This is an optimization exercise on Yosys and OpenROAD, whose aim is small area, not a production implementation. Where RTL was checked, it was by simulation tests only, not by an equivalence proof against the original. Some runs may be left out. An edit can pass the tests and still lose a function that they never use. Only the layout flow was run in runs 2 to 6; the RTL was not checked for function there. In runs 9 to 11 the design's own scripts or RTL, not TritonCTS, make the clock network. The clock port is modelled as an ideal driver, which makes a skipped or thinned clock tree look cheaper than it is; a real chip needs a root buffer or a tree. Power and IR drop assume default switching activity.

## design/flow/config.mk

```make
export PLATFORM = sky130hd
export DESIGN_NAME = collision_avoidance_car
export DESIGN_NICKNAME = collision_avoidance_car
export VERILOG_FILES = /design/flow/design.v
export SDC_FILE = /design/flow/constraint.sdc
export NUM_CORES = 4
export LEC_CHECK = 0
export CAP_MARGIN = 20
export CORE_MARGIN = 2
export CORE_UTILIZATION = 40
export SLEW_MARGIN = 20
```

## design/flow/constraint.sdc

```tcl
create_clock -name core_clock -period 9.0 [get_ports {clk}]
set_input_delay 1.8000 -clock core_clock [delete_from_list [all_inputs] [get_ports {clk}]]
set_output_delay 1.8000 -clock core_clock [all_outputs]
set_load 0.01 [all_outputs]
```

## design/flow/design.v

```verilog
module collision_avoidance_car (
    input wire clk,
    input wire rst,
    input wire front_obstacle_detected,
    input wire left_obstacle_detected,
    input wire right_obstacle_detected,
    input wire front_obstacle_slow,
    input wire lane_clear_left,
    input wire lane_clear_right,
    input wire destination_reached,
    input wire [1:0] speed_limit_zone,
    output reg [1:0] acceleration,
    output reg [1:0] steering,
    output reg [1:0] indicators,
    output reg [7:0] current_speed_out,
    output reg [31:0] distance_travelled_out,
    output reg [31:0] total_power_consumed_out
);
    reg [1:0] next_acceleration;
    reg [1:0] next_steering;
    reg [1:0] next_indicators;
    reg front_obstacle_slow_reg;
    reg lane_clear_left_reg;
    reg lane_clear_right_reg;
    reg destination_reached_reg;
    reg [1:0] speed_limit_zone_reg;
    always @(posedge clk or posedge rst) begin
        if (rst) begin
            front_obstacle_slow_reg <= 1'b0;
            lane_clear_left_reg     <= 1'b0;
            lane_clear_right_reg    <= 1'b0;
            destination_reached_reg <= 1'b0;
            speed_limit_zone_reg    <= 2'b0;
        end else begin
            front_obstacle_slow_reg <= front_obstacle_slow;
            lane_clear_left_reg     <= lane_clear_left;
            lane_clear_right_reg    <= lane_clear_right;
            destination_reached_reg <= destination_reached;
            speed_limit_zone_reg    <= speed_limit_zone;
        end
    end
    parameter STATE_WIDTH = 11;
    parameter IDLE                      = 11'b00000000001;
    parameter ACCELERATE_FWD            = 11'b00000000010;
    parameter CRUISE                    = 11'b00000000100;
    parameter DECELERATE                = 11'b00000001000;
    parameter PREPARE_LANE_CHANGE_LEFT  = 11'b00000010000;
    parameter LANE_CHANGE_LEFT          = 11'b00000100000;
    parameter PREPARE_LANE_CHANGE_RIGHT = 11'b00001000000;
    parameter LANE_CHANGE_RIGHT         = 11'b00010000000;
    parameter AVOID_OBSTACLE_STOP       = 11'b00100000000;
    parameter REVERSE                   = 11'b01000000000;
    parameter STOPPED                   = 11'b10000000000;
    reg [STATE_WIDTH-1:0] current_state, next_state;
    reg [2:0] front_obstacle_history, left_obstacle_history, right_obstacle_history;
    wire persistent_front_obstacle, persistent_left_obstacle, persistent_right_obstacle;
    always @(posedge clk or posedge rst) begin
        if (rst) begin
            front_obstacle_history <= 3'b0;
            left_obstacle_history  <= 3'b0;
            right_obstacle_history <= 3'b0;
        end else begin
            front_obstacle_history <= {front_obstacle_history[1:0], front_obstacle_detected};
            left_obstacle_history  <= {left_obstacle_history[1:0], left_obstacle_detected};
            right_obstacle_history <= {right_obstacle_history[1:0], right_obstacle_detected};
        end
    end
    assign persistent_front_obstacle = &front_obstacle_history;
    assign persistent_left_obstacle  = &left_obstacle_history;
    assign persistent_right_obstacle = &right_obstacle_history;
    reg [7:0] current_speed;
    wire [7:0] target_speed;
    reg [31:0] distance_travelled;
    wire [7:0] speed_limit;
    wire [7:0] speed_error;
    wire signed [8:0] signed_speed_error;
    wire [7:0] throttle_value;
    wire speed_is_zero;
    wire target_speed_reached;
    reg signed [15:0] integral_error_accumulator;
    wire [15:0] instantaneous_power;
    reg [31:0] total_power_consumed;
    assign speed_limit = (speed_limit_zone_reg == 2'b00) ? 8'd30 :
                         (speed_limit_zone_reg == 2'b01) ? 8'd60 :
                         (speed_limit_zone_reg == 2'b10) ? 8'd100:
                         8'd0;
    assign speed_error = (target_speed > current_speed) ? (target_speed - current_speed) : 8'd0;
    assign signed_speed_error = target_speed - current_speed;
    assign throttle_value = (acceleration == 2'b10 && speed_error > 20) ? 8'd150:
                            (acceleration == 2'b10 && speed_error > 5)  ? 8'd100:
                            (acceleration == 2'b10)                     ? 8'd50 :
                            8'd0;
    assign instantaneous_power = current_speed * throttle_value;
    always @(posedge clk or posedge rst) begin
        if (rst) begin
            current_speed <= 8'd0;
            distance_travelled <= 32'd0;
            total_power_consumed <= 32'd0;
            integral_error_accumulator <= 16'd0;
        end else begin
            if (acceleration[1]) begin
                current_speed <= current_speed + (throttle_value >> 4) + (integral_error_accumulator >> 8);
            end else if (!acceleration[1] && !acceleration[0] && current_speed > 0) begin
                current_speed <= (current_speed > 8'd1) ? current_speed - 8'd2 : 8'd0;
            end
            distance_travelled <= distance_travelled + current_speed;
            total_power_consumed <= total_power_consumed + instantaneous_power;
            if (current_state == CRUISE) begin
                integral_error_accumulator <= integral_error_accumulator + signed_speed_error;
            end else begin
                integral_error_accumulator <= 16'd0;
            end
        end
    end
    assign speed_is_zero = (current_speed == 8'd0);
    assign target_speed_reached = (current_speed >= target_speed);
    always @(posedge clk or posedge rst) begin
        if (rst) current_state <= IDLE;
        else     current_state <= next_state;
    end
    always @(*) begin
        next_state = current_state;
        case (current_state)
            IDLE:           if (destination_reached_reg) next_state = STOPPED; else if (!persistent_front_obstacle) next_state = ACCELERATE_FWD;
            ACCELERATE_FWD: if (persistent_front_obstacle) next_state = AVOID_OBSTACLE_STOP; else if (front_obstacle_slow_reg) next_state = DECELERATE; else if (destination_reached_reg) next_state = STOPPED; else if (target_speed_reached) next_state = CRUISE;
            CRUISE:         if (persistent_front_obstacle) next_state = AVOID_OBSTACLE_STOP; else if (front_obstacle_slow_reg) next_state = DECELERATE; else if (destination_reached_reg) next_state = STOPPED; else if (!target_speed_reached) next_state = ACCELERATE_FWD;
            DECELERATE:     if (persistent_front_obstacle) next_state = AVOID_OBSTACLE_STOP; else if (lane_clear_left_reg && !persistent_left_obstacle) next_state = PREPARE_LANE_CHANGE_LEFT; else if (lane_clear_right_reg && !persistent_right_obstacle) next_state = PREPARE_LANE_CHANGE_RIGHT; else if (!front_obstacle_slow_reg) next_state = ACCELERATE_FWD;
            PREPARE_LANE_CHANGE_LEFT:  next_state = LANE_CHANGE_LEFT;
            LANE_CHANGE_LEFT:          next_state = ACCELERATE_FWD;
            PREPARE_LANE_CHANGE_RIGHT: next_state = LANE_CHANGE_RIGHT;
            LANE_CHANGE_RIGHT:         next_state = ACCELERATE_FWD;
            AVOID_OBSTACLE_STOP:       if (speed_is_zero && !persistent_front_obstacle) next_state = IDLE;
            STOPPED:                   next_state = STOPPED;
            default: next_state = IDLE;
        endcase
    end
    assign target_speed = 
        (current_state == ACCELERATE_FWD || current_state == LANE_CHANGE_LEFT || current_state == LANE_CHANGE_RIGHT) ? speed_limit :
        (current_state == PREPARE_LANE_CHANGE_LEFT || current_state == PREPARE_LANE_CHANGE_RIGHT) ? current_speed :
        8'd0;
    always @(*) begin
        next_acceleration = 2'b01;
        next_steering = 2'b00;
        next_indicators = 2'b00;
        case (current_state)
            ACCELERATE_FWD: next_acceleration = 2'b10;
            CRUISE:         next_acceleration = 2'b01;
            DECELERATE:     next_acceleration = 2'b00;
            PREPARE_LANE_CHANGE_LEFT:  next_indicators = 2'b01;
            LANE_CHANGE_LEFT:          begin next_acceleration = 2'b10; next_steering = 2'b01; next_indicators = 2'b01; end
            PREPARE_LANE_CHANGE_RIGHT: next_indicators = 2'b10;
            LANE_CHANGE_RIGHT:         begin next_acceleration = 2'b10; next_steering = 2'b10; next_indicators = 2'b10; end
            AVOID_OBSTACLE_STOP:       next_acceleration = 2'b00;
            STOPPED:                   next_acceleration = 2'b00;
        endcase
    end
    always @(posedge clk or posedge rst) begin
        if (rst) begin
            acceleration <= 2'b01;
            steering     <= 2'b00;
            indicators   <= 2'b00;
            current_speed_out <= 8'd0;
            distance_travelled_out <= 32'd0;
            total_power_consumed_out <= 32'd0;
        end else begin
            acceleration <= next_acceleration;
            steering     <= next_steering;
            indicators   <= next_indicators;
            current_speed_out <= current_speed;
            distance_travelled_out <= distance_travelled;
            total_power_consumed_out <= total_power_consumed;
        end
    end
endmodule
```

## design/flow/run.sh

```bash
#!/bin/bash
# synth_recipe.tcl (not shown) runs the flow's synth.tcl, then flattens the netlist and writes it again
# the make line also repeats each setting of config.mk as NAME=value (left out here)
make -C /OpenROAD-flow-scripts/flow DESIGN_CONFIG=/design/flow/config.mk WORK_HOME=/design/flow/orfs CLKGATE_MAP_FILE= SYNTH_SCRIPT=/design/flow/synth_recipe.tcl finish
```

run_1/gate_families.png
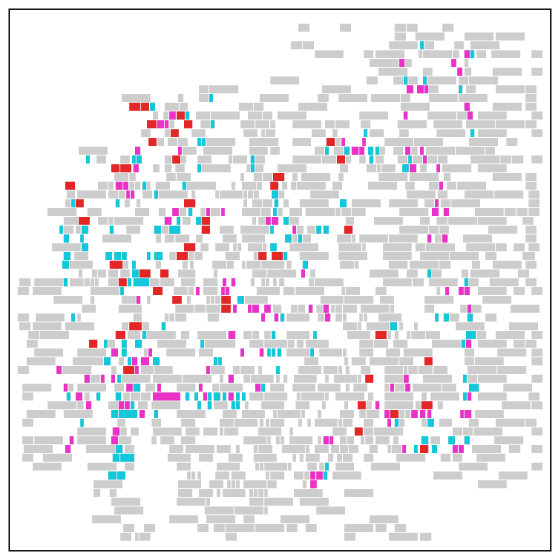
[magenta] NAND gates | cells: 114 | most used: nand2_1
[red] AND-OR and OR-AND gates | cells: 45 | most used: a21o_1
[cyan] NOR gates | cells: 137 | most used: nor2_1
Non-Filler Instances: 1439
commonest non-fill, non-tap cell in the layout: dfrtp_1
fraction of area in multi-input gates: 43.4%

run_1/final_congestion.png
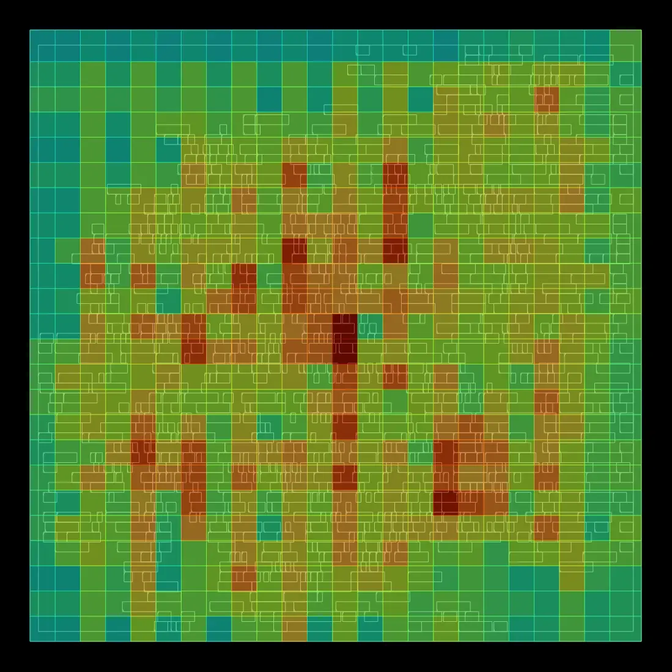
wire length per cell: 14.6 um
met1 usage: 22.7%

==> results.json, run 1 <==
{
  "grt_pass1_vias": 7270,
  "critPathCapture": "total_power_consumed[29]",
  "firstDrtPassIters": 18,
  "cpMostUsedCell": "fa_1",
  "start_util_pct": 40.8,
  "whs_endpoint": "front_obstacle_history[1]",
  "holdPathStages": 0,
  "post-cts-setup-buffer-count": 0,
  "fmax_mhz": 119,
  "place_ws_ns": 0.331,
  "fin_crit_sh_pct": 93.1,
  "status": "no timing/DRC/antenna violations",
  "rr_startpoint": "current_state[5]",
  "crit_path_start_kind": "flop",
  "gp_congestion": 0.821,
  "fin_nets": 1243,
  "power_switching_share_pct": 38.6,
  "period_minus_slack_ns": 8.38,
  "cp.depth": 28,
  "synth_edf_count": 0,
  "switching_power_w": 0.00124,
  "cts.sinks": 189,
  "worst_slack_ns": 0.617,
  "cts_resized": 0,
  "pg_clk_w": 0.000783,
  "hold_start": "front_obstacle_history[0]",
  "critical_path_class": "flop to flop",
  "first_iter_violations": 539,
  "endpoint_kind": "flop",
  "holdWs_ns": 0.380,
  "clk_latency_ns": 0.43,
  "pg_comb_w": 0.00124,
  "fp.coreArea_sq_um": 26100,
  "htreeDepth": 4,
  "ys_types": 74,
  "relSlewSlack_pct": 38.6,
  "synth_ff_type": "dfrtp_1",
  "clk_pin_slew_ns": 0.08,
  "p_comb_share_pct": 38.9,
  "final_core_util_pct": 48.1
}
run_1/cell_classes.png
Bar = 50 um.
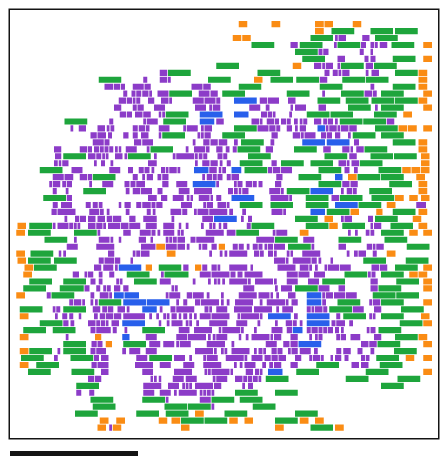
[orange] other buffers and delay cells | cells: 93
[blue] clock drivers and dummy loads | cells: 32
[green] flops | cells: 189
[purple] all other logic | cells: 790

## run 1: logic make-up (layout without fill, tap and decap cells)
kind of cell / Yosys count / count (layout) / share of synthesized area, %
simple gates: 299 / 299 / 14.3
flops: 189 / 189 / 44.3
compound gates: 159 / 159 / 10.3
fa+ha+maj: 141 / 141 / 19.6
buf+inv: 132 / 234 / 4.82
xor+xnor: 80 / 80 / 6.56
other cells: 1 / 1 / 0.0351
mux: 1 / 1 / 0.0938
## run 1: layout make-up
type,count,area (sq um),share of cell area (%)
clock buffer,17,425,3.38
sequential,189,4730,37.6
clock inverter,15,206,1.64
tap,335,419,3.33
multi-input combinational,681,5460,43.4
timing repair buffer,93,916,7.28
inverter,109,417,3.31
## run 1: synthesized netlist by cell type, drive strengths merged, types with 19 or more instances
cell type and instances:
nor3 20, o21ai 31, xnor2 51, ha 98, xor2 29, inv 109
and3 19, a21oi 37, fa 43, nand2 51, nor2 85, nand3 38
dfrtp 187
## run 1: per-layer routing
layer	part of all wire, %	up-vias	GRT usage, %
met5	0	-	0
met4	0.75	0	3.36
met3	4.3	12	2.74
met2	47	134	26.1
met1	48	3551	22.7
li1	-	3596	-
--- run 2 (changed files replaced; the others as in run 1) ---
==> design/flow/design.v <==
module collision_avoidance_car (
    input wire clk,
    input wire rst,
    input wire front_obstacle_detected,
    input wire left_obstacle_detected,
    input wire right_obstacle_detected,
    input wire front_obstacle_slow,
    input wire lane_clear_left,
    input wire lane_clear_right,
    input wire destination_reached,
    input wire [1:0] speed_limit_zone,
    output wire [1:0] acceleration,
    output wire [1:0] steering,
    output wire [1:0] indicators,
    output reg  [7:0] current_speed_out,
    output reg  [31:0] distance_travelled_out,
    output wire [31:0] total_power_consumed_out
);
    reg [1:0] front_cnt;
    reg       left_h1, left_h2;      
    reg       right_h1, right_h2;
    reg       lcl_ok, lcr_ok;
    reg       slow_r, dest_r;
    reg [1:0] zone_r;
    always @(posedge clk or posedge rst) begin
        if (rst) begin
            front_cnt <= 2'd0;
            left_h1   <= 1'b0;
            left_h2   <= 1'b0;
            right_h1  <= 1'b0;
            right_h2  <= 1'b0;
            lcl_ok    <= 1'b0;
            lcr_ok    <= 1'b0;
            slow_r    <= 1'b0;
            dest_r    <= 1'b0;
            zone_r    <= 2'd0;
        end else begin
            front_cnt[1] <= front_obstacle_detected & (front_cnt[1] | front_cnt[0]);
            front_cnt[0] <= front_obstacle_detected & (front_cnt[1] | ~front_cnt[0]);
            left_h1   <= left_obstacle_detected;
            left_h2   <= left_obstacle_detected & left_h1;
            right_h1  <= right_obstacle_detected;
            right_h2  <= right_obstacle_detected & right_h1;
            lcl_ok    <= lane_clear_left  & ~(left_obstacle_detected  & left_h2);
            lcr_ok    <= lane_clear_right & ~(right_obstacle_detected & right_h2);
            slow_r    <= front_obstacle_slow;
            dest_r    <= destination_reached;
            zone_r    <= speed_limit_zone;
        end
    end
    wire pf = front_cnt[1] & front_cnt[0];
    localparam [2:0] X_IDLE  = 3'd0,
                     X_ACC   = 3'd1,
                     X_CRU   = 3'd2,
                     X_DEC   = 3'd3,
                     X_AVOID = 3'd4,
                     X_STOP  = 3'd5,
                     X_LEFT  = 3'd6,
                     X_RIGHT = 3'd7;
    reg a1, a0;
    reg [2:0] x;
    assign acceleration = {a1, a0};
    wire sd      = x[2] & x[1];
    wire ind_on  = sd & (a1 | a0);
    assign indicators = {ind_on & x[0], ind_on & ~x[0]};
    assign steering   = {sd & a1 & x[0], sd & a1 & ~x[0]};
    wire in_idle  = (x == X_IDLE);
    wire in_acc   = (x == X_ACC) | (sd & a1);
    wire in_cru   = (x == X_CRU);
    wire in_dec   = (x == X_DEC);
    wire in_avoid = (x == X_AVOID);
    wire in_prep  = sd & ~a1 & ~a0;
    wire in_lane  = sd & a0;
    reg [1:0] k_d;       
    reg       brake_d;   
    wire [7:0] S = current_speed_out;
    wire spb1 = brake_d | (k_d[1] ^ k_d[0]);
    wire spb2 = brake_d | (k_d[1] & ~k_d[0]);
    wire spb3 = brake_d | (k_d[1] & k_d[0]);
    wire [7:0] sp_sum;
    wire [7:0] speed = (brake_d & (S[7:1] == 7'd0)) ? 8'd0 : sp_sum;
    reg hi, mid, reached;
    always @(*) begin
        case (zone_r)
            2'd0: begin hi = speed < 8'd10; mid = speed < 8'd25; reached = speed >= 8'd30;  end
            2'd1: begin hi = speed < 8'd40; mid = speed < 8'd55; reached = speed >= 8'd60;  end
            2'd2: begin hi = speed < 8'd80; mid = speed < 8'd95; reached = speed >= 8'd100; end
            default: begin hi = 1'b0; mid = 1'b0; reached = 1'b1; end
        endcase
    end
    wire [1:0] k = !a1 ? 2'd0 :
                   (in_acc & hi)  ? 2'd3 :
                   (in_acc & mid) ? 2'd2 : 2'd1;
    reg [2:0] x_n;
    always @(*) begin
        x_n = x;
        if (in_idle) begin
            if (dest_r) x_n = X_STOP; else if (!pf) x_n = X_ACC;
        end else if (in_acc) begin
            if (pf) x_n = X_AVOID; else if (slow_r) x_n = X_DEC; else if (dest_r) x_n = X_STOP;
            else if (reached) x_n = X_CRU; else x_n = X_ACC;
        end else if (in_cru) begin
            if (pf) x_n = X_AVOID; else if (slow_r) x_n = X_DEC; else if (dest_r) x_n = X_STOP;
        end else if (in_dec) begin
            if (pf) x_n = X_AVOID; else if (lcl_ok) x_n = X_LEFT; else if (lcr_ok) x_n = X_RIGHT;
            else if (!slow_r) x_n = X_ACC;
        end else if (in_avoid) begin
            if (speed == 8'd0 && !pf) x_n = X_IDLE;
        end
    end
    wire a1_n = in_acc | in_lane;
    wire a0_n = in_idle | in_cru | in_prep;
    reg [30:0] pw;
    assign total_power_consumed_out = {pw, 1'b0};
    wire [7:0] ma = S & {8{k_d[0]}};
    wire [7:0] mb = S & {8{k_d[1]}};
    wire [30:0] pw_n;
    wire [31:0] dist_n;
    wire hs1, hc2, fs3, fc4, fs5, fc6, fs7, fc8, fs9, fc10, fs11, fc12, fs13, fc14, w15, hs16, hc17, fs18, fc19, fs20, fc21, fs22, fc23, fs24, fc25, fs26, fc27, fs28, fc29, hs30, hc31, fs32, fc33, fs34, fc35, fs36, fc37, fs38, fc39, fs40, fc41, fs42, fc43, fs44, fc45, fs46, fc47, fs48, fc49, fs50, fc51, fs52, fc53, fs54, fc55, fs56, fc57, fs58, fc59, fs60, fc61, fs62, fc63, fs64, fc65, fs66, fc67, fs68, fc69, fs70, fc71, hs72, hc73, fs74, fc75, fs76, fc77, hs78, hc79, hs80, hc81, fs82, fc83, fs84, fc85, fs86, fc87, fs88, fc89, fs90, fc91, hs92, hc93, hs94, hc95, hs96, hc97, fs98, fc99, fs100, fc101, hs102, hc103, hs104, hc105, hs106, hc107, w108, cb109, hs110, hc111, hs112, hc113, hs114, hc115, w116, cb117, hs118, hc119, hs120, hc121, hs122, hc123, w124, cb125, hs126, hc127, hs128, hc129, hs130, hc131, w132, hs133, hc134, fs135, fc136, fs137, fc138, fs139, fc140, fs141, fc142, fs143, fc144, fs145, fc146, fs147, fc148, hs149, hc150, hs151, hc152, hs153, hc154, hs155, hc156, hs157, hc158, hs159, hc160, hs161, hc162, hs163, hc164, hs165, hc166, hs167, hc168, hs169, hc170, w171, cb172, hs173, hc174, hs175, hc176, hs177, hc178, hs179, hc180, hs181, hc182, hs183, hc184, hs185, hc186, hs187, hc188, hs189, hc190, hs191, hc192, hs193, hc194, w195;
    cac_ha u_hs1 (.a(S[0]), .b(k_d[0]), .s(hs1), .co(hc2));
    cac_fa u_fs3 (.a(S[1]), .b(spb1), .c(hc2), .s(fs3), .co(fc4));
    cac_fa u_fs5 (.a(S[2]), .b(spb2), .c(fc4), .s(fs5), .co(fc6));
    cac_fa u_fs7 (.a(S[3]), .b(spb3), .c(fc6), .s(fs7), .co(fc8));
    cac_fa u_fs9 (.a(S[4]), .b(brake_d), .c(fc8), .s(fs9), .co(fc10));
    cac_fa u_fs11 (.a(S[5]), .b(brake_d), .c(fc10), .s(fs11), .co(fc12));
    cac_fa u_fs13 (.a(S[6]), .b(brake_d), .c(fc12), .s(fs13), .co(fc14));
    assign w15 = S[7] ^ brake_d ^ fc14;
    assign sp_sum = {w15, fs13, fs11, fs9, fs7, fs5, fs3, hs1};
    cac_ha u_hs16 (.a(ma[1]), .b(mb[0]), .s(hs16), .co(hc17));
    cac_fa u_fs18 (.a(ma[2]), .b(mb[1]), .c(hc17), .s(fs18), .co(fc19));
    cac_fa u_fs20 (.a(ma[3]), .b(mb[2]), .c(fc19), .s(fs20), .co(fc21));
    cac_fa u_fs22 (.a(ma[4]), .b(mb[3]), .c(fc21), .s(fs22), .co(fc23));
    cac_fa u_fs24 (.a(ma[5]), .b(mb[4]), .c(fc23), .s(fs24), .co(fc25));
    cac_fa u_fs26 (.a(ma[6]), .b(mb[5]), .c(fc25), .s(fs26), .co(fc27));
    cac_fa u_fs28 (.a(ma[7]), .b(mb[6]), .c(fc27), .s(fs28), .co(fc29));
    cac_ha u_hs30 (.a(mb[7]), .b(fc29), .s(hs30), .co(hc31));
    cac_fa u_fs32 (.a(pw[3]), .b(fs20), .c(ma[0]), .s(fs32), .co(fc33));
    cac_fa u_fs34 (.a(pw[4]), .b(fs22), .c(hs16), .s(fs34), .co(fc35));
    cac_fa u_fs36 (.a(pw[5]), .b(fs24), .c(fs18), .s(fs36), .co(fc37));
    cac_fa u_fs38 (.a(pw[6]), .b(fs26), .c(fs20), .s(fs38), .co(fc39));
    cac_fa u_fs40 (.a(pw[7]), .b(fs28), .c(fs22), .s(fs40), .co(fc41));
    cac_fa u_fs42 (.a(pw[8]), .b(hs30), .c(fs24), .s(fs42), .co(fc43));
    cac_fa u_fs44 (.a(pw[9]), .b(hc31), .c(fs26), .s(fs44), .co(fc45));
    cac_fa u_fs46 (.a(pw[10]), .b(fs28), .c(fs26), .s(fs46), .co(fc47));
    cac_fa u_fs48 (.a(pw[11]), .b(hs30), .c(fs28), .s(fs48), .co(fc49));
    cac_fa u_fs50 (.a(pw[12]), .b(hc31), .c(hs30), .s(fs50), .co(fc51));
    cac_fa u_fs52 (.a(fc33), .b(fs34), .c(ma[0]), .s(fs52), .co(fc53));
    cac_fa u_fs54 (.a(fc35), .b(fs36), .c(hs16), .s(fs54), .co(fc55));
    cac_fa u_fs56 (.a(fc37), .b(fs38), .c(fs18), .s(fs56), .co(fc57));
    cac_fa u_fs58 (.a(fc39), .b(fs40), .c(fs20), .s(fs58), .co(fc59));
    cac_fa u_fs60 (.a(fc41), .b(fs42), .c(fs22), .s(fs60), .co(fc61));
    cac_fa u_fs62 (.a(fc43), .b(fs44), .c(fs24), .s(fs62), .co(fc63));
    cac_fa u_fs64 (.a(fc51), .b(pw[13]), .c(hc31), .s(fs64), .co(fc65));
    cac_fa u_fs66 (.a(fc63), .b(fc45), .c(fs46), .s(fs66), .co(fc67));
    cac_fa u_fs68 (.a(fc67), .b(fc47), .c(fs48), .s(fs68), .co(fc69));
    cac_fa u_fs70 (.a(fc69), .b(fc49), .c(fs50), .s(fs70), .co(fc71));
    cac_ha u_hs72 (.a(pw[0]), .b(ma[0]), .s(hs72), .co(hc73));
    cac_fa u_fs74 (.a(pw[1]), .b(hs16), .c(hc73), .s(fs74), .co(fc75));
    cac_fa u_fs76 (.a(pw[2]), .b(fs18), .c(fc75), .s(fs76), .co(fc77));
    cac_ha u_hs78 (.a(fs32), .b(fc77), .s(hs78), .co(hc79));
    cac_ha u_hs80 (.a(fs52), .b(hc79), .s(hs80), .co(hc81));
    cac_fa u_fs82 (.a(fc53), .b(fs54), .c(hc81), .s(fs82), .co(fc83));
    cac_fa u_fs84 (.a(fc55), .b(fs56), .c(fc83), .s(fs84), .co(fc85));
    cac_fa u_fs86 (.a(fc57), .b(fs58), .c(fc85), .s(fs86), .co(fc87));
    cac_fa u_fs88 (.a(fc59), .b(fs60), .c(fc87), .s(fs88), .co(fc89));
    cac_fa u_fs90 (.a(fc61), .b(fs62), .c(fc89), .s(fs90), .co(fc91));
    cac_ha u_hs92 (.a(fs66), .b(fc91), .s(hs92), .co(hc93));
    cac_ha u_hs94 (.a(fs68), .b(hc93), .s(hs94), .co(hc95));
    cac_ha u_hs96 (.a(fs70), .b(hc95), .s(hs96), .co(hc97));
    cac_fa u_fs98 (.a(fc71), .b(fs64), .c(hc97), .s(fs98), .co(fc99));
    cac_fa u_fs100 (.a(fc65), .b(pw[14]), .c(fc99), .s(fs100), .co(fc101));
    cac_ha u_hs102 (.a(pw[15]), .b(fc101), .s(hs102), .co(hc103));
    cac_ha u_hs104 (.a(pw[16]), .b(hc103), .s(hs104), .co(hc105));
    cac_ha u_hs106 (.a(pw[17]), .b(hc105), .s(hs106), .co(hc107));
    assign w108 = pw[18] ^ hc107;
    assign cb109 = fc101 & pw[15] & pw[16] & pw[17] & pw[18];
    cac_ha u_hs110 (.a(pw[19]), .b(cb109), .s(hs110), .co(hc111));
    cac_ha u_hs112 (.a(pw[20]), .b(hc111), .s(hs112), .co(hc113));
    cac_ha u_hs114 (.a(pw[21]), .b(hc113), .s(hs114), .co(hc115));
    assign w116 = pw[22] ^ hc115;
    assign cb117 = fc101 & pw[15] & pw[16] & pw[17] & pw[18] & pw[19] & pw[20] & pw[21] & pw[22];
    cac_ha u_hs118 (.a(pw[23]), .b(cb117), .s(hs118), .co(hc119));
    cac_ha u_hs120 (.a(pw[24]), .b(hc119), .s(hs120), .co(hc121));
    cac_ha u_hs122 (.a(pw[25]), .b(hc121), .s(hs122), .co(hc123));
    assign w124 = pw[26] ^ hc123;
    assign cb125 = fc101 & pw[15] & pw[16] & pw[17] & pw[18] & pw[19] & pw[20] & pw[21] & pw[22] & pw[23] & pw[24] & pw[25] & pw[26];
    cac_ha u_hs126 (.a(pw[27]), .b(cb125), .s(hs126), .co(hc127));
    cac_ha u_hs128 (.a(pw[28]), .b(hc127), .s(hs128), .co(hc129));
    cac_ha u_hs130 (.a(pw[29]), .b(hc129), .s(hs130), .co(hc131));
    assign w132 = pw[30] ^ hc131;
    assign pw_n = {w132, hs130, hs128, hs126, w124, hs122, hs120, hs118, w116, hs114, hs112, hs110, w108, hs106, hs104, hs102, fs100, fs98, hs96, hs94, hs92, fs90, fs88, fs86, fs84, fs82, hs80, hs78, fs76, fs74, hs72};
    cac_ha u_hs133 (.a(distance_travelled_out[0]), .b(S[0]), .s(hs133), .co(hc134));
    cac_fa u_fs135 (.a(distance_travelled_out[1]), .b(S[1]), .c(hc134), .s(fs135), .co(fc136));
    cac_fa u_fs137 (.a(distance_travelled_out[2]), .b(S[2]), .c(fc136), .s(fs137), .co(fc138));
    cac_fa u_fs139 (.a(distance_travelled_out[3]), .b(S[3]), .c(fc138), .s(fs139), .co(fc140));
    cac_fa u_fs141 (.a(distance_travelled_out[4]), .b(S[4]), .c(fc140), .s(fs141), .co(fc142));
    cac_fa u_fs143 (.a(distance_travelled_out[5]), .b(S[5]), .c(fc142), .s(fs143), .co(fc144));
    cac_fa u_fs145 (.a(distance_travelled_out[6]), .b(S[6]), .c(fc144), .s(fs145), .co(fc146));
    cac_fa u_fs147 (.a(distance_travelled_out[7]), .b(S[7]), .c(fc146), .s(fs147), .co(fc148));
    cac_ha u_hs149 (.a(distance_travelled_out[8]), .b(fc148), .s(hs149), .co(hc150));
    cac_ha u_hs151 (.a(distance_travelled_out[9]), .b(hc150), .s(hs151), .co(hc152));
    cac_ha u_hs153 (.a(distance_travelled_out[10]), .b(hc152), .s(hs153), .co(hc154));
    cac_ha u_hs155 (.a(distance_travelled_out[11]), .b(hc154), .s(hs155), .co(hc156));
    cac_ha u_hs157 (.a(distance_travelled_out[12]), .b(hc156), .s(hs157), .co(hc158));
    cac_ha u_hs159 (.a(distance_travelled_out[13]), .b(hc158), .s(hs159), .co(hc160));
    cac_ha u_hs161 (.a(distance_travelled_out[14]), .b(hc160), .s(hs161), .co(hc162));
    cac_ha u_hs163 (.a(distance_travelled_out[15]), .b(hc162), .s(hs163), .co(hc164));
    cac_ha u_hs165 (.a(distance_travelled_out[16]), .b(hc164), .s(hs165), .co(hc166));
    cac_ha u_hs167 (.a(distance_travelled_out[17]), .b(hc166), .s(hs167), .co(hc168));
    cac_ha u_hs169 (.a(distance_travelled_out[18]), .b(hc168), .s(hs169), .co(hc170));
    assign w171 = distance_travelled_out[19] ^ hc170;
    assign cb172 = fc148 & distance_travelled_out[8] & distance_travelled_out[9] & distance_travelled_out[10] & distance_travelled_out[11] & distance_travelled_out[12] & distance_travelled_out[13] & distance_travelled_out[14] & distance_travelled_out[15] & distance_travelled_out[16] & distance_travelled_out[17] & distance_travelled_out[18] & distance_travelled_out[19];
    cac_ha u_hs173 (.a(distance_travelled_out[20]), .b(cb172), .s(hs173), .co(hc174));
    cac_ha u_hs175 (.a(distance_travelled_out[21]), .b(hc174), .s(hs175), .co(hc176));
    cac_ha u_hs177 (.a(distance_travelled_out[22]), .b(hc176), .s(hs177), .co(hc178));
    cac_ha u_hs179 (.a(distance_travelled_out[23]), .b(hc178), .s(hs179), .co(hc180));
    cac_ha u_hs181 (.a(distance_travelled_out[24]), .b(hc180), .s(hs181), .co(hc182));
    cac_ha u_hs183 (.a(distance_travelled_out[25]), .b(hc182), .s(hs183), .co(hc184));
    cac_ha u_hs185 (.a(distance_travelled_out[26]), .b(hc184), .s(hs185), .co(hc186));
    cac_ha u_hs187 (.a(distance_travelled_out[27]), .b(hc186), .s(hs187), .co(hc188));
    cac_ha u_hs189 (.a(distance_travelled_out[28]), .b(hc188), .s(hs189), .co(hc190));
    cac_ha u_hs191 (.a(distance_travelled_out[29]), .b(hc190), .s(hs191), .co(hc192));
    cac_ha u_hs193 (.a(distance_travelled_out[30]), .b(hc192), .s(hs193), .co(hc194));
    assign w195 = distance_travelled_out[31] ^ hc194;
    assign dist_n = {w195, hs193, hs191, hs189, hs187, hs185, hs183, hs181, hs179, hs177, hs175, hs173, w171, hs169, hs167, hs165, hs163, hs161, hs159, hs157, hs155, hs153, hs151, hs149, fs147, fs145, fs143, fs141, fs139, fs137, fs135, hs133};
    always @(posedge clk or posedge rst) begin
        if (rst) begin
            x <= X_IDLE;
            a1 <= 1'b0; a0 <= 1'b1;
            k_d <= 2'd0;
            brake_d <= 1'b0;
            current_speed_out <= 8'd0;
            distance_travelled_out <= 32'd0;
            pw <= 31'd0;
        end else begin
            x <= x_n;
            a1 <= a1_n; a0 <= a0_n;
            k_d <= k;
            brake_d <= ~a1 & ~a0;
            current_speed_out <= speed;
            distance_travelled_out <= dist_n;
            pw <= pw_n;
        end
    end
endmodule
module cac_fa (input wire a, input wire b, input wire c, output wire s, output wire co);
    assign s  = a ^ b ^ c;
    assign co = (a & b) | (c & (a ^ b));
endmodule
module cac_ha (input wire a, input wire b, output wire s, output wire co);
    assign s  = a ^ b;
    assign co = a & b;
endmodule
==> design/flow/config.mk <==
export PLATFORM = sky130hd
export DESIGN_NAME = collision_avoidance_car
export DESIGN_NICKNAME = collision_avoidance_car
export VERILOG_FILES = /design/flow/design.v
export SDC_FILE = /design/flow/constraint.sdc
export NUM_CORES = 4
export LEC_CHECK = 0
export CAP_MARGIN = 20
export CORE_MARGIN = 2
export CORE_UTILIZATION = 40
export SLEW_MARGIN = 20
export SYNTH_HIERARCHICAL = 1
run_2/cts_layout.png
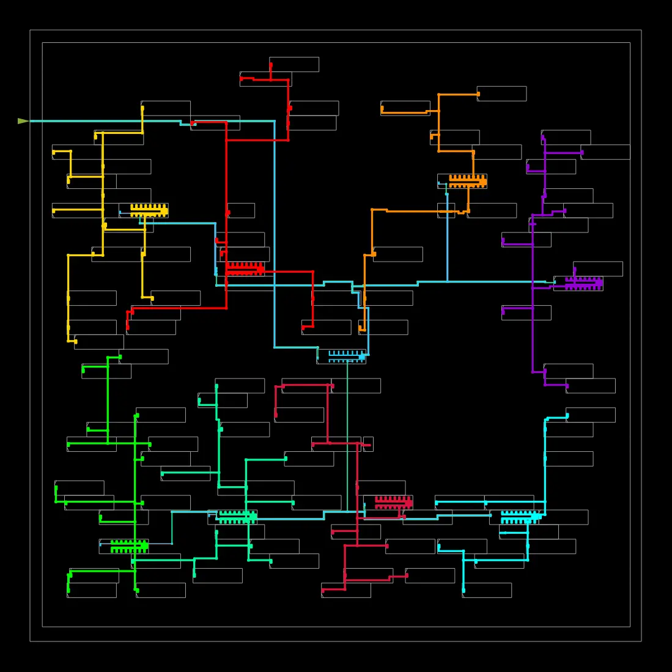
FFs & Latches: 91
root buffer cell: clkbuf_16
H-tree depth: 3
clock sinks: 91
CTS Buf Count: 9

run_2/drive_strength.png
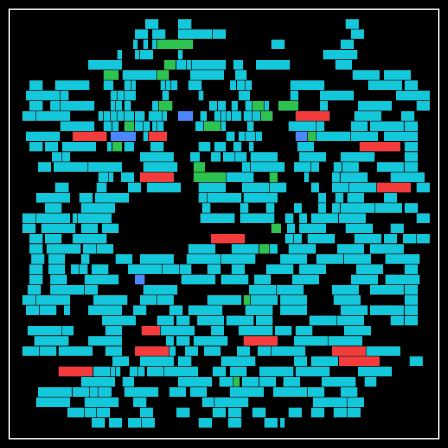
[blue] drive 3 to 4 | cells: 4
[red] drive 6 and up | cells: 13 | most used: clkbuf_16
[cyan] drive 1 or less | cells: 396 | most used: dfrtp_1
[green] drive 2 | cells: 19

==> results.json, run 2 <==
{
  "final_common_cell": "dfrtp_1",
  "seq_area_share_pct": 37.1,
  "taps": 147,
  "final_cells": 579,
  "power_switching_share_pct": 39.0,
  "multi_input_comb_area_sq_um": 2450,
  "cp.depth": 25,
  "synth_edf_count": 0,
  "whs_endpoint": "lcr_ok",
  "first_iter_violations": 98,
  "clkbuf_count": 11,
  "yosysMostFrequentCell": "dfrtp_1",
  "use_met1_pct": 20.7,
  "cpMostUsedCell": "fa_1",
  "fin_nets": 533,
  "pg_clk_w": 0.000409,
  "switching_power_w": 0.000923,
  "critical_path_class": "flop to flop",
  "clk_pin_slew_ns": 0.06,
  "p_comb_share_pct": 52.9,
  "wl_met2_um": 4510,
  "highest_layer": "met4",
  "yosys-top-cells-count": "90 x dfrtp_1, 48 x fa_1, 46 x ha_1, 24 x and2_1, 14 x nor2_1",
  "grt_pass1_vias": 3093,
  "inverters": 6,
  "critPathCapture": "pw[30]",
  "cts_resized": 0,
  "holdPathStages": 1,
  "period_minus_slack_ns": 8.07,
  "endpoint_kind": "flop",
  "seq_area_sq_um": 2280,
  "wl_met3_um": 484,
  "largest_class": "multi-input combinational cells",
  "nMultiInputCombCells": 232,
  "fp.coreArea_sq_um": 11900,
  "hold_start": "right_h2",
  "gp_congestion": 0.876,
  "post-cts-setup-buffer-count": 0,
  "use_met3_pct": 5.74,
  "buffer_area_share_pct": 14.3,
  "status": "no timing/DRC/antenna violations",
  "wire_per_inst_um": 15.7,
  "relSlewSlack_pct": 52.6,
  "pg_comb_w": 0.00125,
  "ys_types": 52,
  "rr_startpoint": "k_d[0]",
  "final-clk-cell-share_pct": 5.32,
  "firstDrtPassIters": 4,
  "fmax_mhz": 124,
  "multi_input_area_share_pct": 39.9,
  "grt-busiest-layer": "met2"
}
run_2/gate_families.png
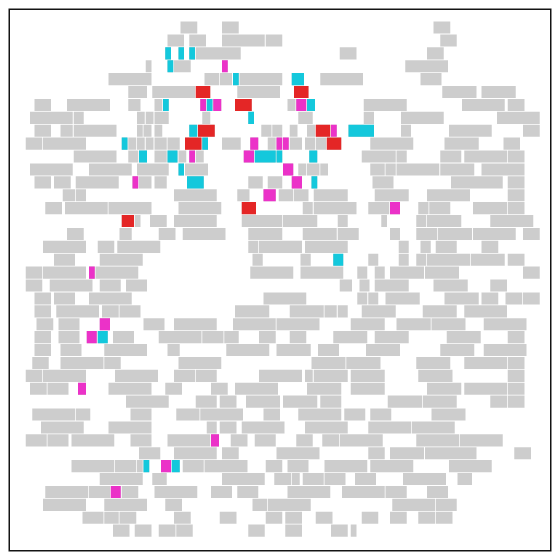
[magenta] NAND gates | cells: 22 | most used: nand2_1
[cyan] NOR gates | cells: 26 | most used: nor2_1
[red] AND-OR and OR-AND gates | cells: 9 | most used: a31o_2 | where: top centre

-- run 2: cell types whose count changed in the layout (fill, tap and decap cells not counted), sizes merged, moves of 18 or more --
cell   change
ha        -52
nor2      -71
o21ai     -21
xor2      -23
nand3     -34
inv      -112
a21oi     -30
nand2     -43
and2      +18
xnor2     -50
dfrtp     -97
-- run 2: kinds of logic after synthesis --
logic type | after synthesis | share of synthesized area (%)
flip-flops | 91 | 47.2
AND/OR/NAND/NOR | 82 | 9.95
buffers and inverters | 15 | 2.12
other | 1 | 0.0777
adder cells (fa/ha/maj) | 94 | 31.8
AO/OA/AOI/OAI | 46 | 6.84
XOR/XNOR | 8 | 1.76
multiplexers | 1 | 0.233
-- run 2: per-stage QoR --
step                power (W)  hold slack, ns  setup slack [ns]  area [sq um]
finish                0.00237           0.427             0.926          6140
global placement      0.00196           0.419             0.980          5810
CTS                   0.00242           0.432             0.869          6140
floorplan             0.00157           0.406              1.17          4830
global route          0.00262           0.469             0.610          6140
detailed placement    0.00199           0.425             0.858          5810
## Run 3: what changed since run 2
==> design/flow/flow/run.sh (new file) <==
#!/bin/bash
# The standard layout, with small port buffers and a clock tree without dummy loads.
set -euo pipefail
bash standard.sh \
  "BUFFER_PORTS_ARGS=-buffer_cell sky130_fd_sc_hd__buf_1" \
  "CTS_ARGS=-sink_clustering_enable -repair_clock_nets -dont_use_dummy_load" \
  finish > standard.log 2>&1
==> design/flow/standard.sh (new file) <==
#!/bin/bash
# synth_recipe.tcl (not shown) runs the flow's synth.tcl, then flattens the netlist and writes it again
# the make line also repeats each setting of config.mk as NAME=value (left out here)
make -C /OpenROAD-flow-scripts/flow DESIGN_CONFIG=/design/flow/config.mk WORK_HOME=/design/flow/orfs CLKGATE_MAP_FILE= SYNTH_SCRIPT=/design/flow/synth_recipe.tcl "${@:-finish}"
removed: design/flow/run.sh
run_3/drive_strength.png
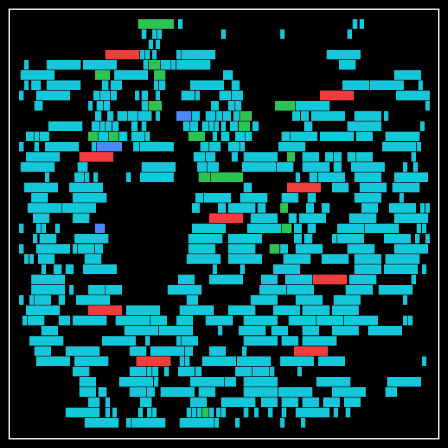
[green] drive 2 | cells: 18
[cyan] drive 1 or less | cells: 396 | most used: dfrtp_1
[blue] drive 3 to 4 | cells: 3
[red] drive 6 and up | cells: 9 | most used: clkbuf_16
Signal buffers: 88
Layout area overhead: 13.8%
Final WS setup: 0.896 ns
Non-Filler Cell Area, Final: 5490 sq um

run_3/gate_families.png
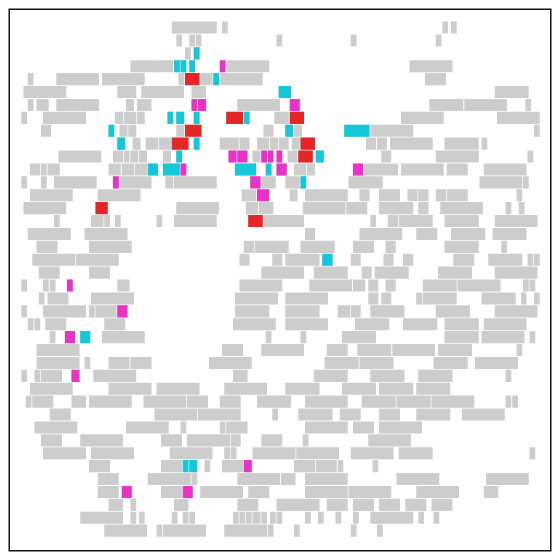
[magenta] NAND gates | cells: 22 | most used: nand2_1
[cyan] NOR gates | cells: 26 | most used: nor2_1
[red] AND-OR and OR-AND gates | cells: 9 | most used: a31o_2 | where: top centre
fraction of area in multi-input gates: 44.6%
Non-Filler Instances: 573

==> results.json, run 3 <==
{
  "status": "no timing/DRC/antenna violations",
  "fin_nets": 533,
  "largest_reg_flops": 32,
  "switching_power_w": 0.000912,
  "cpMostUsedCell": "fa_1",
  "critical_path.top_delay_family": "adder cells",
  "fin_setup_tns_ns": 0,
  "cts_resized": 0,
  "grt_pass1_vias": 3156,
  "ys_types": 52,
  "grt-busiest-layer": "met2",
  "synth_edf_count": 0,
  "finalPower_w": 0.00215,
  "place_ws_ns": 0.829,
  "clk_pin_slew_ns": 0.06,
  "endpoint_kind": "flop",
  "cp_slowest_cell": "fa_1",
  "clock_tree.buffer_depth": 2,
  "rsz0062_at_grt": "no",
  "yosysMostFrequentCell": "dfrtp_1",
  "cts.sinks": 91,
  "relSlewSlack_pct": 43.9,
  "holdWs_ns": 0.431,
  "first_iter_violations": 78,
  "critical_path_class": "flop to flop",
  "use_met3_pct": 3.72,
  "hold_start": "left_h2",
  "final_common_cell": "dfrtp_1",
  "p_comb_share_pct": 52.7,
  "wl_met3_um": 436,
  "use_met1_pct": 19.8,
  "wl_met2_um": 4370,
  "synth_area_leaders": "dfrtp_1 47%, fa_1 20%, ha_1 12%, and2_1 3.1%, buf_4 1.1%",
  "power_switching_share_pct": 42.4,
  "cts-buffers-inserted": 9,
  "root_buffer": "clkbuf_16",
  "fmax_mhz": 123,
  "wire_per_inst_um": 15.3,
  "pg_comb_w": 0.00113,
  "pg_clk_w": 0.000315,
  "dpl_cell_area_sq_um": 5270,
  "htreeDepth": 3,
  "post-cts-setup-buffer-count": 0,
  "crit_start": "k_d[0]",
  "period_minus_slack_ns": 8.10,
  "highest_layer": "met4",
  "rr_startpoint": "k_d[0]",
  "yosys-top-cells-count": "90 x dfrtp_1, 48 x fa_1, 46 x ha_1, 24 x and2_1, 14 x nor2_1",
  "syn_nets": 443,
  "gp_congestion": 0.879,
  "firstDrtPassIters": 4,
  "detailed_place_hpwl_um": 6880,
  "cp.arrival_ns": 8.33,
  "fp.coreArea_sq_um": 11900
}
run_3/cts_layout.png
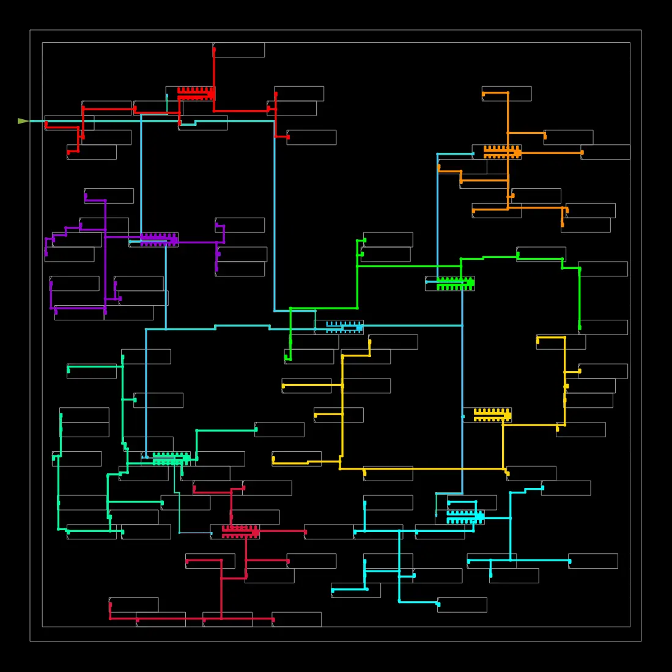

[run 3: final timing paths]
check                      cells after the start     end  slack, ns
setup / recovery                              25  pw[30]       0.90
hold / removal                                 1  lcl_ok       0.43
setup reg to reg                              25  pw[30]       0.90
hold reg to reg                                1  lcl_ok       0.43
max in group asynchronous                      3   pw[3]       6.36
min in group asynchronous                      2  pw[19]       1.43
[run 3: logic make-up after synthesis]
logic type	Yosys count	share of synthesized area (%)
AOI/OAI and AO/OA	46	6.84
and+or+nand+nor	82	9.95
DFF	91	47.2
muxes	1	0.233
buffers and inverters	15	2.12
adders and majority gates	94	31.8
xor gates and xnor gates	8	1.76
other	1	0.0777
[run 3: modules after synthesis, one instance, submodules excluded]
| module | area (sq um) | cells inside | times used | flip-flops and latches |
|---|---|---|---|---|
| collision_avoidance_car | 3320 | 246 | 1 | 91 |
| cac_fa | 20.0 | 1 | 48 | 0 |
| cac_ha | 12.5 | 1 | 44 | 0 |
[run 3: area by class of cell]
cell class                 count  area, sq um  share of cell area (%)
multi-input combinational    232         2450                    44.6
sequential                    91         2280                    41.5
timing repair buffer          88          334                    6.08
inverter                       6         23.8                   0.433
tap                          147          184                    3.35
clock buffer                   9          225                    4.10
## Run 4: what changed since run 3
==> design/flow/flow/run.sh (replaced) <==
#!/bin/bash
# The standard layout, with small port buffers and a small clock tree without dummy loads.
set -euo pipefail
bash standard.sh \
  "BUFFER_PORTS_ARGS=-buffer_cell sky130_fd_sc_hd__buf_1" \
  "CTS_ARGS=-sink_clustering_enable -repair_clock_nets -dont_use_dummy_load -buf_list sky130_fd_sc_hd__clkbuf_8 -sink_clustering_size 40 -sink_clustering_max_diameter 200" \
  finish > standard.log 2>&1
run_4/drive_strength.png
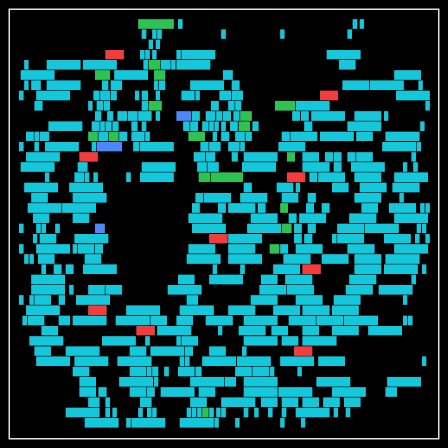
[red] drive 6 and up | cells: 9 | most used: clkbuf_8
[green] drive 2 | cells: 18
[blue] drive 3 to 4 | cells: 3
[cyan] drive 1 or less | cells: 396 | most used: dfrtp_1

run_4/metal_stack.png
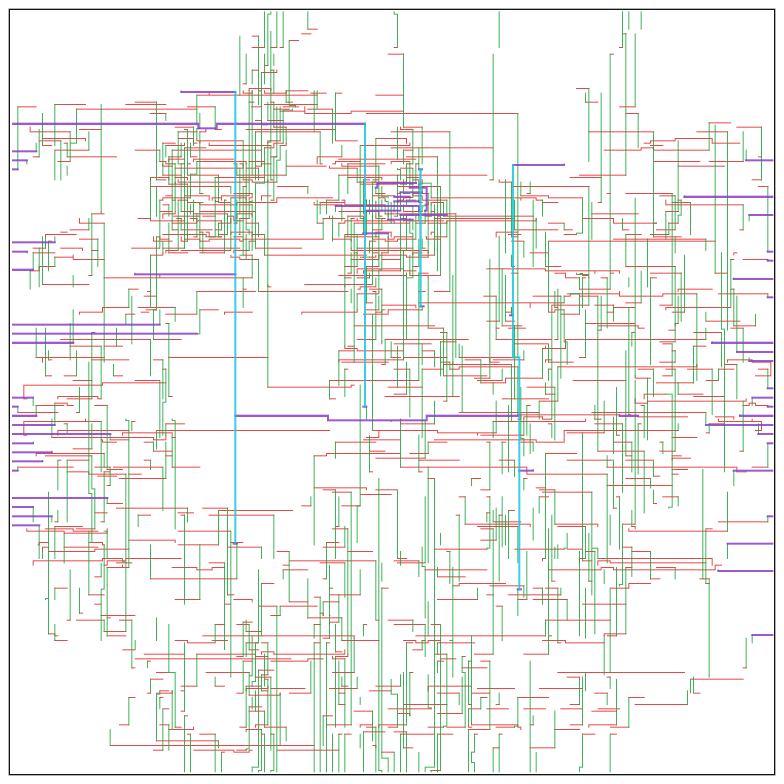
[cyan] met4 | wire length: 194 um
[purple] met3 | wire length: 425 um
[green] met2 | wire length: 4410 um
[red] met1 | wire length: 3790 um

==> results.json, run 4 <==
{
  "place_ws_ns": 0.829,
  "fin_setup_tns_ns": 0,
  "largest_class": "multi-input combinational cells",
  "syn_nets": 443,
  "cpMostUsedCell": "fa_1",
  "finalPower_w": 0.00205,
  "inverters": 6,
  "final_area_sq_um": 5390,
  "synth_top_family_by_area": "adder cells",
  "cp_slowest_cell": "fa_1",
  "synthMuxAreaShare_pct": 0.233,
  "yosys-top-cells-count": "90 x dfrtp_1, 48 x fa_1, 46 x ha_1, 24 x and2_1, 14 x nor2_1",
  "use_met1_pct": 19.6,
  "critical_path_class": "flop to flop",
  "final-clk-cell-share_pct": 2.30,
  "rsz0062_at_grt": "no",
  "htreeDepth": 3,
  "fp.coreArea_sq_um": 11900,
  "final_cells": 573,
  "status": "no timing/DRC/antenna violations",
  "detailed_place_hpwl_um": 6880,
  "yosysMostFrequentCell": "dfrtp_1",
  "num-nonclk-buffers": 88,
  "multi_input_area_share_pct": 45.4,
  "synth_fa_ha_area_share_pct": 31.8,
  "synth_xor_area_share_pct": 1.76,
  "synth_edf_count": 0,
  "root_buffer": "clkbuf_8",
  "wire_per_inst_um": 15.4,
  "synth_area_leaders": "dfrtp_1 47%, fa_1 20%, ha_1 12%, and2_1 3.1%, buf_4 1.1%"
}
run_4/cell_classes.png
Bar = 20 um.
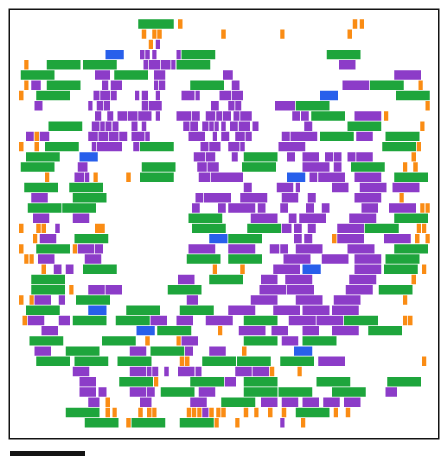
[orange] other buffers and delay cells | cells: 88
[green] flops | cells: 91
[purple] all other logic | cells: 238
[blue] cells driving clock nets | cells: 9

==> run 4: cell types whose count changed in the layout (fill, tap and decap cells not counted) <==
cell / change
clkbuf_8: +9
clkbuf_16: -9
==> run 4: layer usage <==
metal / part of all wire [%] / vias to the layer above
li1: - / 1350
met1: 43 / 1538
met2: 50 / 78
met3: 4.8 / 13
met4: 2.2 / 0
met5: 0 / -
==> run 4: worst paths after layout <==
| kind | to | cells past startpoint | startpoint | slack [ns] |
|---|---|---|---|---|
| min in group asynchronous | distance_travelled_out[19] | 2 | rst | 1.39 |
| max in group asynchronous | pw[3] | 3 | rst | 6.39 |
| setup / recovery | pw[30] | 25 | k_d[0] | 0.90 |
| setup reg to reg | pw[30] | 25 | k_d[0] | 0.90 |
| hold / removal | lcl_ok | 1 | left_h2 | 0.43 |
| hold reg to reg | lcl_ok | 1 | left_h2 | 0.43 |
==> run 4: power breakdown <==
group / total [W] / switching (W) / internal (W)
registers: 0.000701 / 0.000150 / 0.000551
clock network: 0.000218 / 0.000128 / 0.0000897
logic: 0.00113 / 0.000622 / 0.000510
total: 0.00205 / 0.000900 / 0.00115
## Run 5: what changed since run 4
==> design/flow/flow/run.sh (replaced) <==
#!/bin/bash
# The standard layout, with small port buffers and a small clock tree without dummy loads.
set -euo pipefail
bash standard.sh \
  "BUFFER_PORTS_ARGS=-buffer_cell sky130_fd_sc_hd__buf_1" \
  "CTS_ARGS=-sink_clustering_enable -repair_clock_nets -dont_use_dummy_load -buf_list sky130_fd_sc_hd__clkbuf_16 -sink_clustering_size 100 -sink_clustering_max_diameter 500" \
  finish > standard.log 2>&1
run_5/final_congestion.png
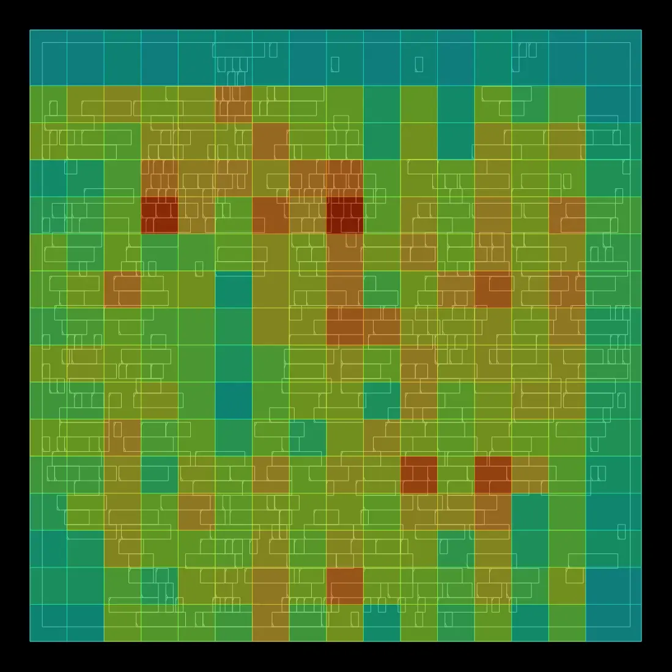
met1 usage: 19.8%
post-layout util: 46.1%
wire length per cell: 15.3 um

run_5/cell_classes.png
Bar = 20 um.
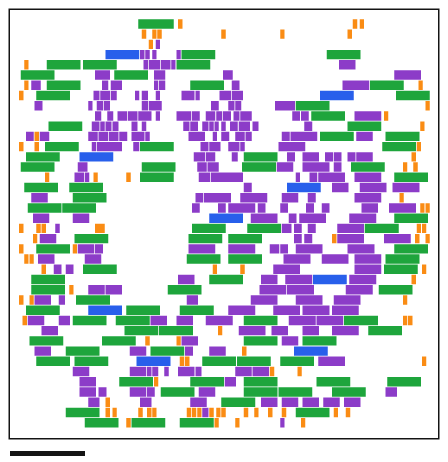
[green] flops | cells: 91
[blue] cells driving clock nets | cells: 9
[purple] all other logic | cells: 238
[orange] other buffers and delay cells | cells: 88

==> results.json, run 5 <==
{
  "cpMostUsedCell": "fa_1",
  "yosys-top-cells-count": "90 x dfrtp_1, 48 x fa_1, 46 x ha_1, 24 x and2_1, 14 x nor2_1",
  "syn_nets": 443,
  "slew_viol_final": 0,
  "fin_setup_tns_ns": 0,
  "rr_startpoint": "k_d[0]",
  "pg_comb_w": 0.00113,
  "crit_fanout": 11,
  "r2r_cells": 25,
  "critical_path_class": "flop to flop",
  "internal-power_w": 0.00124,
  "synth_area_leaders": "dfrtp_1 47%, fa_1 20%, ha_1 12%, and2_1 3.1%, buf_4 1.1%",
  "finalPower_w": 0.00215,
  "cp.arrival_ns": 8.33,
  "route.detailed.drc": 0,
  "die_area_sq_um": 13000,
  "clk_latency_ns": 0.35,
  "fin_skew_ns": 0.0156,
  "critPathCapture": "pw[30]",
  "synth-simple-area-share_pct": 9.95,
  "endpoint_kind": "flop",
  "wl_met3_um": 436,
  "insertedDiodeCount": 0,
  "p_comb_share_pct": 52.7,
  "detailed_place_hpwl_um": 6880,
  "seqPwrFrac_pct": 32.6,
  "root_buffer": "clkbuf_16",
  "path_buf_inv": 0,
  "cp.depth": 25,
  "rows": 40,
  "start_util_pct": 40.5,
  "power_leader": "combinational logic",
  "synth_fa_ha_area_share_pct": 31.8,
  "pg_clk_w": 0.000315,
  "place_ws_ns": 0.829,
  "synth_xor_area_share_pct": 1.76,
  "r2r_end": "pw[30]",
  "seq_area_sq_um": 2280,
  "synth_edf_count": 0,
  "relSlewSlack_pct": 43.9,
  "drt-met1-wl_um": 3790,
  "wl_met2_um": 4370,
  "fp.coreArea_sq_um": 11900,
  "holdPathStages": 1,
  "yosysMostFrequentCell": "dfrtp_1",
  "highest_layer": "met4",
  "clkPwrFrac_pct": 14.7,
  "switching_power_w": 0.000912,
  "ctsHoldBuffers": 0,
  "crit_start": "k_d[0]",
  "rsz0062_at_grt": "no",
  "cp_slowest_cell": "fa_1",
  "synth_top_family_by_area": "adder cells",
  "grt_max_degree": 66,
  "r2r_slack_ns": 0.90,
  "synthMuxAreaShare_pct": 0.233,
  "status": "no timing/DRC/antenna violations",
  "htreeDepth": 3,
  "power_switching_share_pct": 42.4,
  "seq_power_w": 0.000702
}
run_5/metal_stack.png
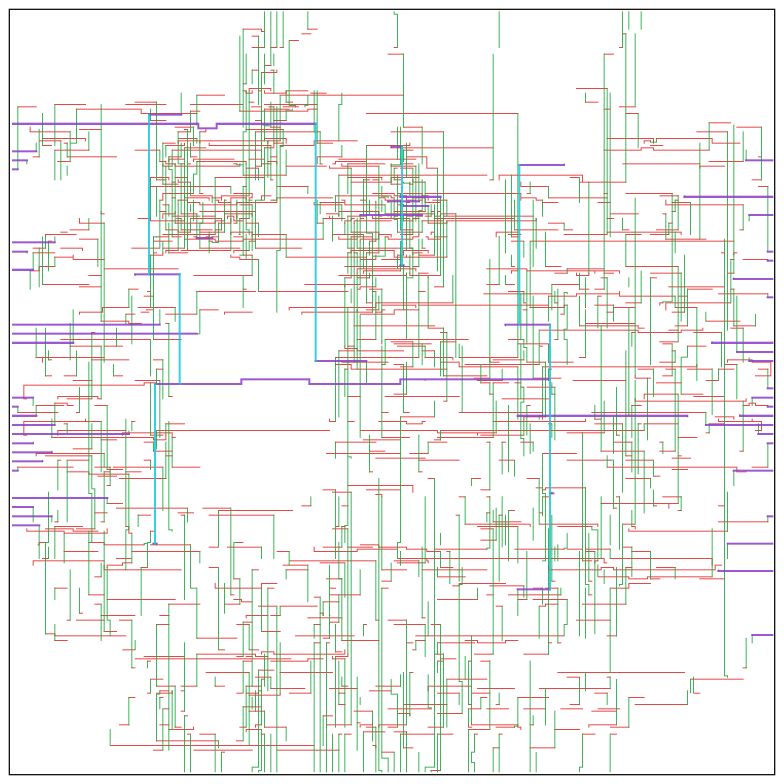
[purple] met3 | wire length: 437 um
[cyan] met4 | wire length: 180 um
[green] met2 | wire length: 4370 um
[red] met1 | wire length: 3790 um
DRT Wirelength: 8780 um
via count: 2943
gr usage total: 15.2%

## run 5: per-stage QoR
stage / cells / hold slack, ns / util (%) / cell area (sq um)
after floorplan: 338 / 0.406 / - / 4830
after global placement: 564 / 0.417 / 44.2 / 5270
after detailed placement: 564 / 0.431 / 44.2 / 5270
after CTS: 573 / 0.438 / 46.1 / 5490
after global routing: 573 / 0.445 / 46.1 / 5490
final: 573 / 0.431 / 46.1 / 5490
## run 5: worst min-delay path by stage
stage                     startpoint     end  slack (ns)
after floorplan              left_h2  lcl_ok        0.41
after global placement      right_h2  lcr_ok        0.42
after detailed placement     left_h2  lcl_ok        0.43
after CTS                    left_h2  lcl_ok        0.44
after global routing         left_h2  lcl_ok        0.45
final                        left_h2  lcl_ok        0.43
## run 5: area by class of cell
type	count	area share [%]
multi-input combinational	232	44.6
sequential	91	41.5
timing repair buffer	88	6.08
clock buffer	9	4.10
tap	147	3.35
inverter	6	0.433
## run 5: modules after synthesis, one instance, submodules excluded
module	flops+latches	cells inside	copies in the design
collision_avoidance_car	91	246	1
cac_fa	0	1	48
cac_ha	0	1	44
## Run 6: what changed since run 5
==> design/flow/flow/run.sh (replaced) <==
#!/bin/bash
# The standard layout, with small port buffers and a small clock tree without dummy loads.
set -euo pipefail
bash standard.sh \
  "BUFFER_PORTS_ARGS=-buffer_cell sky130_fd_sc_hd__buf_1" \
  "CTS_ARGS=-repair_clock_nets -dont_use_dummy_load -buf_list sky130_fd_sc_hd__clkbuf_8 -root_buf sky130_fd_sc_hd__clkbuf_16" \
  finish > standard.log 2>&1
==> results.json, run 6 <==
{
  "slew_viol_final": 0,
  "status": "no timing/DRC/antenna violations",
  "endpoint_kind": "flop",
  "hold_start": "left_h2",
  "whs_endpoint": "lcl_ok",
  "r2r_slack_ns": 0.90,
  "critPathCapture": "pw[30]",
  "r2r_end": "pw[30]",
  "pg_clk_w": 0.000315,
  "crit_fanout": 11,
  "wl_um": 8780,
  "p_comb_share_pct": 52.7,
  "wire_per_inst_um": 15.3,
  "synth_fa_ha_area_share_pct": 31.8,
  "r2r_cells": 25,
  "fp.coreArea_sq_um": 11900,
  "clkPwrFrac_pct": 14.7,
  "rows": 40,
  "grt_usage_pct": 15.2,
  "rr_startpoint": "k_d[0]",
  "synth_area_leaders": "dfrtp_1 47%, fa_1 20%, ha_1 12%, and2_1 3.1%, buf_4 1.1%",
  "power_switching_share_pct": 42.4,
  "syn_nets": 443,
  "relSlewSlack_pct": 43.9,
  "final_cells": 573,
  "critical_path_class": "flop to flop",
  "vias": 2943,
  "synth_top_family_by_area": "adder cells",
  "seqPwrFrac_pct": 32.6,
  "route.detailed.drc": 0,
  "fin_skew_ns": 0.0156,
  "die_area_sq_um": 13000
}
## run 6: cell counts in the layout (fill, tap and decap cells not counted)
No cell type changed its count.
## run 6: final cells by class
type                    count  area (sq um)
fillers                  1127          6420
multi-input cells         232          2450
flip-flops and latches     91          2280
repair buffers             88           334
clock buffers               9           225
well taps                 147           184
inverters                   6          23.8
## run 6: critical path, stage by stage, from the launching register on
cell and delay [ns]:
dfrtp_1 0.46, and2_1 0.20, ha_1 0.20, fa_1 0.38, fa_1 0.40, fa_1 0.40, fa_1 0.61, fa_1 0.47
fa_1 0.49, fa_1 0.42, fa_1 0.39, fa_1 0.39, fa_1 0.40, fa_1 0.38, ha_1 0.20, ha_1 0.18
ha_1 0.19, fa_1 0.38, fa_1 0.40, and3_1 0.18, nand3_1 0.11, nor3_1 0.08, ha_1 0.18, ha_1 0.17
ha_1 0.19, xor2_1 0.16
## run 6: per-module statistics from Yosys (local to each module, per instance)
module                   area (sq um)  cells  flops+latches  times used
cac_ha                           12.5      1              0          44
cac_fa                           20.0      1              0          48
collision_avoidance_car          3320    246             91           1
## run 6: routing by layer
metal	up-vias	routed length, um
li1	1354	-
met1	1506	3790
met2	67	4370
met3	16	436
met4	0	180
met5	-	0
==> run 7: a larger rewrite; changed files in full <==
removed: design/flow/flow/run.sh
removed: design/flow/standard.sh
==> design/flow/design.v <==
module collision_avoidance_car (
    input wire clk,
    input wire rst,
    input wire front_obstacle_detected,
    input wire left_obstacle_detected,
    input wire right_obstacle_detected,
    input wire front_obstacle_slow,
    input wire lane_clear_left,
    input wire lane_clear_right,
    input wire destination_reached,
    input wire [1:0] speed_limit_zone,
    output wire [1:0] acceleration,
    output wire [1:0] steering,
    output wire [1:0] indicators,
    output reg  [7:0] current_speed_out,
    output reg  [31:0] distance_travelled_out,
    output wire [31:0] total_power_consumed_out
);
    reg [1:0] front_cnt;
    reg       left_h1, left_h2;      
    reg       right_h1, right_h2;
    reg       lcl_ok, lcr_ok;
    reg       slow_r, dest_r;
    reg [1:0] zone_r;
    always @(posedge clk or posedge rst) begin
        if (rst) begin
            front_cnt <= 2'd0;
            left_h1   <= 1'b0;
            left_h2   <= 1'b0;
            right_h1  <= 1'b0;
            right_h2  <= 1'b0;
            lcl_ok    <= 1'b0;
            lcr_ok    <= 1'b0;
            slow_r    <= 1'b0;
            dest_r    <= 1'b0;
            zone_r    <= 2'd0;
        end else begin
            front_cnt[1] <= front_obstacle_detected & (front_cnt[1] | front_cnt[0]);
            front_cnt[0] <= front_obstacle_detected & (front_cnt[1] | ~front_cnt[0]);
            left_h1   <= left_obstacle_detected;
            left_h2   <= left_obstacle_detected & left_h1;
            right_h1  <= right_obstacle_detected;
            right_h2  <= right_obstacle_detected & right_h1;
            lcl_ok    <= lane_clear_left  & ~(left_obstacle_detected  & left_h2);
            lcr_ok    <= lane_clear_right & ~(right_obstacle_detected & right_h2);
            slow_r    <= front_obstacle_slow;
            dest_r    <= destination_reached;
            zone_r    <= speed_limit_zone;
        end
    end
    wire pf = front_cnt[1] & front_cnt[0];
    localparam [3:0] S_IDLE  = 4'd0,
                     S_ACC   = 4'd1,
                     S_CRU   = 4'd2,
                     S_DEC   = 4'd3,
                     S_PLL   = 4'd4,
                     S_LL    = 4'd5,
                     S_PLR   = 4'd6,
                     S_LR    = 4'd7,
                     S_AVOID = 4'd8,
                     S_STOP  = 4'd9;
    reg [3:0] st, st_n;
    reg a1, a0, s1, s0;
    assign acceleration = {a1, a0};
    assign indicators   = {s1, s0};
    assign steering     = {s1 & a1, s0 & a1};
    reg [1:0] k_d;       
    reg       brake_d;   
    wire [7:0] S = current_speed_out;
    wire [7:0] sp_b = {{4{brake_d}},
                       brake_d | (k_d[1] & k_d[0]),
                       brake_d | (k_d[1] & ~k_d[0]),
                       brake_d | (k_d[1] ^ k_d[0]),
                       k_d[0]};
    wire [7:0] sp_sum;
    cac_rca #(8) u_sp (.a(S), .b(sp_b), .s(sp_sum));
    wire [7:0] speed = (brake_d & (S[7:1] == 7'd0)) ? 8'd0 : sp_sum;
    reg hi, mid, reached;
    always @(*) begin
        case (zone_r)
            2'd0: begin hi = speed < 8'd10; mid = speed < 8'd25; reached = speed >= 8'd30;  end
            2'd1: begin hi = speed < 8'd40; mid = speed < 8'd55; reached = speed >= 8'd60;  end
            2'd2: begin hi = speed < 8'd80; mid = speed < 8'd95; reached = speed >= 8'd100; end
            default: begin hi = 1'b0; mid = 1'b0; reached = 1'b1; end
        endcase
    end
    wire in_acc = (st == S_ACC);
    wire [1:0] k = !a1 ? 2'd0 :
                   (in_acc & hi)  ? 2'd3 :
                   (in_acc & mid) ? 2'd2 : 2'd1;
    always @(*) begin
        st_n = st;
        case (st)
            S_IDLE:  if (dest_r) st_n = S_STOP; else if (!pf) st_n = S_ACC;
            S_ACC:   if (pf) st_n = S_AVOID; else if (slow_r) st_n = S_DEC; else if (dest_r) st_n = S_STOP; else if (reached) st_n = S_CRU;
            S_CRU:   if (pf) st_n = S_AVOID; else if (slow_r) st_n = S_DEC; else if (dest_r) st_n = S_STOP;
            S_DEC:   if (pf) st_n = S_AVOID; else if (lcl_ok) st_n = S_PLL; else if (lcr_ok) st_n = S_PLR; else if (!slow_r) st_n = S_ACC;
            S_PLL:   st_n = S_LL;
            S_LL:    st_n = S_ACC;
            S_PLR:   st_n = S_LR;
            S_LR:    st_n = S_ACC;
            S_AVOID: if (speed == 8'd0 && !pf) st_n = S_IDLE;
            S_STOP:  st_n = S_STOP;
            default: st_n = S_IDLE;
        endcase
    end
    wire a1_n = (st == S_ACC) | (st == S_LL) | (st == S_LR);
    wire a0_n = (st == S_IDLE) | (st == S_CRU) | (st == S_PLL) | (st == S_PLR);
    wire s0_n = (st == S_PLL) | (st == S_LL);
    wire s1_n = (st == S_PLR) | (st == S_LR);
    reg [30:0] pw;
    assign total_power_consumed_out = {pw, 1'b0};
    wire [9:0] m;
    cac_rca #(10) u_m (.a({2'b00, S & {8{k_d[0]}}}), .b({1'b0, S & {8{k_d[1]}}, 1'b0}), .s(m));
    wire [30:0] c1s, c1c, c2s, c2c, pw_n;
    cac_csa #(31) u_c1 (.a({21'd0, m}), .b({18'd0, m, 3'd0}), .c({17'd0, m, 4'd0}), .s(c1s), .co(c1c));
    cac_csa #(31) u_c2 (.a(c1s), .b(c1c), .c(pw), .s(c2s), .co(c2c));
    cac_rca #(31) u_pw (.a(c2s), .b(c2c), .s(pw_n));
    wire [31:0] dist_n;
    cac_rca #(32) u_d (.a(distance_travelled_out), .b({24'd0, S}), .s(dist_n));
    always @(posedge clk or posedge rst) begin
        if (rst) begin
            st <= S_IDLE;
            a1 <= 1'b0; a0 <= 1'b1; s1 <= 1'b0; s0 <= 1'b0;
            k_d <= 2'd0;
            brake_d <= 1'b0;
            current_speed_out <= 8'd0;
            distance_travelled_out <= 32'd0;
            pw <= 31'd0;
        end else begin
            st <= st_n;
            a1 <= a1_n; a0 <= a0_n; s1 <= s1_n; s0 <= s0_n;
            k_d <= k;
            brake_d <= ~a1 & ~a0;
            current_speed_out <= speed;
            distance_travelled_out <= dist_n;
            pw <= pw_n;
        end
    end
endmodule
module cac_rca #(parameter W = 8) (
    input  wire [W-1:0] a,
    input  wire [W-1:0] b,
    output wire [W-1:0] s
);
    wire [W:0] c;
    assign c[0] = 1'b0;
    genvar i;
    generate for (i = 0; i < W; i = i + 1) begin : g
        assign s[i]   = a[i] ^ b[i] ^ c[i];
        assign c[i+1] = (a[i] & b[i]) | (c[i] & (a[i] ^ b[i]));
    end endgenerate
endmodule
module cac_csa #(parameter W = 8) (
    input  wire [W-1:0] a,
    input  wire [W-1:0] b,
    input  wire [W-1:0] c,
    output wire [W-1:0] s,
    output wire [W-1:0] co
);
    wire [W-1:0] mj = (a & b) | (c & (a ^ b));
    assign s  = a ^ b ^ c;
    assign co = {mj[W-2:0], 1'b0};
endmodule
==> design/flow/run.sh <==
#!/bin/bash
# synth_recipe.tcl (not shown) runs the flow's synth.tcl, then flattens the netlist and writes it again
# the make line also repeats each setting of config.mk as NAME=value (left out here)
make -C /OpenROAD-flow-scripts/flow DESIGN_CONFIG=/design/flow/config.mk WORK_HOME=/design/flow/orfs CLKGATE_MAP_FILE= SYNTH_SCRIPT=/design/flow/synth_recipe.tcl finish
==> design/flow/config.mk <==
export PLATFORM = sky130hd
export DESIGN_NAME = collision_avoidance_car
export DESIGN_NICKNAME = collision_avoidance_car
export VERILOG_FILES = /design/flow/design.v
export SDC_FILE = /design/flow/constraint.sdc
export NUM_CORES = 4
export LEC_CHECK = 0
export CAP_MARGIN = 20
export CORE_MARGIN = 2
export CORE_UTILIZATION = 40
export SLEW_MARGIN = 20
run_7/cts_layout.png
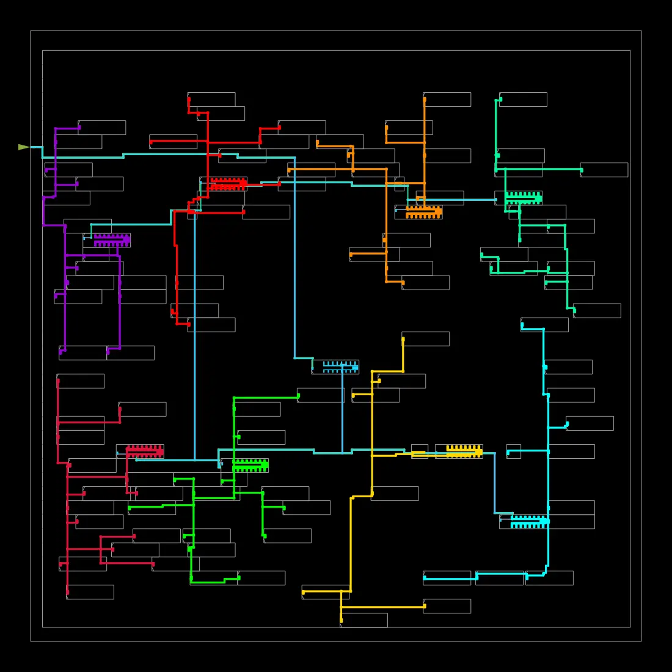
clock sinks: 94
FFs & Latches: 94

run_7/final_congestion.png
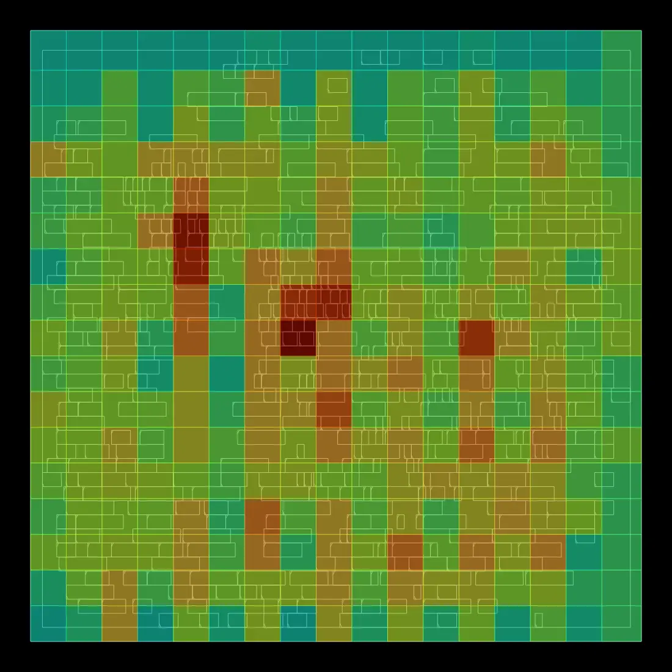
met3 Usage GRT: 5.72%
wire length per cell: 13.7 um
post-layout util: 53.4%

==> results.json, run 7 <==
{
  "status": "failed layout checks",
  "so_faults": "negative setup slack",
  "die_area_sq_um": 13900,
  "clkPwrFrac_pct": 15.5,
  "slew_viol_final": 0,
  "multi_input_comb_area_sq_um": 2660,
  "period_minus_slack_ns": 9.27,
  "p_comb_share_pct": 55.7,
  "num-nonclk-buffers": 107,
  "r2r_slack_ns": -0.27,
  "buffer_area_share_pct": 15.1,
  "fp.coreArea_sq_um": 12700,
  "worst_slew_pin_slew_ns": 0.693,
  "synth_fa_ha_area_share_pct": 31.7,
  "whs_endpoint": "lcl_ok",
  "relSlewSlack_pct": 53.8,
  "taps": 172,
  "seq_area_share_pct": 34.8,
  "grt_max_degree": 56,
  "r2r_cells": 39,
  "crit_fanout": 2,
  "seqPwrFrac_pct": 28.9,
  "largest_class": "multi-input combinational cells",
  "critPathCapture": "pw[30]",
  "setup_viol": 3,
  "hold_start": "left_h2",
  "endpoint_kind": "flop",
  "syn_nets": 529,
  "inverters": 61,
  "clk_latency_ns": 0.35,
  "seq_area_sq_um": 2350,
  "worst_slack_ns": -0.268,
  "rr_startpoint": "k_d[0]",
  "holdPathStages": 1,
  "vias": 3201,
  "cp_slowest_cell": "fa_2",
  "route.detailed.drc": 0,
  "r2r_end": "pw[30]",
  "cpMostUsedCell": "ha_4",
  "wl_um": 9320,
  "synth_seq_cells": 94,
  "cp.depth": 39,
  "critical_path.top_delay_family": "adder cells",
  "clkbuf_count": 11,
  "multi_input_area_share_pct": 39.3,
  "fin_skew_ns": 0.00452,
  "synth_area_leaders": "dfrtp_1 45%, fa_1 18%, ha_1 13%, inv_1 4.4%, buf_4 3.2%",
  "synth_top_family_by_area": "adder cells",
  "final-clk-cell-share_pct": 4.20,
  "nMultiInputCombCells": 232,
  "internal-power_w": 0.00140,
  "grt_usage_pct": 15.0,
  "cp_slowest_stage_delay_ns": 0.55,
  "critical_path_class": "flop to flop",
  "path_buf_inv": 5
}
run_7/drive_strength.png
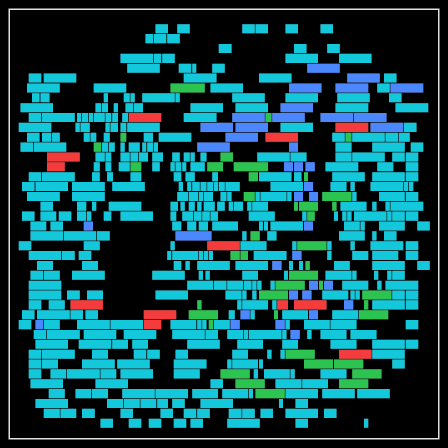
[red] drive 6 and up | cells: 12 | most used: clkbuf_16
[cyan] drive 1 or less | cells: 419 | most used: dfrtp_1
[blue] drive 3 to 4 | cells: 38 | most used: buf_4
[green] drive 2 | cells: 41 | most used: fa_2
Final WS setup: -0.268 ns
Non-Filler Cell Area, Final: 6770 sq um
Layout area overhead: 30.0%

[run 7: repair_timing]
action,CTS,global route
endpoints found under the setup margin,3,4
buffers inserted,2,0
pin swaps,3,0
gates resized for setup,5,0
[run 7: power groups by stage]
| stage | Combinational, W | Clock [W] | Sequential (W) |
|---|---|---|---|
| global route | 0.00149 | 0.000393 | 0.000692 |
| global placement | 0.00125 | 0 | 0.000677 |
| CTS | 0.00132 | 0.000373 | 0.000676 |
| floorplan | 0.000814 | 0 | 0.000698 |
| detailed placement | 0.00130 | 0 | 0.000682 |
| finish | 0.00129 | 0.000360 | 0.000671 |
[run 7: stage by stage]
step                      setup WS (ns)  instances  cell area [sq um]  TNS (ns)  power (W)
final                            -0.268        682               6770    -0.433    0.00233
after global routing             -0.549        682               6770     -1.36    0.00257
after CTS                        -0.321        682               6770    -0.599    0.00237
after detailed placement         -0.423        664               6440    -0.915    0.00199
after global placement           -0.312        664               6440    -0.592    0.00193
after floorplan                  -0.288        415               5410    -0.522    0.00151
[run 7: layer usage]
layer,track usage [%],routed length [um],up-vias
li1,-,-,1500
met2,24.8,4650,94
met1,17.8,3890,1593
met5,0,0,-
met4,5.27,193,0
met3,5.72,588,14
==> run 8: a larger rewrite; changed files in full <==
removed: design/flow/run.sh
==> design/flow/design.v <==
module collision_avoidance_car (
    input wire clk,
    input wire rst,
    input wire front_obstacle_detected,
    input wire left_obstacle_detected,
    input wire right_obstacle_detected,
    input wire front_obstacle_slow,
    input wire lane_clear_left,
    input wire lane_clear_right,
    input wire destination_reached,
    input wire [1:0] speed_limit_zone,
    output wire [1:0] acceleration,
    output wire [1:0] steering,
    output wire [1:0] indicators,
    output reg  [7:0] current_speed_out,
    output reg  [31:0] distance_travelled_out,
    output wire [31:0] total_power_consumed_out
);
    reg [1:0] front_cnt;
    reg       left_h1, left_h2;      
    reg       right_h1, right_h2;
    reg       lcl_ok, lcr_ok;
    reg       slow_r, dest_r;
    reg [1:0] zone_r;
    always @(posedge clk or posedge rst) begin
        if (rst) begin
            front_cnt <= 2'd0;
            left_h1   <= 1'b0;
            left_h2   <= 1'b0;
            right_h1  <= 1'b0;
            right_h2  <= 1'b0;
            dest_r    <= 1'b0;
        end else begin
            front_cnt[1] <= front_obstacle_detected & (front_cnt[1] | front_cnt[0]);
            front_cnt[0] <= front_obstacle_detected & (front_cnt[1] | ~front_cnt[0]);
            left_h1   <= left_obstacle_detected;
            left_h2   <= left_obstacle_detected & left_h1;
            right_h1  <= right_obstacle_detected;
            right_h2  <= right_obstacle_detected & right_h1;
            dest_r    <= destination_reached;
        end
    end
    always @(posedge clk) begin
        lcl_ok    <= lane_clear_left  & ~(left_obstacle_detected  & left_h2);
        lcr_ok    <= lane_clear_right & ~(right_obstacle_detected & right_h2);
        slow_r    <= front_obstacle_slow;
        zone_r    <= speed_limit_zone;
    end
    wire pf = front_cnt[1] & front_cnt[0];
    localparam [2:0] X_IDLE  = 3'd0,
                     X_ACC   = 3'd1,
                     X_CRU   = 3'd2,
                     X_DEC   = 3'd3,
                     X_AVOID = 3'd4,
                     X_STOP  = 3'd5,
                     X_LEFT  = 3'd6,
                     X_RIGHT = 3'd7;
    reg a1, a0;
    reg [2:0] x;
    assign acceleration = {a1, a0};
    wire xl      = (x == X_LEFT);
    wire xr      = (x == X_RIGHT);
    wire sd      = xl | xr;
    wire ind_on  = a1 | a0;
    assign indicators = {ind_on & xr, ind_on & xl};
    assign steering   = {a1 & xr, a1 & xl};
    wire in_idle  = (x == X_IDLE);
    wire in_acc   = (x == X_ACC) | (sd & a1);
    wire in_cru   = (x == X_CRU);
    wire in_dec   = (x == X_DEC);
    wire in_avoid = (x == X_AVOID);
    wire in_prep  = sd & ~a1 & ~a0;
    wire in_lane  = sd & a0;
    reg [1:0] k_d;       
    reg       brake_d;   
    wire [7:0] S = current_speed_out;
    wire sat  = (S[7:1] == 7'd0);
    wire spbe = brake_d & (~sat | S[0]);
    wire spb0 = k_d[0] | (brake_d & sat & S[0]);
    wire spb1 = spbe | (k_d[1] ^ k_d[0]);
    wire spb2 = spbe | (k_d[1] & ~k_d[0]);
    wire spb3 = spbe | (k_d[1] & k_d[0]);
    wire [7:0] sp_sum;
    wire [7:0] speed = sp_sum;
    reg hi, mid, reached;
    always @(*) begin
        case (zone_r)
            2'd0: begin hi = speed < 8'd10; mid = speed < 8'd25; reached = speed >= 8'd30;  end
            2'd1: begin hi = speed < 8'd40; mid = speed < 8'd55; reached = speed >= 8'd60;  end
            2'd2: begin hi = speed < 8'd80; mid = speed < 8'd95; reached = speed >= 8'd100; end
            default: begin hi = 1'b0; mid = 1'b0; reached = 1'b1; end
        endcase
    end
    wire [1:0] k = !a1 ? 2'd0 :
                   (in_acc & hi)  ? 2'd3 :
                   (in_acc & mid) ? 2'd2 : 2'd1;
    reg [2:0] x_n;
    always @(*) begin
        x_n = x;
        if (in_idle) begin
            if (dest_r) x_n = X_STOP; else if (!pf) x_n = X_ACC;
        end else if (in_acc) begin
            if (pf) x_n = X_AVOID; else if (slow_r) x_n = X_DEC; else if (dest_r) x_n = X_STOP;
            else if (reached) x_n = X_CRU; else x_n = X_ACC;
        end else if (in_cru) begin
            if (pf) x_n = X_AVOID; else if (slow_r) x_n = X_DEC; else if (dest_r) x_n = X_STOP;
        end else if (in_dec) begin
            if (pf) x_n = X_AVOID; else if (lcl_ok) x_n = X_LEFT; else if (lcr_ok) x_n = X_RIGHT;
            else if (!slow_r) x_n = X_ACC;
        end else if (in_avoid) begin
            if (speed == 8'd0 && !pf) x_n = X_IDLE;
        end
    end
    wire a1_n = in_acc | in_lane;
    wire a0_n = in_idle | in_cru | in_prep;
    reg [30:0] pw;
    assign total_power_consumed_out = {pw, 1'b0};
    wire [7:0] ma = S & {8{k_d[0]}};
    wire [7:0] mb = S & {8{k_d[1]}};
    wire [30:0] pw_n;
    wire [31:0] dist_n;
    wire hs1, hc2, fs3, fc4, fs5, fc6, fs7, fc8, fs9, fc10, fs11, fc12, fs13, fc14, fs15, fc16, hs17, hc18, fs19, fc20, fs21, fc22, fs23, fc24, fs25, fc26, fs27, fc28, fs29, fc30, hs31, hc32, fs33, fc34, fs35, fc36, fs37, fc38, fs39, fc40, fs41, fc42, fs43, fc44, fs45, fc46, fs47, fc48, fs49, fc50, fs51, fc52, fs53, fc54, fs55, fc56, fs57, fc58, fs59, fc60, fs61, fc62, fs63, fc64, fs65, fc66, fs67, fc68, fs69, fc70, fs71, fc72, hs73, hc74, fs75, fc76, fs77, fc78, hs79, hc80, hs81, hc82, fs83, fc84, fs85, fc86, fs87, fc88, fs89, fc90, fs91, fc92, hs93, hc94, hs95, hc96, hs97, hc98, fs99, fc100, fs101, fc102, hs103, hc104, hs105, hc106, hs107, hc108, w109, cb110, hs111, hc112, hs113, hc114, hs115, hc116, w117, cb118, hs119, hc120, hs121, hc122, hs123, hc124, w125, cb126, hs127, hc128, hs129, hc130, hs131, hc132, w133, hs134, hc135, fs136, fc137, fs138, fc139, fs140, fc141, fs142, fc143, fs144, fc145, fs146, fc147, fs148, fc149, hs150, hc151, hs152, hc153, hs154, hc155, hs156, hc157, hs158, hc159, hs160, hc161, hs162, hc163, hs164, hc165, hs166, hc167, hs168, hc169, hs170, hc171, w172, cb173, hs174, hc175, hs176, hc177, hs178, hc179, hs180, hc181, hs182, hc183, hs184, hc185, hs186, hc187, hs188, hc189, hs190, hc191, hs192, hc193, hs194, hc195, w196;
    cac_ha u_hs1 (.a(S[0]), .b(spb0), .s(hs1), .co(hc2));
    cac_fa u_fs3 (.a(S[1]), .b(spb1), .c(hc2), .s(fs3), .co(fc4));
    cac_fa u_fs5 (.a(S[2]), .b(spb2), .c(fc4), .s(fs5), .co(fc6));
    cac_fa u_fs7 (.a(S[3]), .b(spb3), .c(fc6), .s(fs7), .co(fc8));
    cac_fa u_fs9 (.a(S[4]), .b(spbe), .c(fc8), .s(fs9), .co(fc10));
    cac_fa u_fs11 (.a(S[5]), .b(spbe), .c(fc10), .s(fs11), .co(fc12));
    cac_fa u_fs13 (.a(S[6]), .b(spbe), .c(fc12), .s(fs13), .co(fc14));
    cac_fa u_fs15 (.a(S[7]), .b(spbe), .c(fc14), .s(fs15), .co(fc16));
    assign sp_sum = {fs15, fs13, fs11, fs9, fs7, fs5, fs3, hs1};
    cac_ha u_hs17 (.a(ma[1]), .b(mb[0]), .s(hs17), .co(hc18));
    cac_fa u_fs19 (.a(ma[2]), .b(mb[1]), .c(hc18), .s(fs19), .co(fc20));
    cac_fa u_fs21 (.a(ma[3]), .b(mb[2]), .c(fc20), .s(fs21), .co(fc22));
    cac_fa u_fs23 (.a(ma[4]), .b(mb[3]), .c(fc22), .s(fs23), .co(fc24));
    cac_fa u_fs25 (.a(ma[5]), .b(mb[4]), .c(fc24), .s(fs25), .co(fc26));
    cac_fa u_fs27 (.a(ma[6]), .b(mb[5]), .c(fc26), .s(fs27), .co(fc28));
    cac_fa u_fs29 (.a(ma[7]), .b(mb[6]), .c(fc28), .s(fs29), .co(fc30));
    cac_ha u_hs31 (.a(mb[7]), .b(fc30), .s(hs31), .co(hc32));
    cac_fa u_fs33 (.a(pw[3]), .b(fs21), .c(ma[0]), .s(fs33), .co(fc34));
    cac_fa u_fs35 (.a(pw[4]), .b(fs23), .c(hs17), .s(fs35), .co(fc36));
    cac_fa u_fs37 (.a(pw[5]), .b(fs25), .c(fs19), .s(fs37), .co(fc38));
    cac_fa u_fs39 (.a(pw[6]), .b(fs27), .c(fs21), .s(fs39), .co(fc40));
    cac_fa u_fs41 (.a(pw[7]), .b(fs29), .c(fs23), .s(fs41), .co(fc42));
    cac_fa u_fs43 (.a(pw[8]), .b(hs31), .c(fs25), .s(fs43), .co(fc44));
    cac_fa u_fs45 (.a(pw[9]), .b(hc32), .c(fs27), .s(fs45), .co(fc46));
    cac_fa u_fs47 (.a(pw[10]), .b(fs29), .c(fs27), .s(fs47), .co(fc48));
    cac_fa u_fs49 (.a(pw[11]), .b(hs31), .c(fs29), .s(fs49), .co(fc50));
    cac_fa u_fs51 (.a(pw[12]), .b(hc32), .c(hs31), .s(fs51), .co(fc52));
    cac_fa u_fs53 (.a(fc34), .b(fs35), .c(ma[0]), .s(fs53), .co(fc54));
    cac_fa u_fs55 (.a(fc36), .b(fs37), .c(hs17), .s(fs55), .co(fc56));
    cac_fa u_fs57 (.a(fc38), .b(fs39), .c(fs19), .s(fs57), .co(fc58));
    cac_fa u_fs59 (.a(fc40), .b(fs41), .c(fs21), .s(fs59), .co(fc60));
    cac_fa u_fs61 (.a(fc42), .b(fs43), .c(fs23), .s(fs61), .co(fc62));
    cac_fa u_fs63 (.a(fc44), .b(fs45), .c(fs25), .s(fs63), .co(fc64));
    cac_fa u_fs65 (.a(fc52), .b(pw[13]), .c(hc32), .s(fs65), .co(fc66));
    cac_fa u_fs67 (.a(fc64), .b(fc46), .c(fs47), .s(fs67), .co(fc68));
    cac_fa u_fs69 (.a(fc68), .b(fc48), .c(fs49), .s(fs69), .co(fc70));
    cac_fa u_fs71 (.a(fc70), .b(fc50), .c(fs51), .s(fs71), .co(fc72));
    cac_ha u_hs73 (.a(pw[0]), .b(ma[0]), .s(hs73), .co(hc74));
    cac_fa u_fs75 (.a(pw[1]), .b(hs17), .c(hc74), .s(fs75), .co(fc76));
    cac_fa u_fs77 (.a(pw[2]), .b(fs19), .c(fc76), .s(fs77), .co(fc78));
    cac_ha u_hs79 (.a(fs33), .b(fc78), .s(hs79), .co(hc80));
    cac_ha u_hs81 (.a(fs53), .b(hc80), .s(hs81), .co(hc82));
    cac_fa u_fs83 (.a(fc54), .b(fs55), .c(hc82), .s(fs83), .co(fc84));
    cac_fa u_fs85 (.a(fc56), .b(fs57), .c(fc84), .s(fs85), .co(fc86));
    cac_fa u_fs87 (.a(fc58), .b(fs59), .c(fc86), .s(fs87), .co(fc88));
    cac_fa u_fs89 (.a(fc60), .b(fs61), .c(fc88), .s(fs89), .co(fc90));
    cac_fa u_fs91 (.a(fc62), .b(fs63), .c(fc90), .s(fs91), .co(fc92));
    cac_ha u_hs93 (.a(fs67), .b(fc92), .s(hs93), .co(hc94));
    cac_ha u_hs95 (.a(fs69), .b(hc94), .s(hs95), .co(hc96));
    cac_ha u_hs97 (.a(fs71), .b(hc96), .s(hs97), .co(hc98));
    cac_fa u_fs99 (.a(fc72), .b(fs65), .c(hc98), .s(fs99), .co(fc100));
    cac_fa u_fs101 (.a(fc66), .b(pw[14]), .c(fc100), .s(fs101), .co(fc102));
    cac_ha u_hs103 (.a(pw[15]), .b(fc102), .s(hs103), .co(hc104));
    cac_ha u_hs105 (.a(pw[16]), .b(hc104), .s(hs105), .co(hc106));
    cac_ha u_hs107 (.a(pw[17]), .b(hc106), .s(hs107), .co(hc108));
    assign w109 = pw[18] ^ hc108;
    assign cb110 = fc102 & pw[15] & pw[16] & pw[17] & pw[18];
    cac_ha u_hs111 (.a(pw[19]), .b(cb110), .s(hs111), .co(hc112));
    cac_ha u_hs113 (.a(pw[20]), .b(hc112), .s(hs113), .co(hc114));
    cac_ha u_hs115 (.a(pw[21]), .b(hc114), .s(hs115), .co(hc116));
    assign w117 = pw[22] ^ hc116;
    assign cb118 = fc102 & pw[15] & pw[16] & pw[17] & pw[18] & pw[19] & pw[20] & pw[21] & pw[22];
    cac_ha u_hs119 (.a(pw[23]), .b(cb118), .s(hs119), .co(hc120));
    cac_ha u_hs121 (.a(pw[24]), .b(hc120), .s(hs121), .co(hc122));
    cac_ha u_hs123 (.a(pw[25]), .b(hc122), .s(hs123), .co(hc124));
    assign w125 = pw[26] ^ hc124;
    assign cb126 = fc102 & pw[15] & pw[16] & pw[17] & pw[18] & pw[19] & pw[20] & pw[21] & pw[22] & pw[23] & pw[24] & pw[25] & pw[26];
    cac_ha u_hs127 (.a(pw[27]), .b(cb126), .s(hs127), .co(hc128));
    cac_ha u_hs129 (.a(pw[28]), .b(hc128), .s(hs129), .co(hc130));
    cac_ha u_hs131 (.a(pw[29]), .b(hc130), .s(hs131), .co(hc132));
    assign w133 = pw[30] ^ hc132;
    assign pw_n = {w133, hs131, hs129, hs127, w125, hs123, hs121, hs119, w117, hs115, hs113, hs111, w109, hs107, hs105, hs103, fs101, fs99, hs97, hs95, hs93, fs91, fs89, fs87, fs85, fs83, hs81, hs79, fs77, fs75, hs73};
    cac_ha u_hs134 (.a(distance_travelled_out[0]), .b(S[0]), .s(hs134), .co(hc135));
    cac_fa u_fs136 (.a(distance_travelled_out[1]), .b(S[1]), .c(hc135), .s(fs136), .co(fc137));
    cac_fa u_fs138 (.a(distance_travelled_out[2]), .b(S[2]), .c(fc137), .s(fs138), .co(fc139));
    cac_fa u_fs140 (.a(distance_travelled_out[3]), .b(S[3]), .c(fc139), .s(fs140), .co(fc141));
    cac_fa u_fs142 (.a(distance_travelled_out[4]), .b(S[4]), .c(fc141), .s(fs142), .co(fc143));
    cac_fa u_fs144 (.a(distance_travelled_out[5]), .b(S[5]), .c(fc143), .s(fs144), .co(fc145));
    cac_fa u_fs146 (.a(distance_travelled_out[6]), .b(S[6]), .c(fc145), .s(fs146), .co(fc147));
    cac_fa u_fs148 (.a(distance_travelled_out[7]), .b(S[7]), .c(fc147), .s(fs148), .co(fc149));
    cac_ha u_hs150 (.a(distance_travelled_out[8]), .b(fc149), .s(hs150), .co(hc151));
    cac_ha u_hs152 (.a(distance_travelled_out[9]), .b(hc151), .s(hs152), .co(hc153));
    cac_ha u_hs154 (.a(distance_travelled_out[10]), .b(hc153), .s(hs154), .co(hc155));
    cac_ha u_hs156 (.a(distance_travelled_out[11]), .b(hc155), .s(hs156), .co(hc157));
    cac_ha u_hs158 (.a(distance_travelled_out[12]), .b(hc157), .s(hs158), .co(hc159));
    cac_ha u_hs160 (.a(distance_travelled_out[13]), .b(hc159), .s(hs160), .co(hc161));
    cac_ha u_hs162 (.a(distance_travelled_out[14]), .b(hc161), .s(hs162), .co(hc163));
    cac_ha u_hs164 (.a(distance_travelled_out[15]), .b(hc163), .s(hs164), .co(hc165));
    cac_ha u_hs166 (.a(distance_travelled_out[16]), .b(hc165), .s(hs166), .co(hc167));
    cac_ha u_hs168 (.a(distance_travelled_out[17]), .b(hc167), .s(hs168), .co(hc169));
    cac_ha u_hs170 (.a(distance_travelled_out[18]), .b(hc169), .s(hs170), .co(hc171));
    assign w172 = distance_travelled_out[19] ^ hc171;
    assign cb173 = fc149 & distance_travelled_out[8] & distance_travelled_out[9] & distance_travelled_out[10] & distance_travelled_out[11] & distance_travelled_out[12] & distance_travelled_out[13] & distance_travelled_out[14] & distance_travelled_out[15] & distance_travelled_out[16] & distance_travelled_out[17] & distance_travelled_out[18] & distance_travelled_out[19];
    cac_ha u_hs174 (.a(distance_travelled_out[20]), .b(cb173), .s(hs174), .co(hc175));
    cac_ha u_hs176 (.a(distance_travelled_out[21]), .b(hc175), .s(hs176), .co(hc177));
    cac_ha u_hs178 (.a(distance_travelled_out[22]), .b(hc177), .s(hs178), .co(hc179));
    cac_ha u_hs180 (.a(distance_travelled_out[23]), .b(hc179), .s(hs180), .co(hc181));
    cac_ha u_hs182 (.a(distance_travelled_out[24]), .b(hc181), .s(hs182), .co(hc183));
    cac_ha u_hs184 (.a(distance_travelled_out[25]), .b(hc183), .s(hs184), .co(hc185));
    cac_ha u_hs186 (.a(distance_travelled_out[26]), .b(hc185), .s(hs186), .co(hc187));
    cac_ha u_hs188 (.a(distance_travelled_out[27]), .b(hc187), .s(hs188), .co(hc189));
    cac_ha u_hs190 (.a(distance_travelled_out[28]), .b(hc189), .s(hs190), .co(hc191));
    cac_ha u_hs192 (.a(distance_travelled_out[29]), .b(hc191), .s(hs192), .co(hc193));
    cac_ha u_hs194 (.a(distance_travelled_out[30]), .b(hc193), .s(hs194), .co(hc195));
    assign w196 = distance_travelled_out[31] ^ hc195;
    assign dist_n = {w196, hs194, hs192, hs190, hs188, hs186, hs184, hs182, hs180, hs178, hs176, hs174, w172, hs170, hs168, hs166, hs164, hs162, hs160, hs158, hs156, hs154, hs152, hs150, fs148, fs146, fs144, fs142, fs140, fs138, fs136, hs134};
    always @(posedge clk or posedge rst) begin
        if (rst) begin
            x <= X_IDLE;
            a1 <= 1'b0; a0 <= 1'b1;
            k_d <= 2'd0;
            brake_d <= 1'b0;
            current_speed_out <= 8'd0;
            distance_travelled_out <= 32'd0;
            pw <= 31'd0;
        end else begin
            x <= x_n;
            a1 <= a1_n; a0 <= a0_n;
            k_d <= k;
            brake_d <= ~a1 & ~a0;
            current_speed_out <= speed;
            distance_travelled_out <= dist_n;
            pw <= pw_n;
        end
    end
endmodule
module cac_fa (input wire a, input wire b, input wire c, output wire s, output wire co);
    assign s  = a ^ b ^ c;
    assign co = (a & b) | (c & (a ^ b));
endmodule
module cac_ha (input wire a, input wire b, output wire s, output wire co);
    assign s  = a ^ b;
    assign co = a & b;
endmodule
==> design/flow/flow/run.sh <==
#!/bin/bash
# The standard layout (standard synthesis unchanged), with buf_1 port buffers and a
# clock tree of clkbuf_8 without dummy loads. Each tool's output is in orfs/logs; make's
# own output is in standard.log.
set -euo pipefail
bash standard.sh \
  "BUFFER_PORTS_ARGS=-buffer_cell sky130_fd_sc_hd__buf_1" \
  "CTS_ARGS=-sink_clustering_enable -repair_clock_nets -dont_use_dummy_load -buf_list sky130_fd_sc_hd__clkbuf_8 -sink_clustering_size 40 -sink_clustering_max_diameter 200" \
  finish > standard.log 2>&1
==> design/flow/standard.sh <==
#!/bin/bash
# synth_recipe.tcl (not shown) runs the flow's synth.tcl, then flattens the netlist and writes it again
# the make line also repeats each setting of config.mk as NAME=value (left out here)
make -C /OpenROAD-flow-scripts/flow DESIGN_CONFIG=/design/flow/config.mk WORK_HOME=/design/flow/orfs CLKGATE_MAP_FILE= SYNTH_SCRIPT=/design/flow/synth_recipe.tcl "${@:-finish}"
==> design/flow/config.mk <==
export PLATFORM = sky130hd
export DESIGN_NAME = collision_avoidance_car
export DESIGN_NICKNAME = collision_avoidance_car
export VERILOG_FILES = /design/flow/design.v
export SDC_FILE = /design/flow/constraint.sdc
export NUM_CORES = 4
export LEC_CHECK = 0
export CAP_MARGIN = 20
export CORE_MARGIN = 2
export CORE_UTILIZATION = 40
export SLEW_MARGIN = 20
export SYNTH_HIERARCHICAL = 1
run_8/cell_classes.png
Bar = 20 um.
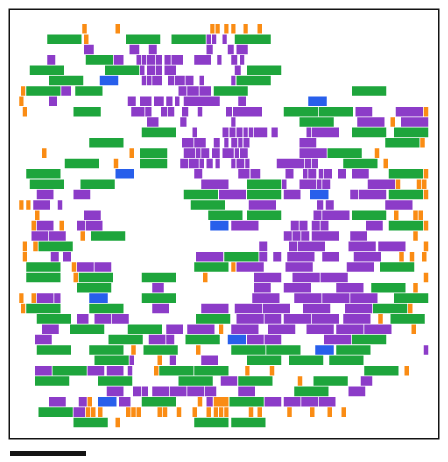
[green] flops | cells: 91
[purple] all other logic | cells: 232
[orange] other buffers and delay cells | cells: 88
[blue] cells driving clock nets | cells: 9
post-layout util: 46.3%
Seq area share: 42.6%
Non-Filler Cell Area, Final: 5290 sq um

run_8/gate_families.png
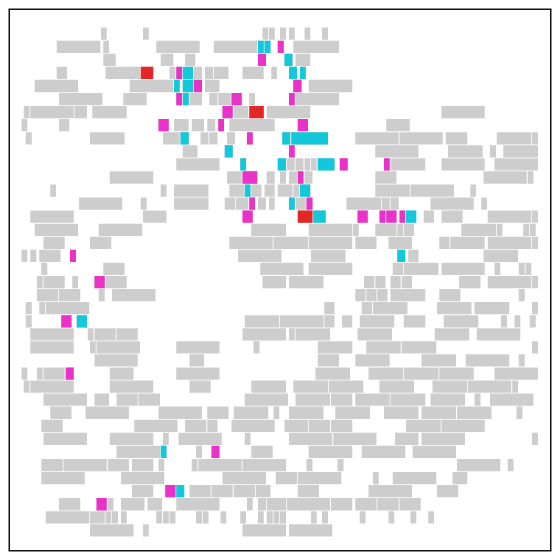
[red] AND-OR and OR-AND gates | cells: 3
[magenta] NAND gates | cells: 32 | most used: nand2_1
[cyan] NOR gates | cells: 25 | most used: nor2_1

==> results.json, run 8 <==
{
  "syn_nets": 437,
  "grt-busiest-layer": "met2",
  "hold_start": "left_h2",
  "rr_startpoint": "k_d[0]",
  "seqPwrFrac_pct": 37.0,
  "fin_skew_ns": 0.0123,
  "crit_start": "k_d[0]",
  "cts_resized": 0,
  "status": "no timing/DRC/antenna violations",
  "slew_viol_final": 0,
  "post-cts-setup-buffer-count": 0,
  "pg_comb_w": 0.000959,
  "multi_input_comb_area_sq_um": 2350,
  "crit_fanout": 10,
  "route.detailed.drc": 0,
  "nMultiInputCombCells": 220,
  "synth_area_leaders": "dfrtp_1 45%, fa_1 21%, ha_1 12%, and2_1 2.4%, dfxtp_1 2.1%",
  "multi_input_area_share_pct": 44.4,
  "vias": 2859,
  "critical_path.top_delay_family": "adder cells",
  "cts.sinks": 91,
  "p_comb_share_pct": 51.5,
  "synth_seq_cells": 91,
  "internal-power_w": 0.00102,
  "power_leader": "combinational logic",
  "final-clk-cell-share_pct": 2.34,
  "seq_area_sq_um": 2250,
  "clkPwrFrac_pct": 11.5,
  "drt-met1-wl_um": 3800,
  "cpMostUsedCell": "fa_1",
  "path_buf_inv": 0,
  "wl_met2_um": 4110,
  "grt_max_degree": 87,
  "worst_slew_pin_slew_ns": 0.780,
  "period_minus_slack_ns": 8.11,
  "place_ws_ns": 0.842,
  "clkbuf_count": 9,
  "wl_met3_um": 522,
  "cp_slowest_cell": "fa_1",
  "num-nonclk-buffers": 88,
  "endpoint_kind": "flop",
  "clk_latency_ns": 0.37,
  "fin_setup_tns_ns": 0,
  "inverters": 12,
  "syn2layout_area_growth_pct": 12.5,
  "seq_power_w": 0.000688,
  "highest_layer": "met4",
  "taps": 143
}
run_8/final_congestion.png
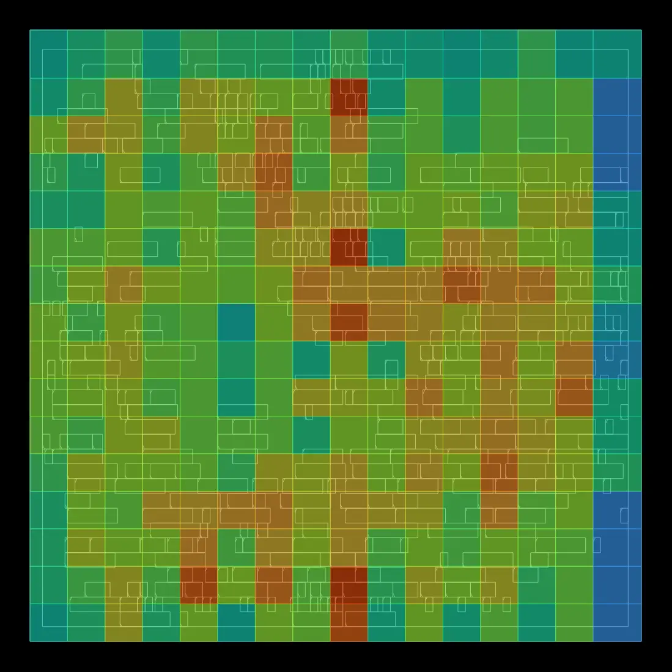
met1 usage: 20.4%
met3 Usage GRT: 4.81%
gr usage total: 14.7%
met2 GRT Util: 21.7%
wire length per cell: 15.2 um

run 8: cells by family (layout without fill, tap and decap cells):
kind of cell | count (synthesis) | after routing | share of synthesized area [%]
buf+inv | 20 | 109 | 2.08
mux | 1 | 1 | 0.213
fa+ha+maj | 95 | 95 | 33.1
flops | 91 | 91 | 48.0
xor+xnor | 7 | 7 | 1.30
other cells | 1 | 1 | 0.0798
simple gates | 77 | 77 | 9.13
compound gates | 39 | 39 | 6.10
run 8: path summary, 6_finish.rpt:
path / endpoint / slack (ns) / cells past startpoint
worst min register to register: lcl_ok / 0.43 / 1
min in group asynchronous: distance_travelled_out[26] / 1.60 / 3
worst max-delay path: pw[26] / 0.89 / 25
worst min-delay path: lcl_ok / 0.43 / 1
max in group asynchronous: pw[3] / 6.83 / 3
worst max register to register: pw[26] / 0.89 / 25
run 8: through the flow:
stage          util [%]  hold slack [ns]  cell area (sq um)  instances  power, W
2_1_floorplan         -            0.411               4700        331   0.00138
3_3_place_gp       45.2            0.425               5160        554   0.00163
3_5_place_dp       45.2            0.424               5160        554   0.00167
4_1_cts            46.3            0.440               5280        563   0.00190
5_1_grt            46.3            0.454               5290        563   0.00207
6_report           46.3            0.432               5290        563   0.00186
## Run 9: what changed since run 8
==> design/flow/flow/run.sh (replaced) <==
#!/bin/bash
# The standard layout (standard synthesis unchanged) with buf_1 port buffers, and a
# clock tree built by flow/mycts.tcl in place of ORFS's cts step: the clock port drives
# 4 sky130_fd_sc_hd__clkbuf_16 buffer(s), each at the centre of its group of flip-flops.
# Logs: standard_*.log, mycts.log, and each tool's log in orfs/logs.
set -euo pipefail
here=$(pwd)
B="BUFFER_PORTS_ARGS=-buffer_cell sky130_fd_sc_hd__buf_1"
bash standard.sh "$B" place > standard_place.log 2>&1
bash standard.sh "$B" run RUN_SCRIPT=$here/flow/mycts.tcl RUN_LOG_NAME_STEM=4_1_cts \
  MY_CTS_BUF=sky130_fd_sc_hd__clkbuf_16 MY_CTS_GROUPS=4 > mycts.log 2>&1
bash standard.sh "$B" finish > standard_finish.log 2>&1
==> design/flow/flow/mycts.tcl (new file) <==
# Clock tree: the clock port drives CTS_ROOT_BUF buffers placed at the centroids of
# groups of flip-flops (k-means on their placement). Then the rest of ORFS's cts step.
utl::set_metrics_stage "cts__{}"
source $::env(SCRIPTS_DIR)/load.tcl
erase_non_stage_variables cts
load_design 3_place.odb 3_place.sdc

set buf_cell $::env(MY_CTS_BUF)
set ngroups $::env(MY_CTS_GROUPS)
set block [ord::get_db_block]
set clk_net [$block findNet clk]
set sinks {}
foreach it [$clk_net getITerms] {
  set inst [$it getInst]
  lappend sinks [list $it [$inst getLocation]]
}
puts "clock sinks: [llength $sinks]"
# k-means on sink locations
set pts {}
foreach s $sinks { lappend pts [lindex $s 1] }
set n [llength $pts]
set cent {}
for {set g 0} {$g < $ngroups} {incr g} {
  lappend cent [lindex $pts [expr {int(($g + 0.5) * $n / $ngroups)}]]
}
# sort points by x for an initial guess
set pts_sorted [lsort -integer -index 0 $pts]
set cent {}
for {set g 0} {$g < $ngroups} {incr g} {
  lappend cent [lindex $pts_sorted [expr {int(($g + 0.5) * $n / $ngroups)}]]
}
for {set iter 0} {$iter < 30} {incr iter} {
  set assign {}
  foreach p $pts {
    set best 0; set bd 1e30
    for {set g 0} {$g < $ngroups} {incr g} {
      set c [lindex $cent $g]
      set d [expr {abs([lindex $p 0]-[lindex $c 0]) + abs([lindex $p 1]-[lindex $c 1])}]
      if {$d < $bd} { set bd $d; set best $g }
    }
    lappend assign $best
  }
  set newc {}
  for {set g 0} {$g < $ngroups} {incr g} {
    set sx 0; set sy 0; set k 0
    foreach p $pts a $assign { if {$a == $g} { incr sx [lindex $p 0]; incr sy [lindex $p 1]; incr k } }
    if {$k == 0} { lappend newc [lindex $cent $g] } else { lappend newc [list [expr {$sx / $k}] [expr {$sy / $k}]] }
  }
  set cent $newc
}
set dbu [$block getDbUnitsPerMicron]
for {set g 0} {$g < $ngroups} {incr g} {
  set pins {}
  foreach s $sinks a $assign {
    if {$a == $g} {
      set it [lindex $s 0]
      lappend pins [get_pins -of_objects [get_cells [[$it getInst] getName]] -filter "direction == input && is_clock"]
    }
  }
  set c [lindex $cent $g]
  set x [expr {double([lindex $c 0]) / $dbu}]
  set y [expr {double([lindex $c 1]) / $dbu}]
  puts "group $g: [llength $pins] sinks at $x $y"
  insert_buffer -buffer_cell $buf_cell -net clk -load_pins $pins -location [list $x $y] \
    -buffer_name clkbuf_my_$g -net_name clknet_my_$g
}
foreach net [list clk] { [$block findNet $net] setSigType CLOCK }
foreach inst [$block getInsts] {
  if {[string match "clkbuf_my_*" [$inst getName]]} {
    foreach it [$inst getITerms] {
      set net [$it getNet]
      if {$net != "NULL"} { if {[$net getName] ne "VDD" && [$net getName] ne "VSS"} { $net setSigType CLOCK } }
    }
    puts "inserted [$inst getName] [[$inst getMaster] getName]"
  }
}
set_propagated_clock [all_clocks]

estimate_parasitics -placement
set_placement_padding -global \
  -left $::env(CELL_PAD_IN_SITES_DETAIL_PLACEMENT) \
  -right $::env(CELL_PAD_IN_SITES_DETAIL_PLACEMENT)
detailed_placement
estimate_parasitics -placement
repair_timing_helper
detailed_placement
check_placement -verbose
report_clock_min_period
report_checks -path_delay min_max
report_check_types -max_slew -max_capacitance -violators
foreach g [lsort [array names ::env MY_CTS*]] { puts "$g=$::env($g)" }
report_metrics 4 "cts final"
orfs_write_db $::env(RESULTS_DIR)/4_1_cts.odb
orfs_write_sdc $::env(RESULTS_DIR)/4_cts.sdc
run_9/final_congestion.png
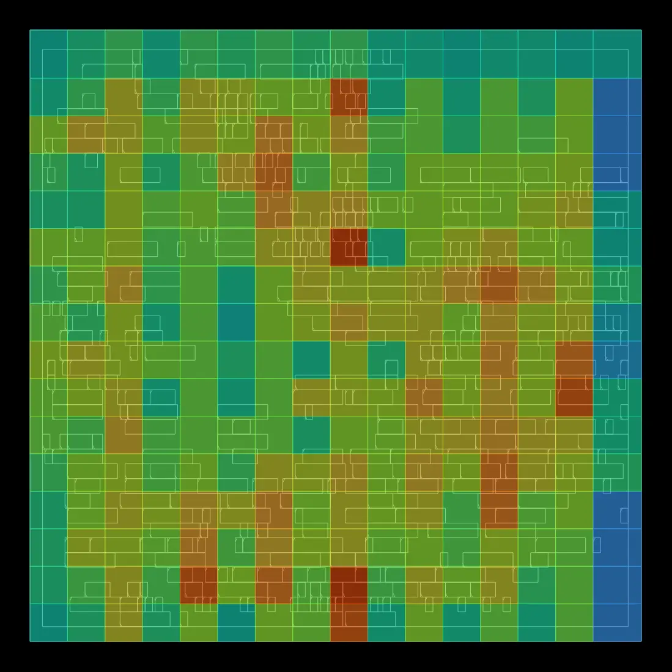
met3 Usage GRT: 1.73%
wire length per cell: 15.1 um
GR peak layer: met2
met2 GRT Util: 22.0%

run_9/drive_strength.png
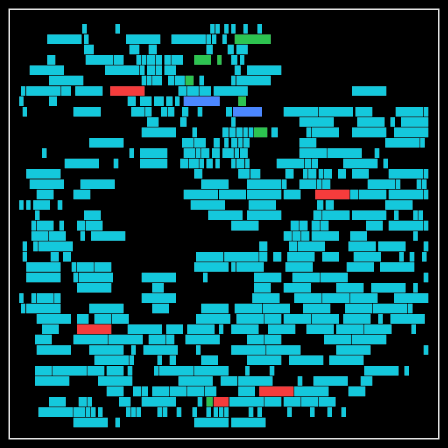
[red] drive 6 and up | cells: 5 | most used: clkbuf_16
[cyan] drive 1 or less | cells: 401 | most used: buf_1
[blue] drive 3 to 4 | cells: 2
[green] drive 2 | cells: 7 | most used: nand2_2

==> results.json, run 9 <==
{
  "status": "no timing/DRC/antenna violations",
  "nMultiInputCombCells": 220,
  "whs_endpoint": "lcl_ok",
  "r2r_end": "pw[26]",
  "power_leader": "combinational logic",
  "fin_setup_tns_ns": 0,
  "hold_start": "left_h2",
  "period_minus_slack_ns": 8.13,
  "seq_power_w": 0.000688,
  "synth_compound_area_share_pct": 6.10,
  "clkPwrFrac_pct": 9.9,
  "slew_viol_final": 0,
  "synthMuxAreaShare_pct": 0.213,
  "r2r_slack_ns": 0.87,
  "multi_input_area_share_pct": 44.6,
  "seqPwrFrac_pct": 37.7,
  "final_core_util_pct": 46.1,
  "clkbuf_count": 4,
  "wl_met2_um": 4100,
  "crit_fanout": 10,
  "grt_max_degree": 87,
  "holdWs_ns": 0.435,
  "syn_nets": 437,
  "grt_usage_pct": 13.5,
  "pg_comb_w": 0.000958,
  "rr_startpoint": "k_d[0]",
  "clk_latency_ns": 0.15,
  "place_ws_ns": 0.842,
  "r2r_cells": 25,
  "seq_area_sq_um": 2250,
  "synth_seq_cells": 91,
  "internal-power_w": 0.00101,
  "vias": 2813,
  "crit_start": "k_d[0]",
  "fin_skew_ns": 0.00510,
  "final-clk-cell-share_pct": 1.90,
  "seq_area_share_pct": 42.8,
  "final_area_sq_um": 5260,
  "cts_resized": 0,
  "taps": 143,
  "syn2layout_area_growth_pct": 12.0,
  "synth_xor_area_share_pct": 1.30,
  "inverters": 12,
  "synth_top_family_by_area": "adder cells",
  "dpl_cell_area_sq_um": 5160,
  "synth_area_leaders": "dfrtp_1 45%, fa_1 21%, ha_1 12%, and2_1 2.4%, dfxtp_1 2.1%",
  "endpoint_kind": "flop",
  "worst_slew_pin_slew_ns": 0.778,
  "final_cells": 558,
  "use_met1_pct": 20.2,
  "multi_input_comb_area_sq_um": 2350,
  "route.detailed.drc": 0
}
run_9/cell_classes.png
Bar = 20 um.
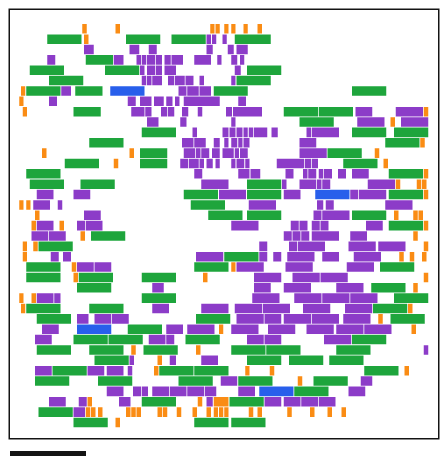
[purple] all other logic | cells: 232
[orange] other buffers and delay cells | cells: 88
[blue] cells driving clock nets | cells: 4
[green] flops | cells: 91

[run 9: worst max path at each step]
| stage | end | slack [ns] | depth (start not counted) |
|---|---|---|---|
| floorplan | pw[30] | 1.19 | 25 |
| global placement | pw[30] | 1.03 | 25 |
| detailed placement | pw[26] | 0.84 | 25 |
| CTS | pw[26] | 0.82 | 25 |
| global route | pw[26] | 0.47 | 25 |
| finish | pw[26] | 0.87 | 25 |
[run 9: worst max-delay path: stages, from the launching register on]
cell and delay (ns):
dfrtp_1 0.48, and2_1 0.22, ha_1 0.21, fa_1 0.38, fa_1 0.38, fa_1 0.38, fa_1 0.39, fa_1 0.39
fa_1 0.61, fa_1 0.48, fa_1 0.50, fa_1 0.42, fa_1 0.38, fa_1 0.38, ha_1 0.20, ha_1 0.18
ha_1 0.19, fa_1 0.38, fa_1 0.39, and3_1 0.18, nand3_1 0.12, nor2_1 0.07, ha_1 0.19, ha_1 0.18
ha_1 0.18, xor2_1 0.15
[run 9: logic make-up (layout without fill, tap and decap cells)]
logic type,Yosys count,after routing
adders and majority gates,95,95
DFF,91,91
and+or+nand+nor,77,77
AOI/OAI and AO/OA,39,39
buffers and inverters,20,104
xor gates and xnor gates,7,7
other,1,1
muxes,1,1
## Run 10: what changed since run 9
==> design/flow/flow/run.sh (replaced) <==
#!/bin/bash
# The standard layout with three changes:
#  1. after the standard synthesis (unchanged), flow/reabc.sh re-maps the combinational
#     logic for area; registers and full adders keep their instances, names and cells;
#  2. port buffers are buf_1;
#  3. the clock tree is built by flow/mycts.tcl in place of ORFS's cts step: the clock
#     port drives 4 clkbuf_16, each at the centre of its group of flip-flops.
# Logs: standard_*.log, reabc.log, mycts.log here, and each tool's log in orfs/logs.
set -euo pipefail
here=$(pwd)
B="BUFFER_PORTS_ARGS=-buffer_cell sky130_fd_sc_hd__buf_1"
R=orfs/results/sky130hd/collision_avoidance_car/base
bash standard.sh "$B" synth > standard_synth.log 2>&1
cp $R/1_2_yosys.v $R/1_2_yosys_standard.v
bash flow/reabc.sh $here/$R/1_2_yosys_standard.v $here/$R/1_2_yosys.v > reabc.log 2>&1
rm -f $R/1_synth.odb $R/1_synth.sdc
bash standard.sh "$B" place > standard_place.log 2>&1
bash standard.sh "$B" run RUN_SCRIPT=$here/flow/mycts.tcl RUN_LOG_NAME_STEM=4_1_cts \
  MY_CTS_BUF=sky130_fd_sc_hd__clkbuf_16 MY_CTS_GROUPS=4 > mycts.log 2>&1
bash standard.sh "$B" finish > standard_finish.log 2>&1
==> design/flow/flow/reabc.sh (new file) <==
#!/bin/bash
# Re-maps the combinational logic of the standard synthesis netlist for area.
# Flip-flops and full adders are kept as they are (same instances, names and cells);
# everything else is flattened to gates, optimised with ABC (&deepsyn) and mapped
# again with an area-oriented mapper. Usage: reabc.sh in.v out.v
set -euo pipefail
in=$1; out=$2
here=$(cd "$(dirname "$0")" && pwd)
LIB=$FLOW_HOME/platforms/sky130hd/lib/sky130_fd_sc_hd__tt_025C_1v80.lib
YOSYS=${YOSYS_EXE:-$FLOW_HOME/../tools/install/yosys/bin/yosys}
[[ -x $YOSYS ]] || YOSYS=yosys
work=$(dirname "$out")
cat > "$work/reabc.abc" <<EOS
strash
&get -n
&deepsyn -T ${REABC_T:-20}
&put
dch -f
amap
EOS
cat > "$work/reabc.ys" <<EOS
read_liberty -ignore_miss_func $LIB
blackbox sky130_fd_sc_hd__df* sky130_fd_sc_hd__fa_* sky130_fd_sc_hd__conb_1
read_verilog $in
hierarchy -check -top collision_avoidance_car
flatten
rename -hide w:*.*
opt -purge
abc -liberty $LIB -dont_use sky130_fd_sc_hd__probe_p_8 -dont_use sky130_fd_sc_hd__probec_p_8 -dont_use sky130_fd_sc_hd__lpflow_* -script $work/reabc.abc
setundef -zero
splitnets
opt_clean -purge
hilomap -singleton -hicell sky130_fd_sc_hd__conb_1 HI -locell sky130_fd_sc_hd__conb_1 LO
opt_clean -purge
write_verilog -noattr -nohex -nodec $work/reabc_raw.v
design -reset
read_liberty -lib $LIB
read_verilog $work/reabc_raw.v
hierarchy -check -top collision_avoidance_car
insbuf -buf sky130_fd_sc_hd__buf_4 A X
opt_clean -purge
check -assert -mapped
tee -o $work/reabc_stat.txt stat -liberty $LIB
write_verilog -noattr -nohex -nodec $out
EOS
"$YOSYS" -s "$work/reabc.ys"
run_10/cell_classes.png
Bar = 20 um.
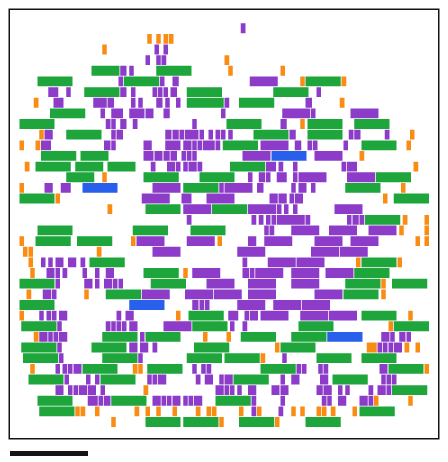
[purple] all other logic | cells: 301
[orange] other buffers and delay cells | cells: 88
[green] flops | cells: 91
[blue] cells driving clock nets | cells: 4
post-layout util: 46.4%
Seq area share: 44.8%
# rows: 38
core area: 10800 sq um
Non-Filler Cell Area, Final: 5030 sq um

run_10/drive_strength.png
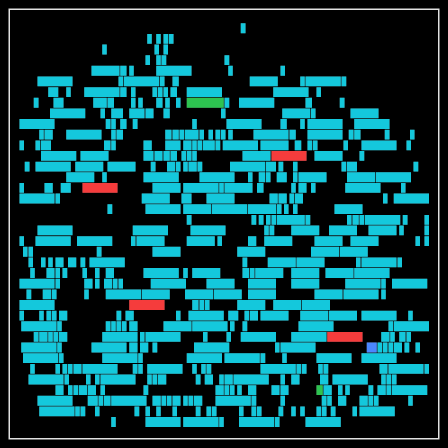
[green] drive 2 | cells: 2
[blue] drive 3 to 4 | cells: 1 | most used: buf_4
[cyan] drive 1 or less | cells: 477 | most used: nor2_1
[red] drive 6 and up | cells: 4 | most used: clkbuf_16

==> results.json, run 10 <==
{
  "seq_power_w": 0.000679,
  "cpMostUsedCell": "fa_1",
  "status": "no timing/DRC/antenna violations",
  "top_register": "distance_travelled_out",
  "slew_viol_final": 0,
  "pg_comb_w": 0.00108,
  "yosys_warnings": 7,
  "syn_nets": 455,
  "worst_slack_ns": 0.655,
  "die_area_sq_um": 12000,
  "r2r_slack_ns": 0.66,
  "syn2layout_area_growth_pct": 13.2,
  "vias": 2970,
  "grt_max_degree": 54,
  "peakVddDrop_v": 0.000149,
  "cp_slowest_cell": "fa_1",
  "clk_pin_slew_ns": 0.10,
  "internal-power_w": 0.00109,
  "die_y_um": 109,
  "start_util_pct": 41.0,
  "max-cap-violations": 0,
  "holdWs_ns": 0.457,
  "place_ws_ns": 0.596,
  "final_common_cell": "nor2_1",
  "period_minus_slack_ns": 8.34,
  "fin_setup_tns_ns": 0,
  "worst_slew_pin_slew_ns": 0.667,
  "power_leader": "combinational logic",
  "endpoint_kind": "flop",
  "worstPathRequired_ns": 9.09,
  "clkPwrFrac_pct": 9.2,
  "dpl_cell_area_sq_um": 4930,
  "grt_pass1_vias": 2991,
  "crit_fanout": 6,
  "fin_skew_ns": 0.0186,
  "seqPwrFrac_pct": 35.1,
  "clk_latency_ns": 0.16,
  "cts_resized": 0,
  "final_cells": 624,
  "route.detailed.drc": 0,
  "cp_slowest_stage_delay_ns": 0.61,
  "switching_power_w": 0.000847
}
run_10/final_congestion.png
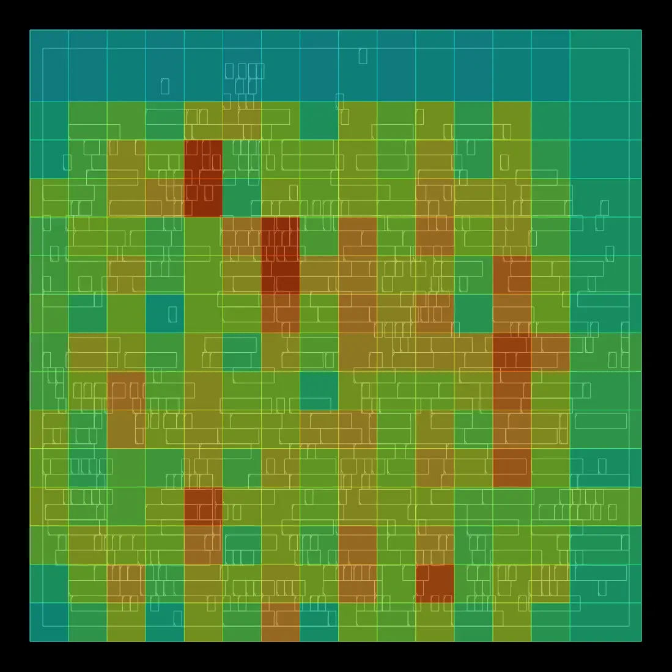
met2 GRT Util: 24.3%
wire length per cell: 13.3 um
met3 Usage GRT: 2.07%
gr usage total: 14.4%
met1 usage: 20.9%

==> run 10: metal layers <==
| layer | GRT usage (%) | vias up | routed length [um] |
|---|---|---|---|
| li1 | - | 1452 | - |
| met1 | 20.9 | 1449 | 3740 |
| met4 | 0.904 | 0 | 59 |
| met2 | 24.3 | 64 | 3990 |
| met5 | 0 | - | 0 |
| met3 | 2.07 | 5 | 496 |
==> run 10: final cells by class <==
class,instances,area [sq um],share of cell area [%]
repair buffers,88,334,6.64
flip-flops and latches,91,2250,44.8
inverters,29,110,2.19
clock buffers,4,100,1.99
well taps,140,175,3.48
multi-input cells,272,2060,40.9
==> run 10: worst max-delay path, delay by kind of cell (launching register included) <==
family | cells | cell delay, ns
adders and majority gates | 13 | 5.53
and+or+nand+nor | 14 | 2.25
DFF | 1 | 0.47
AOI/OAI and AO/OA | 1 | 0.06
==> run 10: final timing paths <==
check | from | endpoint | cells after the start
worst min register to register | left_h2 | lcl_ok | 1
worst max-delay path | current_speed_out[1] | pw[30] | 28
max in group asynchronous | rst | current_speed_out[3] | 3
worst min-delay path | left_h2 | lcl_ok | 1
worst max register to register | current_speed_out[1] | pw[30] | 28
min in group asynchronous | rst | distance_travelled_out[17] | 2
## Run 11: what changed since run 10
--- a/design/flow/flow/run.sh
+++ b/design/flow/flow/run.sh
@@ -5,5 +5,5 @@
 #  2. port buffers are buf_1;
 #  3. the clock tree is built by flow/mycts.tcl in place of ORFS's cts step: the clock
-#     port drives 4 clkbuf_16, each at the centre of its group of flip-flops.
+#     port drives 3 clkbuf_16, each at the centre of its group of flip-flops.
 # Logs: standard_*.log, reabc.log, mycts.log here, and each tool's log in orfs/logs.
 set -euo pipefail
@@ -17,4 +17,4 @@
 bash standard.sh "$B" place > standard_place.log 2>&1
 bash standard.sh "$B" run RUN_SCRIPT=$here/flow/mycts.tcl RUN_LOG_NAME_STEM=4_1_cts \
-  MY_CTS_BUF=sky130_fd_sc_hd__clkbuf_16 MY_CTS_GROUPS=4 > mycts.log 2>&1
+  MY_CTS_BUF=sky130_fd_sc_hd__clkbuf_16 MY_CTS_GROUPS=3 > mycts.log 2>&1
 bash standard.sh "$B" finish > standard_finish.log 2>&1
--- a/design/flow/flow/mycts.tcl
+++ b/design/flow/flow/mycts.tcl
@@ -30,14 +30,27 @@
   lappend cent [lindex $pts_sorted [expr {int(($g + 0.5) * $n / $ngroups)}]]
 }
-for {set iter 0} {$iter < 30} {incr iter} {
-  set assign {}
+# balanced k-means: each group takes at most ceil(n / ngroups) sinks
+set cap [expr {($n + $ngroups - 1) / $ngroups}]
+for {set iter 0} {$iter < 40} {incr iter} {
+  set pairs {}
+  set i 0
   foreach p $pts {
-    set best 0; set bd 1e30
     for {set g 0} {$g < $ngroups} {incr g} {
       set c [lindex $cent $g]
-      set d [expr {abs([lindex $p 0]-[lindex $c 0]) + abs([lindex $p 1]-[lindex $c 1])}]
-      if {$d < $bd} { set bd $d; set best $g }
+      set dx [expr {double([lindex $p 0]-[lindex $c 0])}]
+      set dy [expr {double([lindex $p 1]-[lindex $c 1])}]
+      lappend pairs [list [expr {$dx*$dx + $dy*$dy}] $i $g]
     }
-    lappend assign $best
+    incr i
+  }
+  set pairs [lsort -real -index 0 $pairs]
+  set assign [lrepeat $n -1]
+  set count [lrepeat $ngroups 0]
+  foreach pr $pairs {
+    lassign $pr d i g
+    if {[lindex $assign $i] >= 0} continue
+    if {[lindex $count $g] >= $cap} continue
+    lset assign $i $g
+    lset count $g [expr {[lindex $count $g] + 1}]
   }
   set newc {}
run_11/gate_families.png
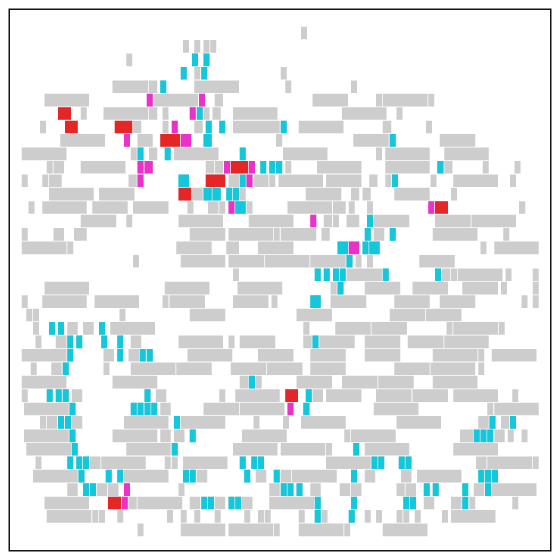
[red] AND-OR and OR-AND gates | cells: 10 | most used: o21a_1
[cyan] NOR gates | cells: 120 | most used: nor2_1 | where: all over the die
[magenta] NAND gates | cells: 19 | most used: nand2_1
fraction of area in multi-input gates: 41.1%
commonest non-fill, non-tap cell in the layout: nor2_1

run_11/metal_stack.png
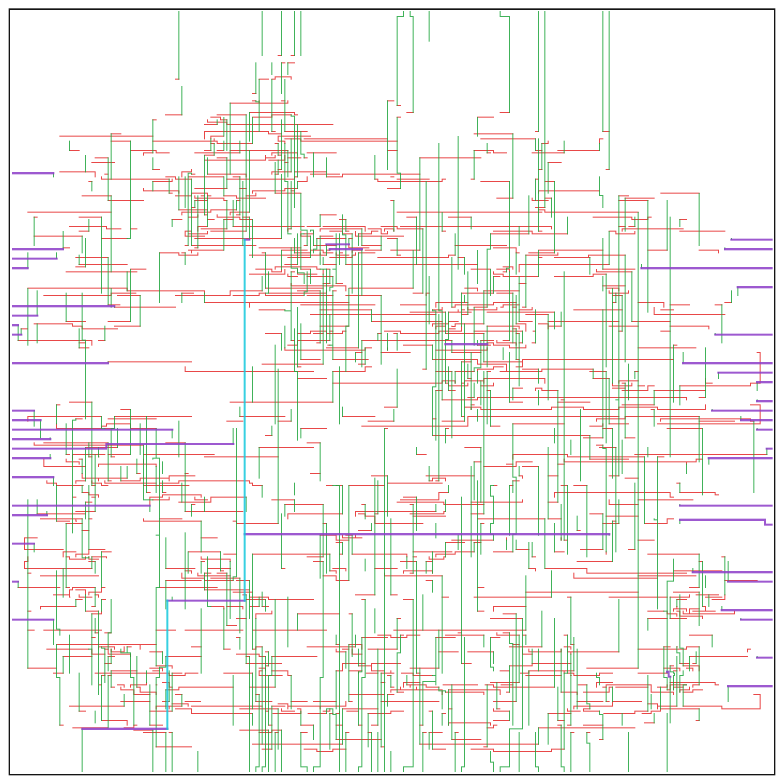
[cyan] met4 | wire length: 70.0 um
[purple] met3 | wire length: 415 um
[green] met2 | wire length: 3930 um
[red] met1 | wire length: 3830 um

==> results.json, run 11 <==
{
  "power_leader": "combinational logic",
  "grt_max_degree": 54,
  "pg_comb_w": 0.00108,
  "whs_endpoint": "lcl_ok",
  "place_ws_ns": 0.596,
  "peakVddDrop_v": 0.000196,
  "worst_slew_pin_slew_ns": 0.672,
  "fin_setup_tns_ns": 0,
  "cpMostUsedCell": "fa_1",
  "endpoint_kind": "flop",
  "seqPwrFrac_pct": 35.4,
  "syn_nets": 455,
  "top_register": "distance_travelled_out",
  "fin_skew_ns": 0.00999,
  "die_y_um": 109,
  "holdPathStages": 1,
  "r2r_slack_ns": 0.62,
  "start_util_pct": 41.0,
  "first_iter_violations": 134,
  "critPathCapture": "pw[30]",
  "yosys_warnings": 7,
  "max-cap-violations": 0,
  "cp_slowest_cell": "fa_1",
  "rr_startpoint": "current_speed_out[1]",
  "power_density_nw_per_um2": 383,
  "cts_resized": 0,
  "crit_fanout": 6,
  "fp.coreArea_sq_um": 10800,
  "ctsHoldBuffers": 0,
  "clk_latency_ns": 0.17,
  "cp_slowest_stage_delay_ns": 0.61,
  "vias": 2973,
  "worstPathRequired_ns": 9.10,
  "rsz0062_at_grt": "no",
  "rows": 38,
  "grt_usage_pct": 14.3,
  "seq_power_w": 0.000678,
  "r2r_end": "pw[30]",
  "wire_per_inst_um": 13.2,
  "switching_power_w": 0.000849,
  "r2r_cells": 28,
  "grt_pass1_vias": 2975,
  "clkPwrFrac_pct": 8.5,
  "period_minus_slack_ns": 8.38,
  "fill_cells": 1033,
  "route.detailed.drc": 0,
  "status": "no timing/DRC/antenna violations",
  "hold_start": "left_h2",
  "clk_pin_slew_ns": 0.11,
  "crit_start": "current_speed_out[1]"
}
run_11/drive_strength.png
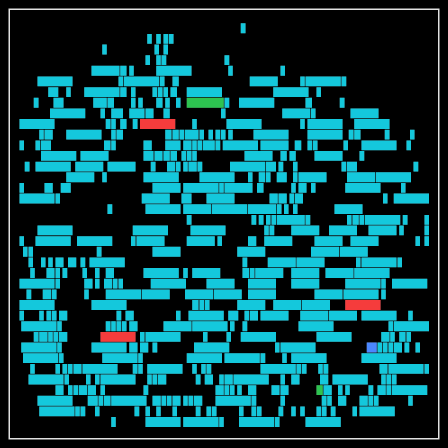
[cyan] drive 1 or less | cells: 477 | most used: nor2_1
[green] drive 2 | cells: 2
[blue] drive 3 to 4 | cells: 1 | most used: buf_4
[red] drive 6 and up | cells: 3 | most used: clkbuf_16
Non-Filler Cell Area, Final: 5000 sq um
Final WS setup: 0.624 ns
Layout area overhead: 12.7%

[run 11: layout make-up]
cell class                      count  area (sq um)  share of cell area [%]
Clock buffer                        3          75.1                    1.50
Inverter                           29           110                    2.20
Multi-Input combinational cell    272          2060                    41.1
Timing Repair Buffer               88           334                    6.67
Tap cell                          140           175                    3.50
Sequential cell                    91          2250                    45.0
[run 11: layer usage]
layer / routed length, um / track usage (%) / vias up
li1: - / - / 1451
met1: 3830 / 20.8 / 1462
met2: 3930 / 24.3 / 55
met3: 414 / 1.72 / 5
met4: 70 / 0.995 / 0
met5: 0 / 0 / -
[run 11: critical path: cells and delay by family, from the launching register on]
kind / cells / cell delay [ns]
fa+ha+maj: 13 / 5.51
simple gates: 14 / 2.25
flops: 1 / 0.48
compound gates: 1 / 0.06
[run 11: per-stage QoR]
step           cells  total power [W]  cell area (sq um)  hold slack, ns  utilization (%)
2_1_floorplan    395          0.00147               4440           0.409                -
3_3_place_gp     620          0.00174               4930           0.426             45.5
3_5_place_dp     620          0.00179               4930           0.442             45.5
5_1_grt          623          0.00216               5000           0.472             46.2
6_report         623          0.00192               5000           0.465             46.2

separate check: timing with driven ports:
Ports are ideal in the flow. The routed layouts listed here were re-timed in OpenROAD.
Step 1 assumes that a clkbuf_16 drives the clock port and a buf_2 every other input.
Step 2 moves the port delays by t, midway between the first and last clock arrival at a register: inputs arrive t later, outputs are due t later. That takes back most of the time a late clock gives input paths.
Slacks: ideal / step 1 / step 2; pairs: ideal / step 1.
run	t (ns)	setup WS [ns]	latest minus earliest clock arrival (ns)
run 1	0.473	0.617 / 0.617 / 0.617	0.011 / 0.011
run 2	0.376	0.926 / 0.926 / 0.926	0.007 / 0.007
run 3	0.375	0.896 / 0.896 / 0.896	0.016 / 0.016
run 4	0.393	0.895 / 0.895 / 0.895	0.026 / 0.026
run 5	0.375	0.896 / 0.896 / 0.896	0.016 / 0.016
run 6	0.375	0.896 / 0.896 / 0.896	0.016 / 0.016
run 7	0.382	-0.268 / -0.268 / -0.268	0.004 / 0.004
run 8	0.394	0.886 / 0.886 / 0.886	0.013 / 0.013
run 9	0.237	0.871 / 0.871 / 0.871	0.005 / 0.005
run 10	0.231	0.655 / 0.655 / 0.655	0.019 / 0.019
run 11	0.234	0.624 / 0.624 / 0.624	0.011 / 0.011
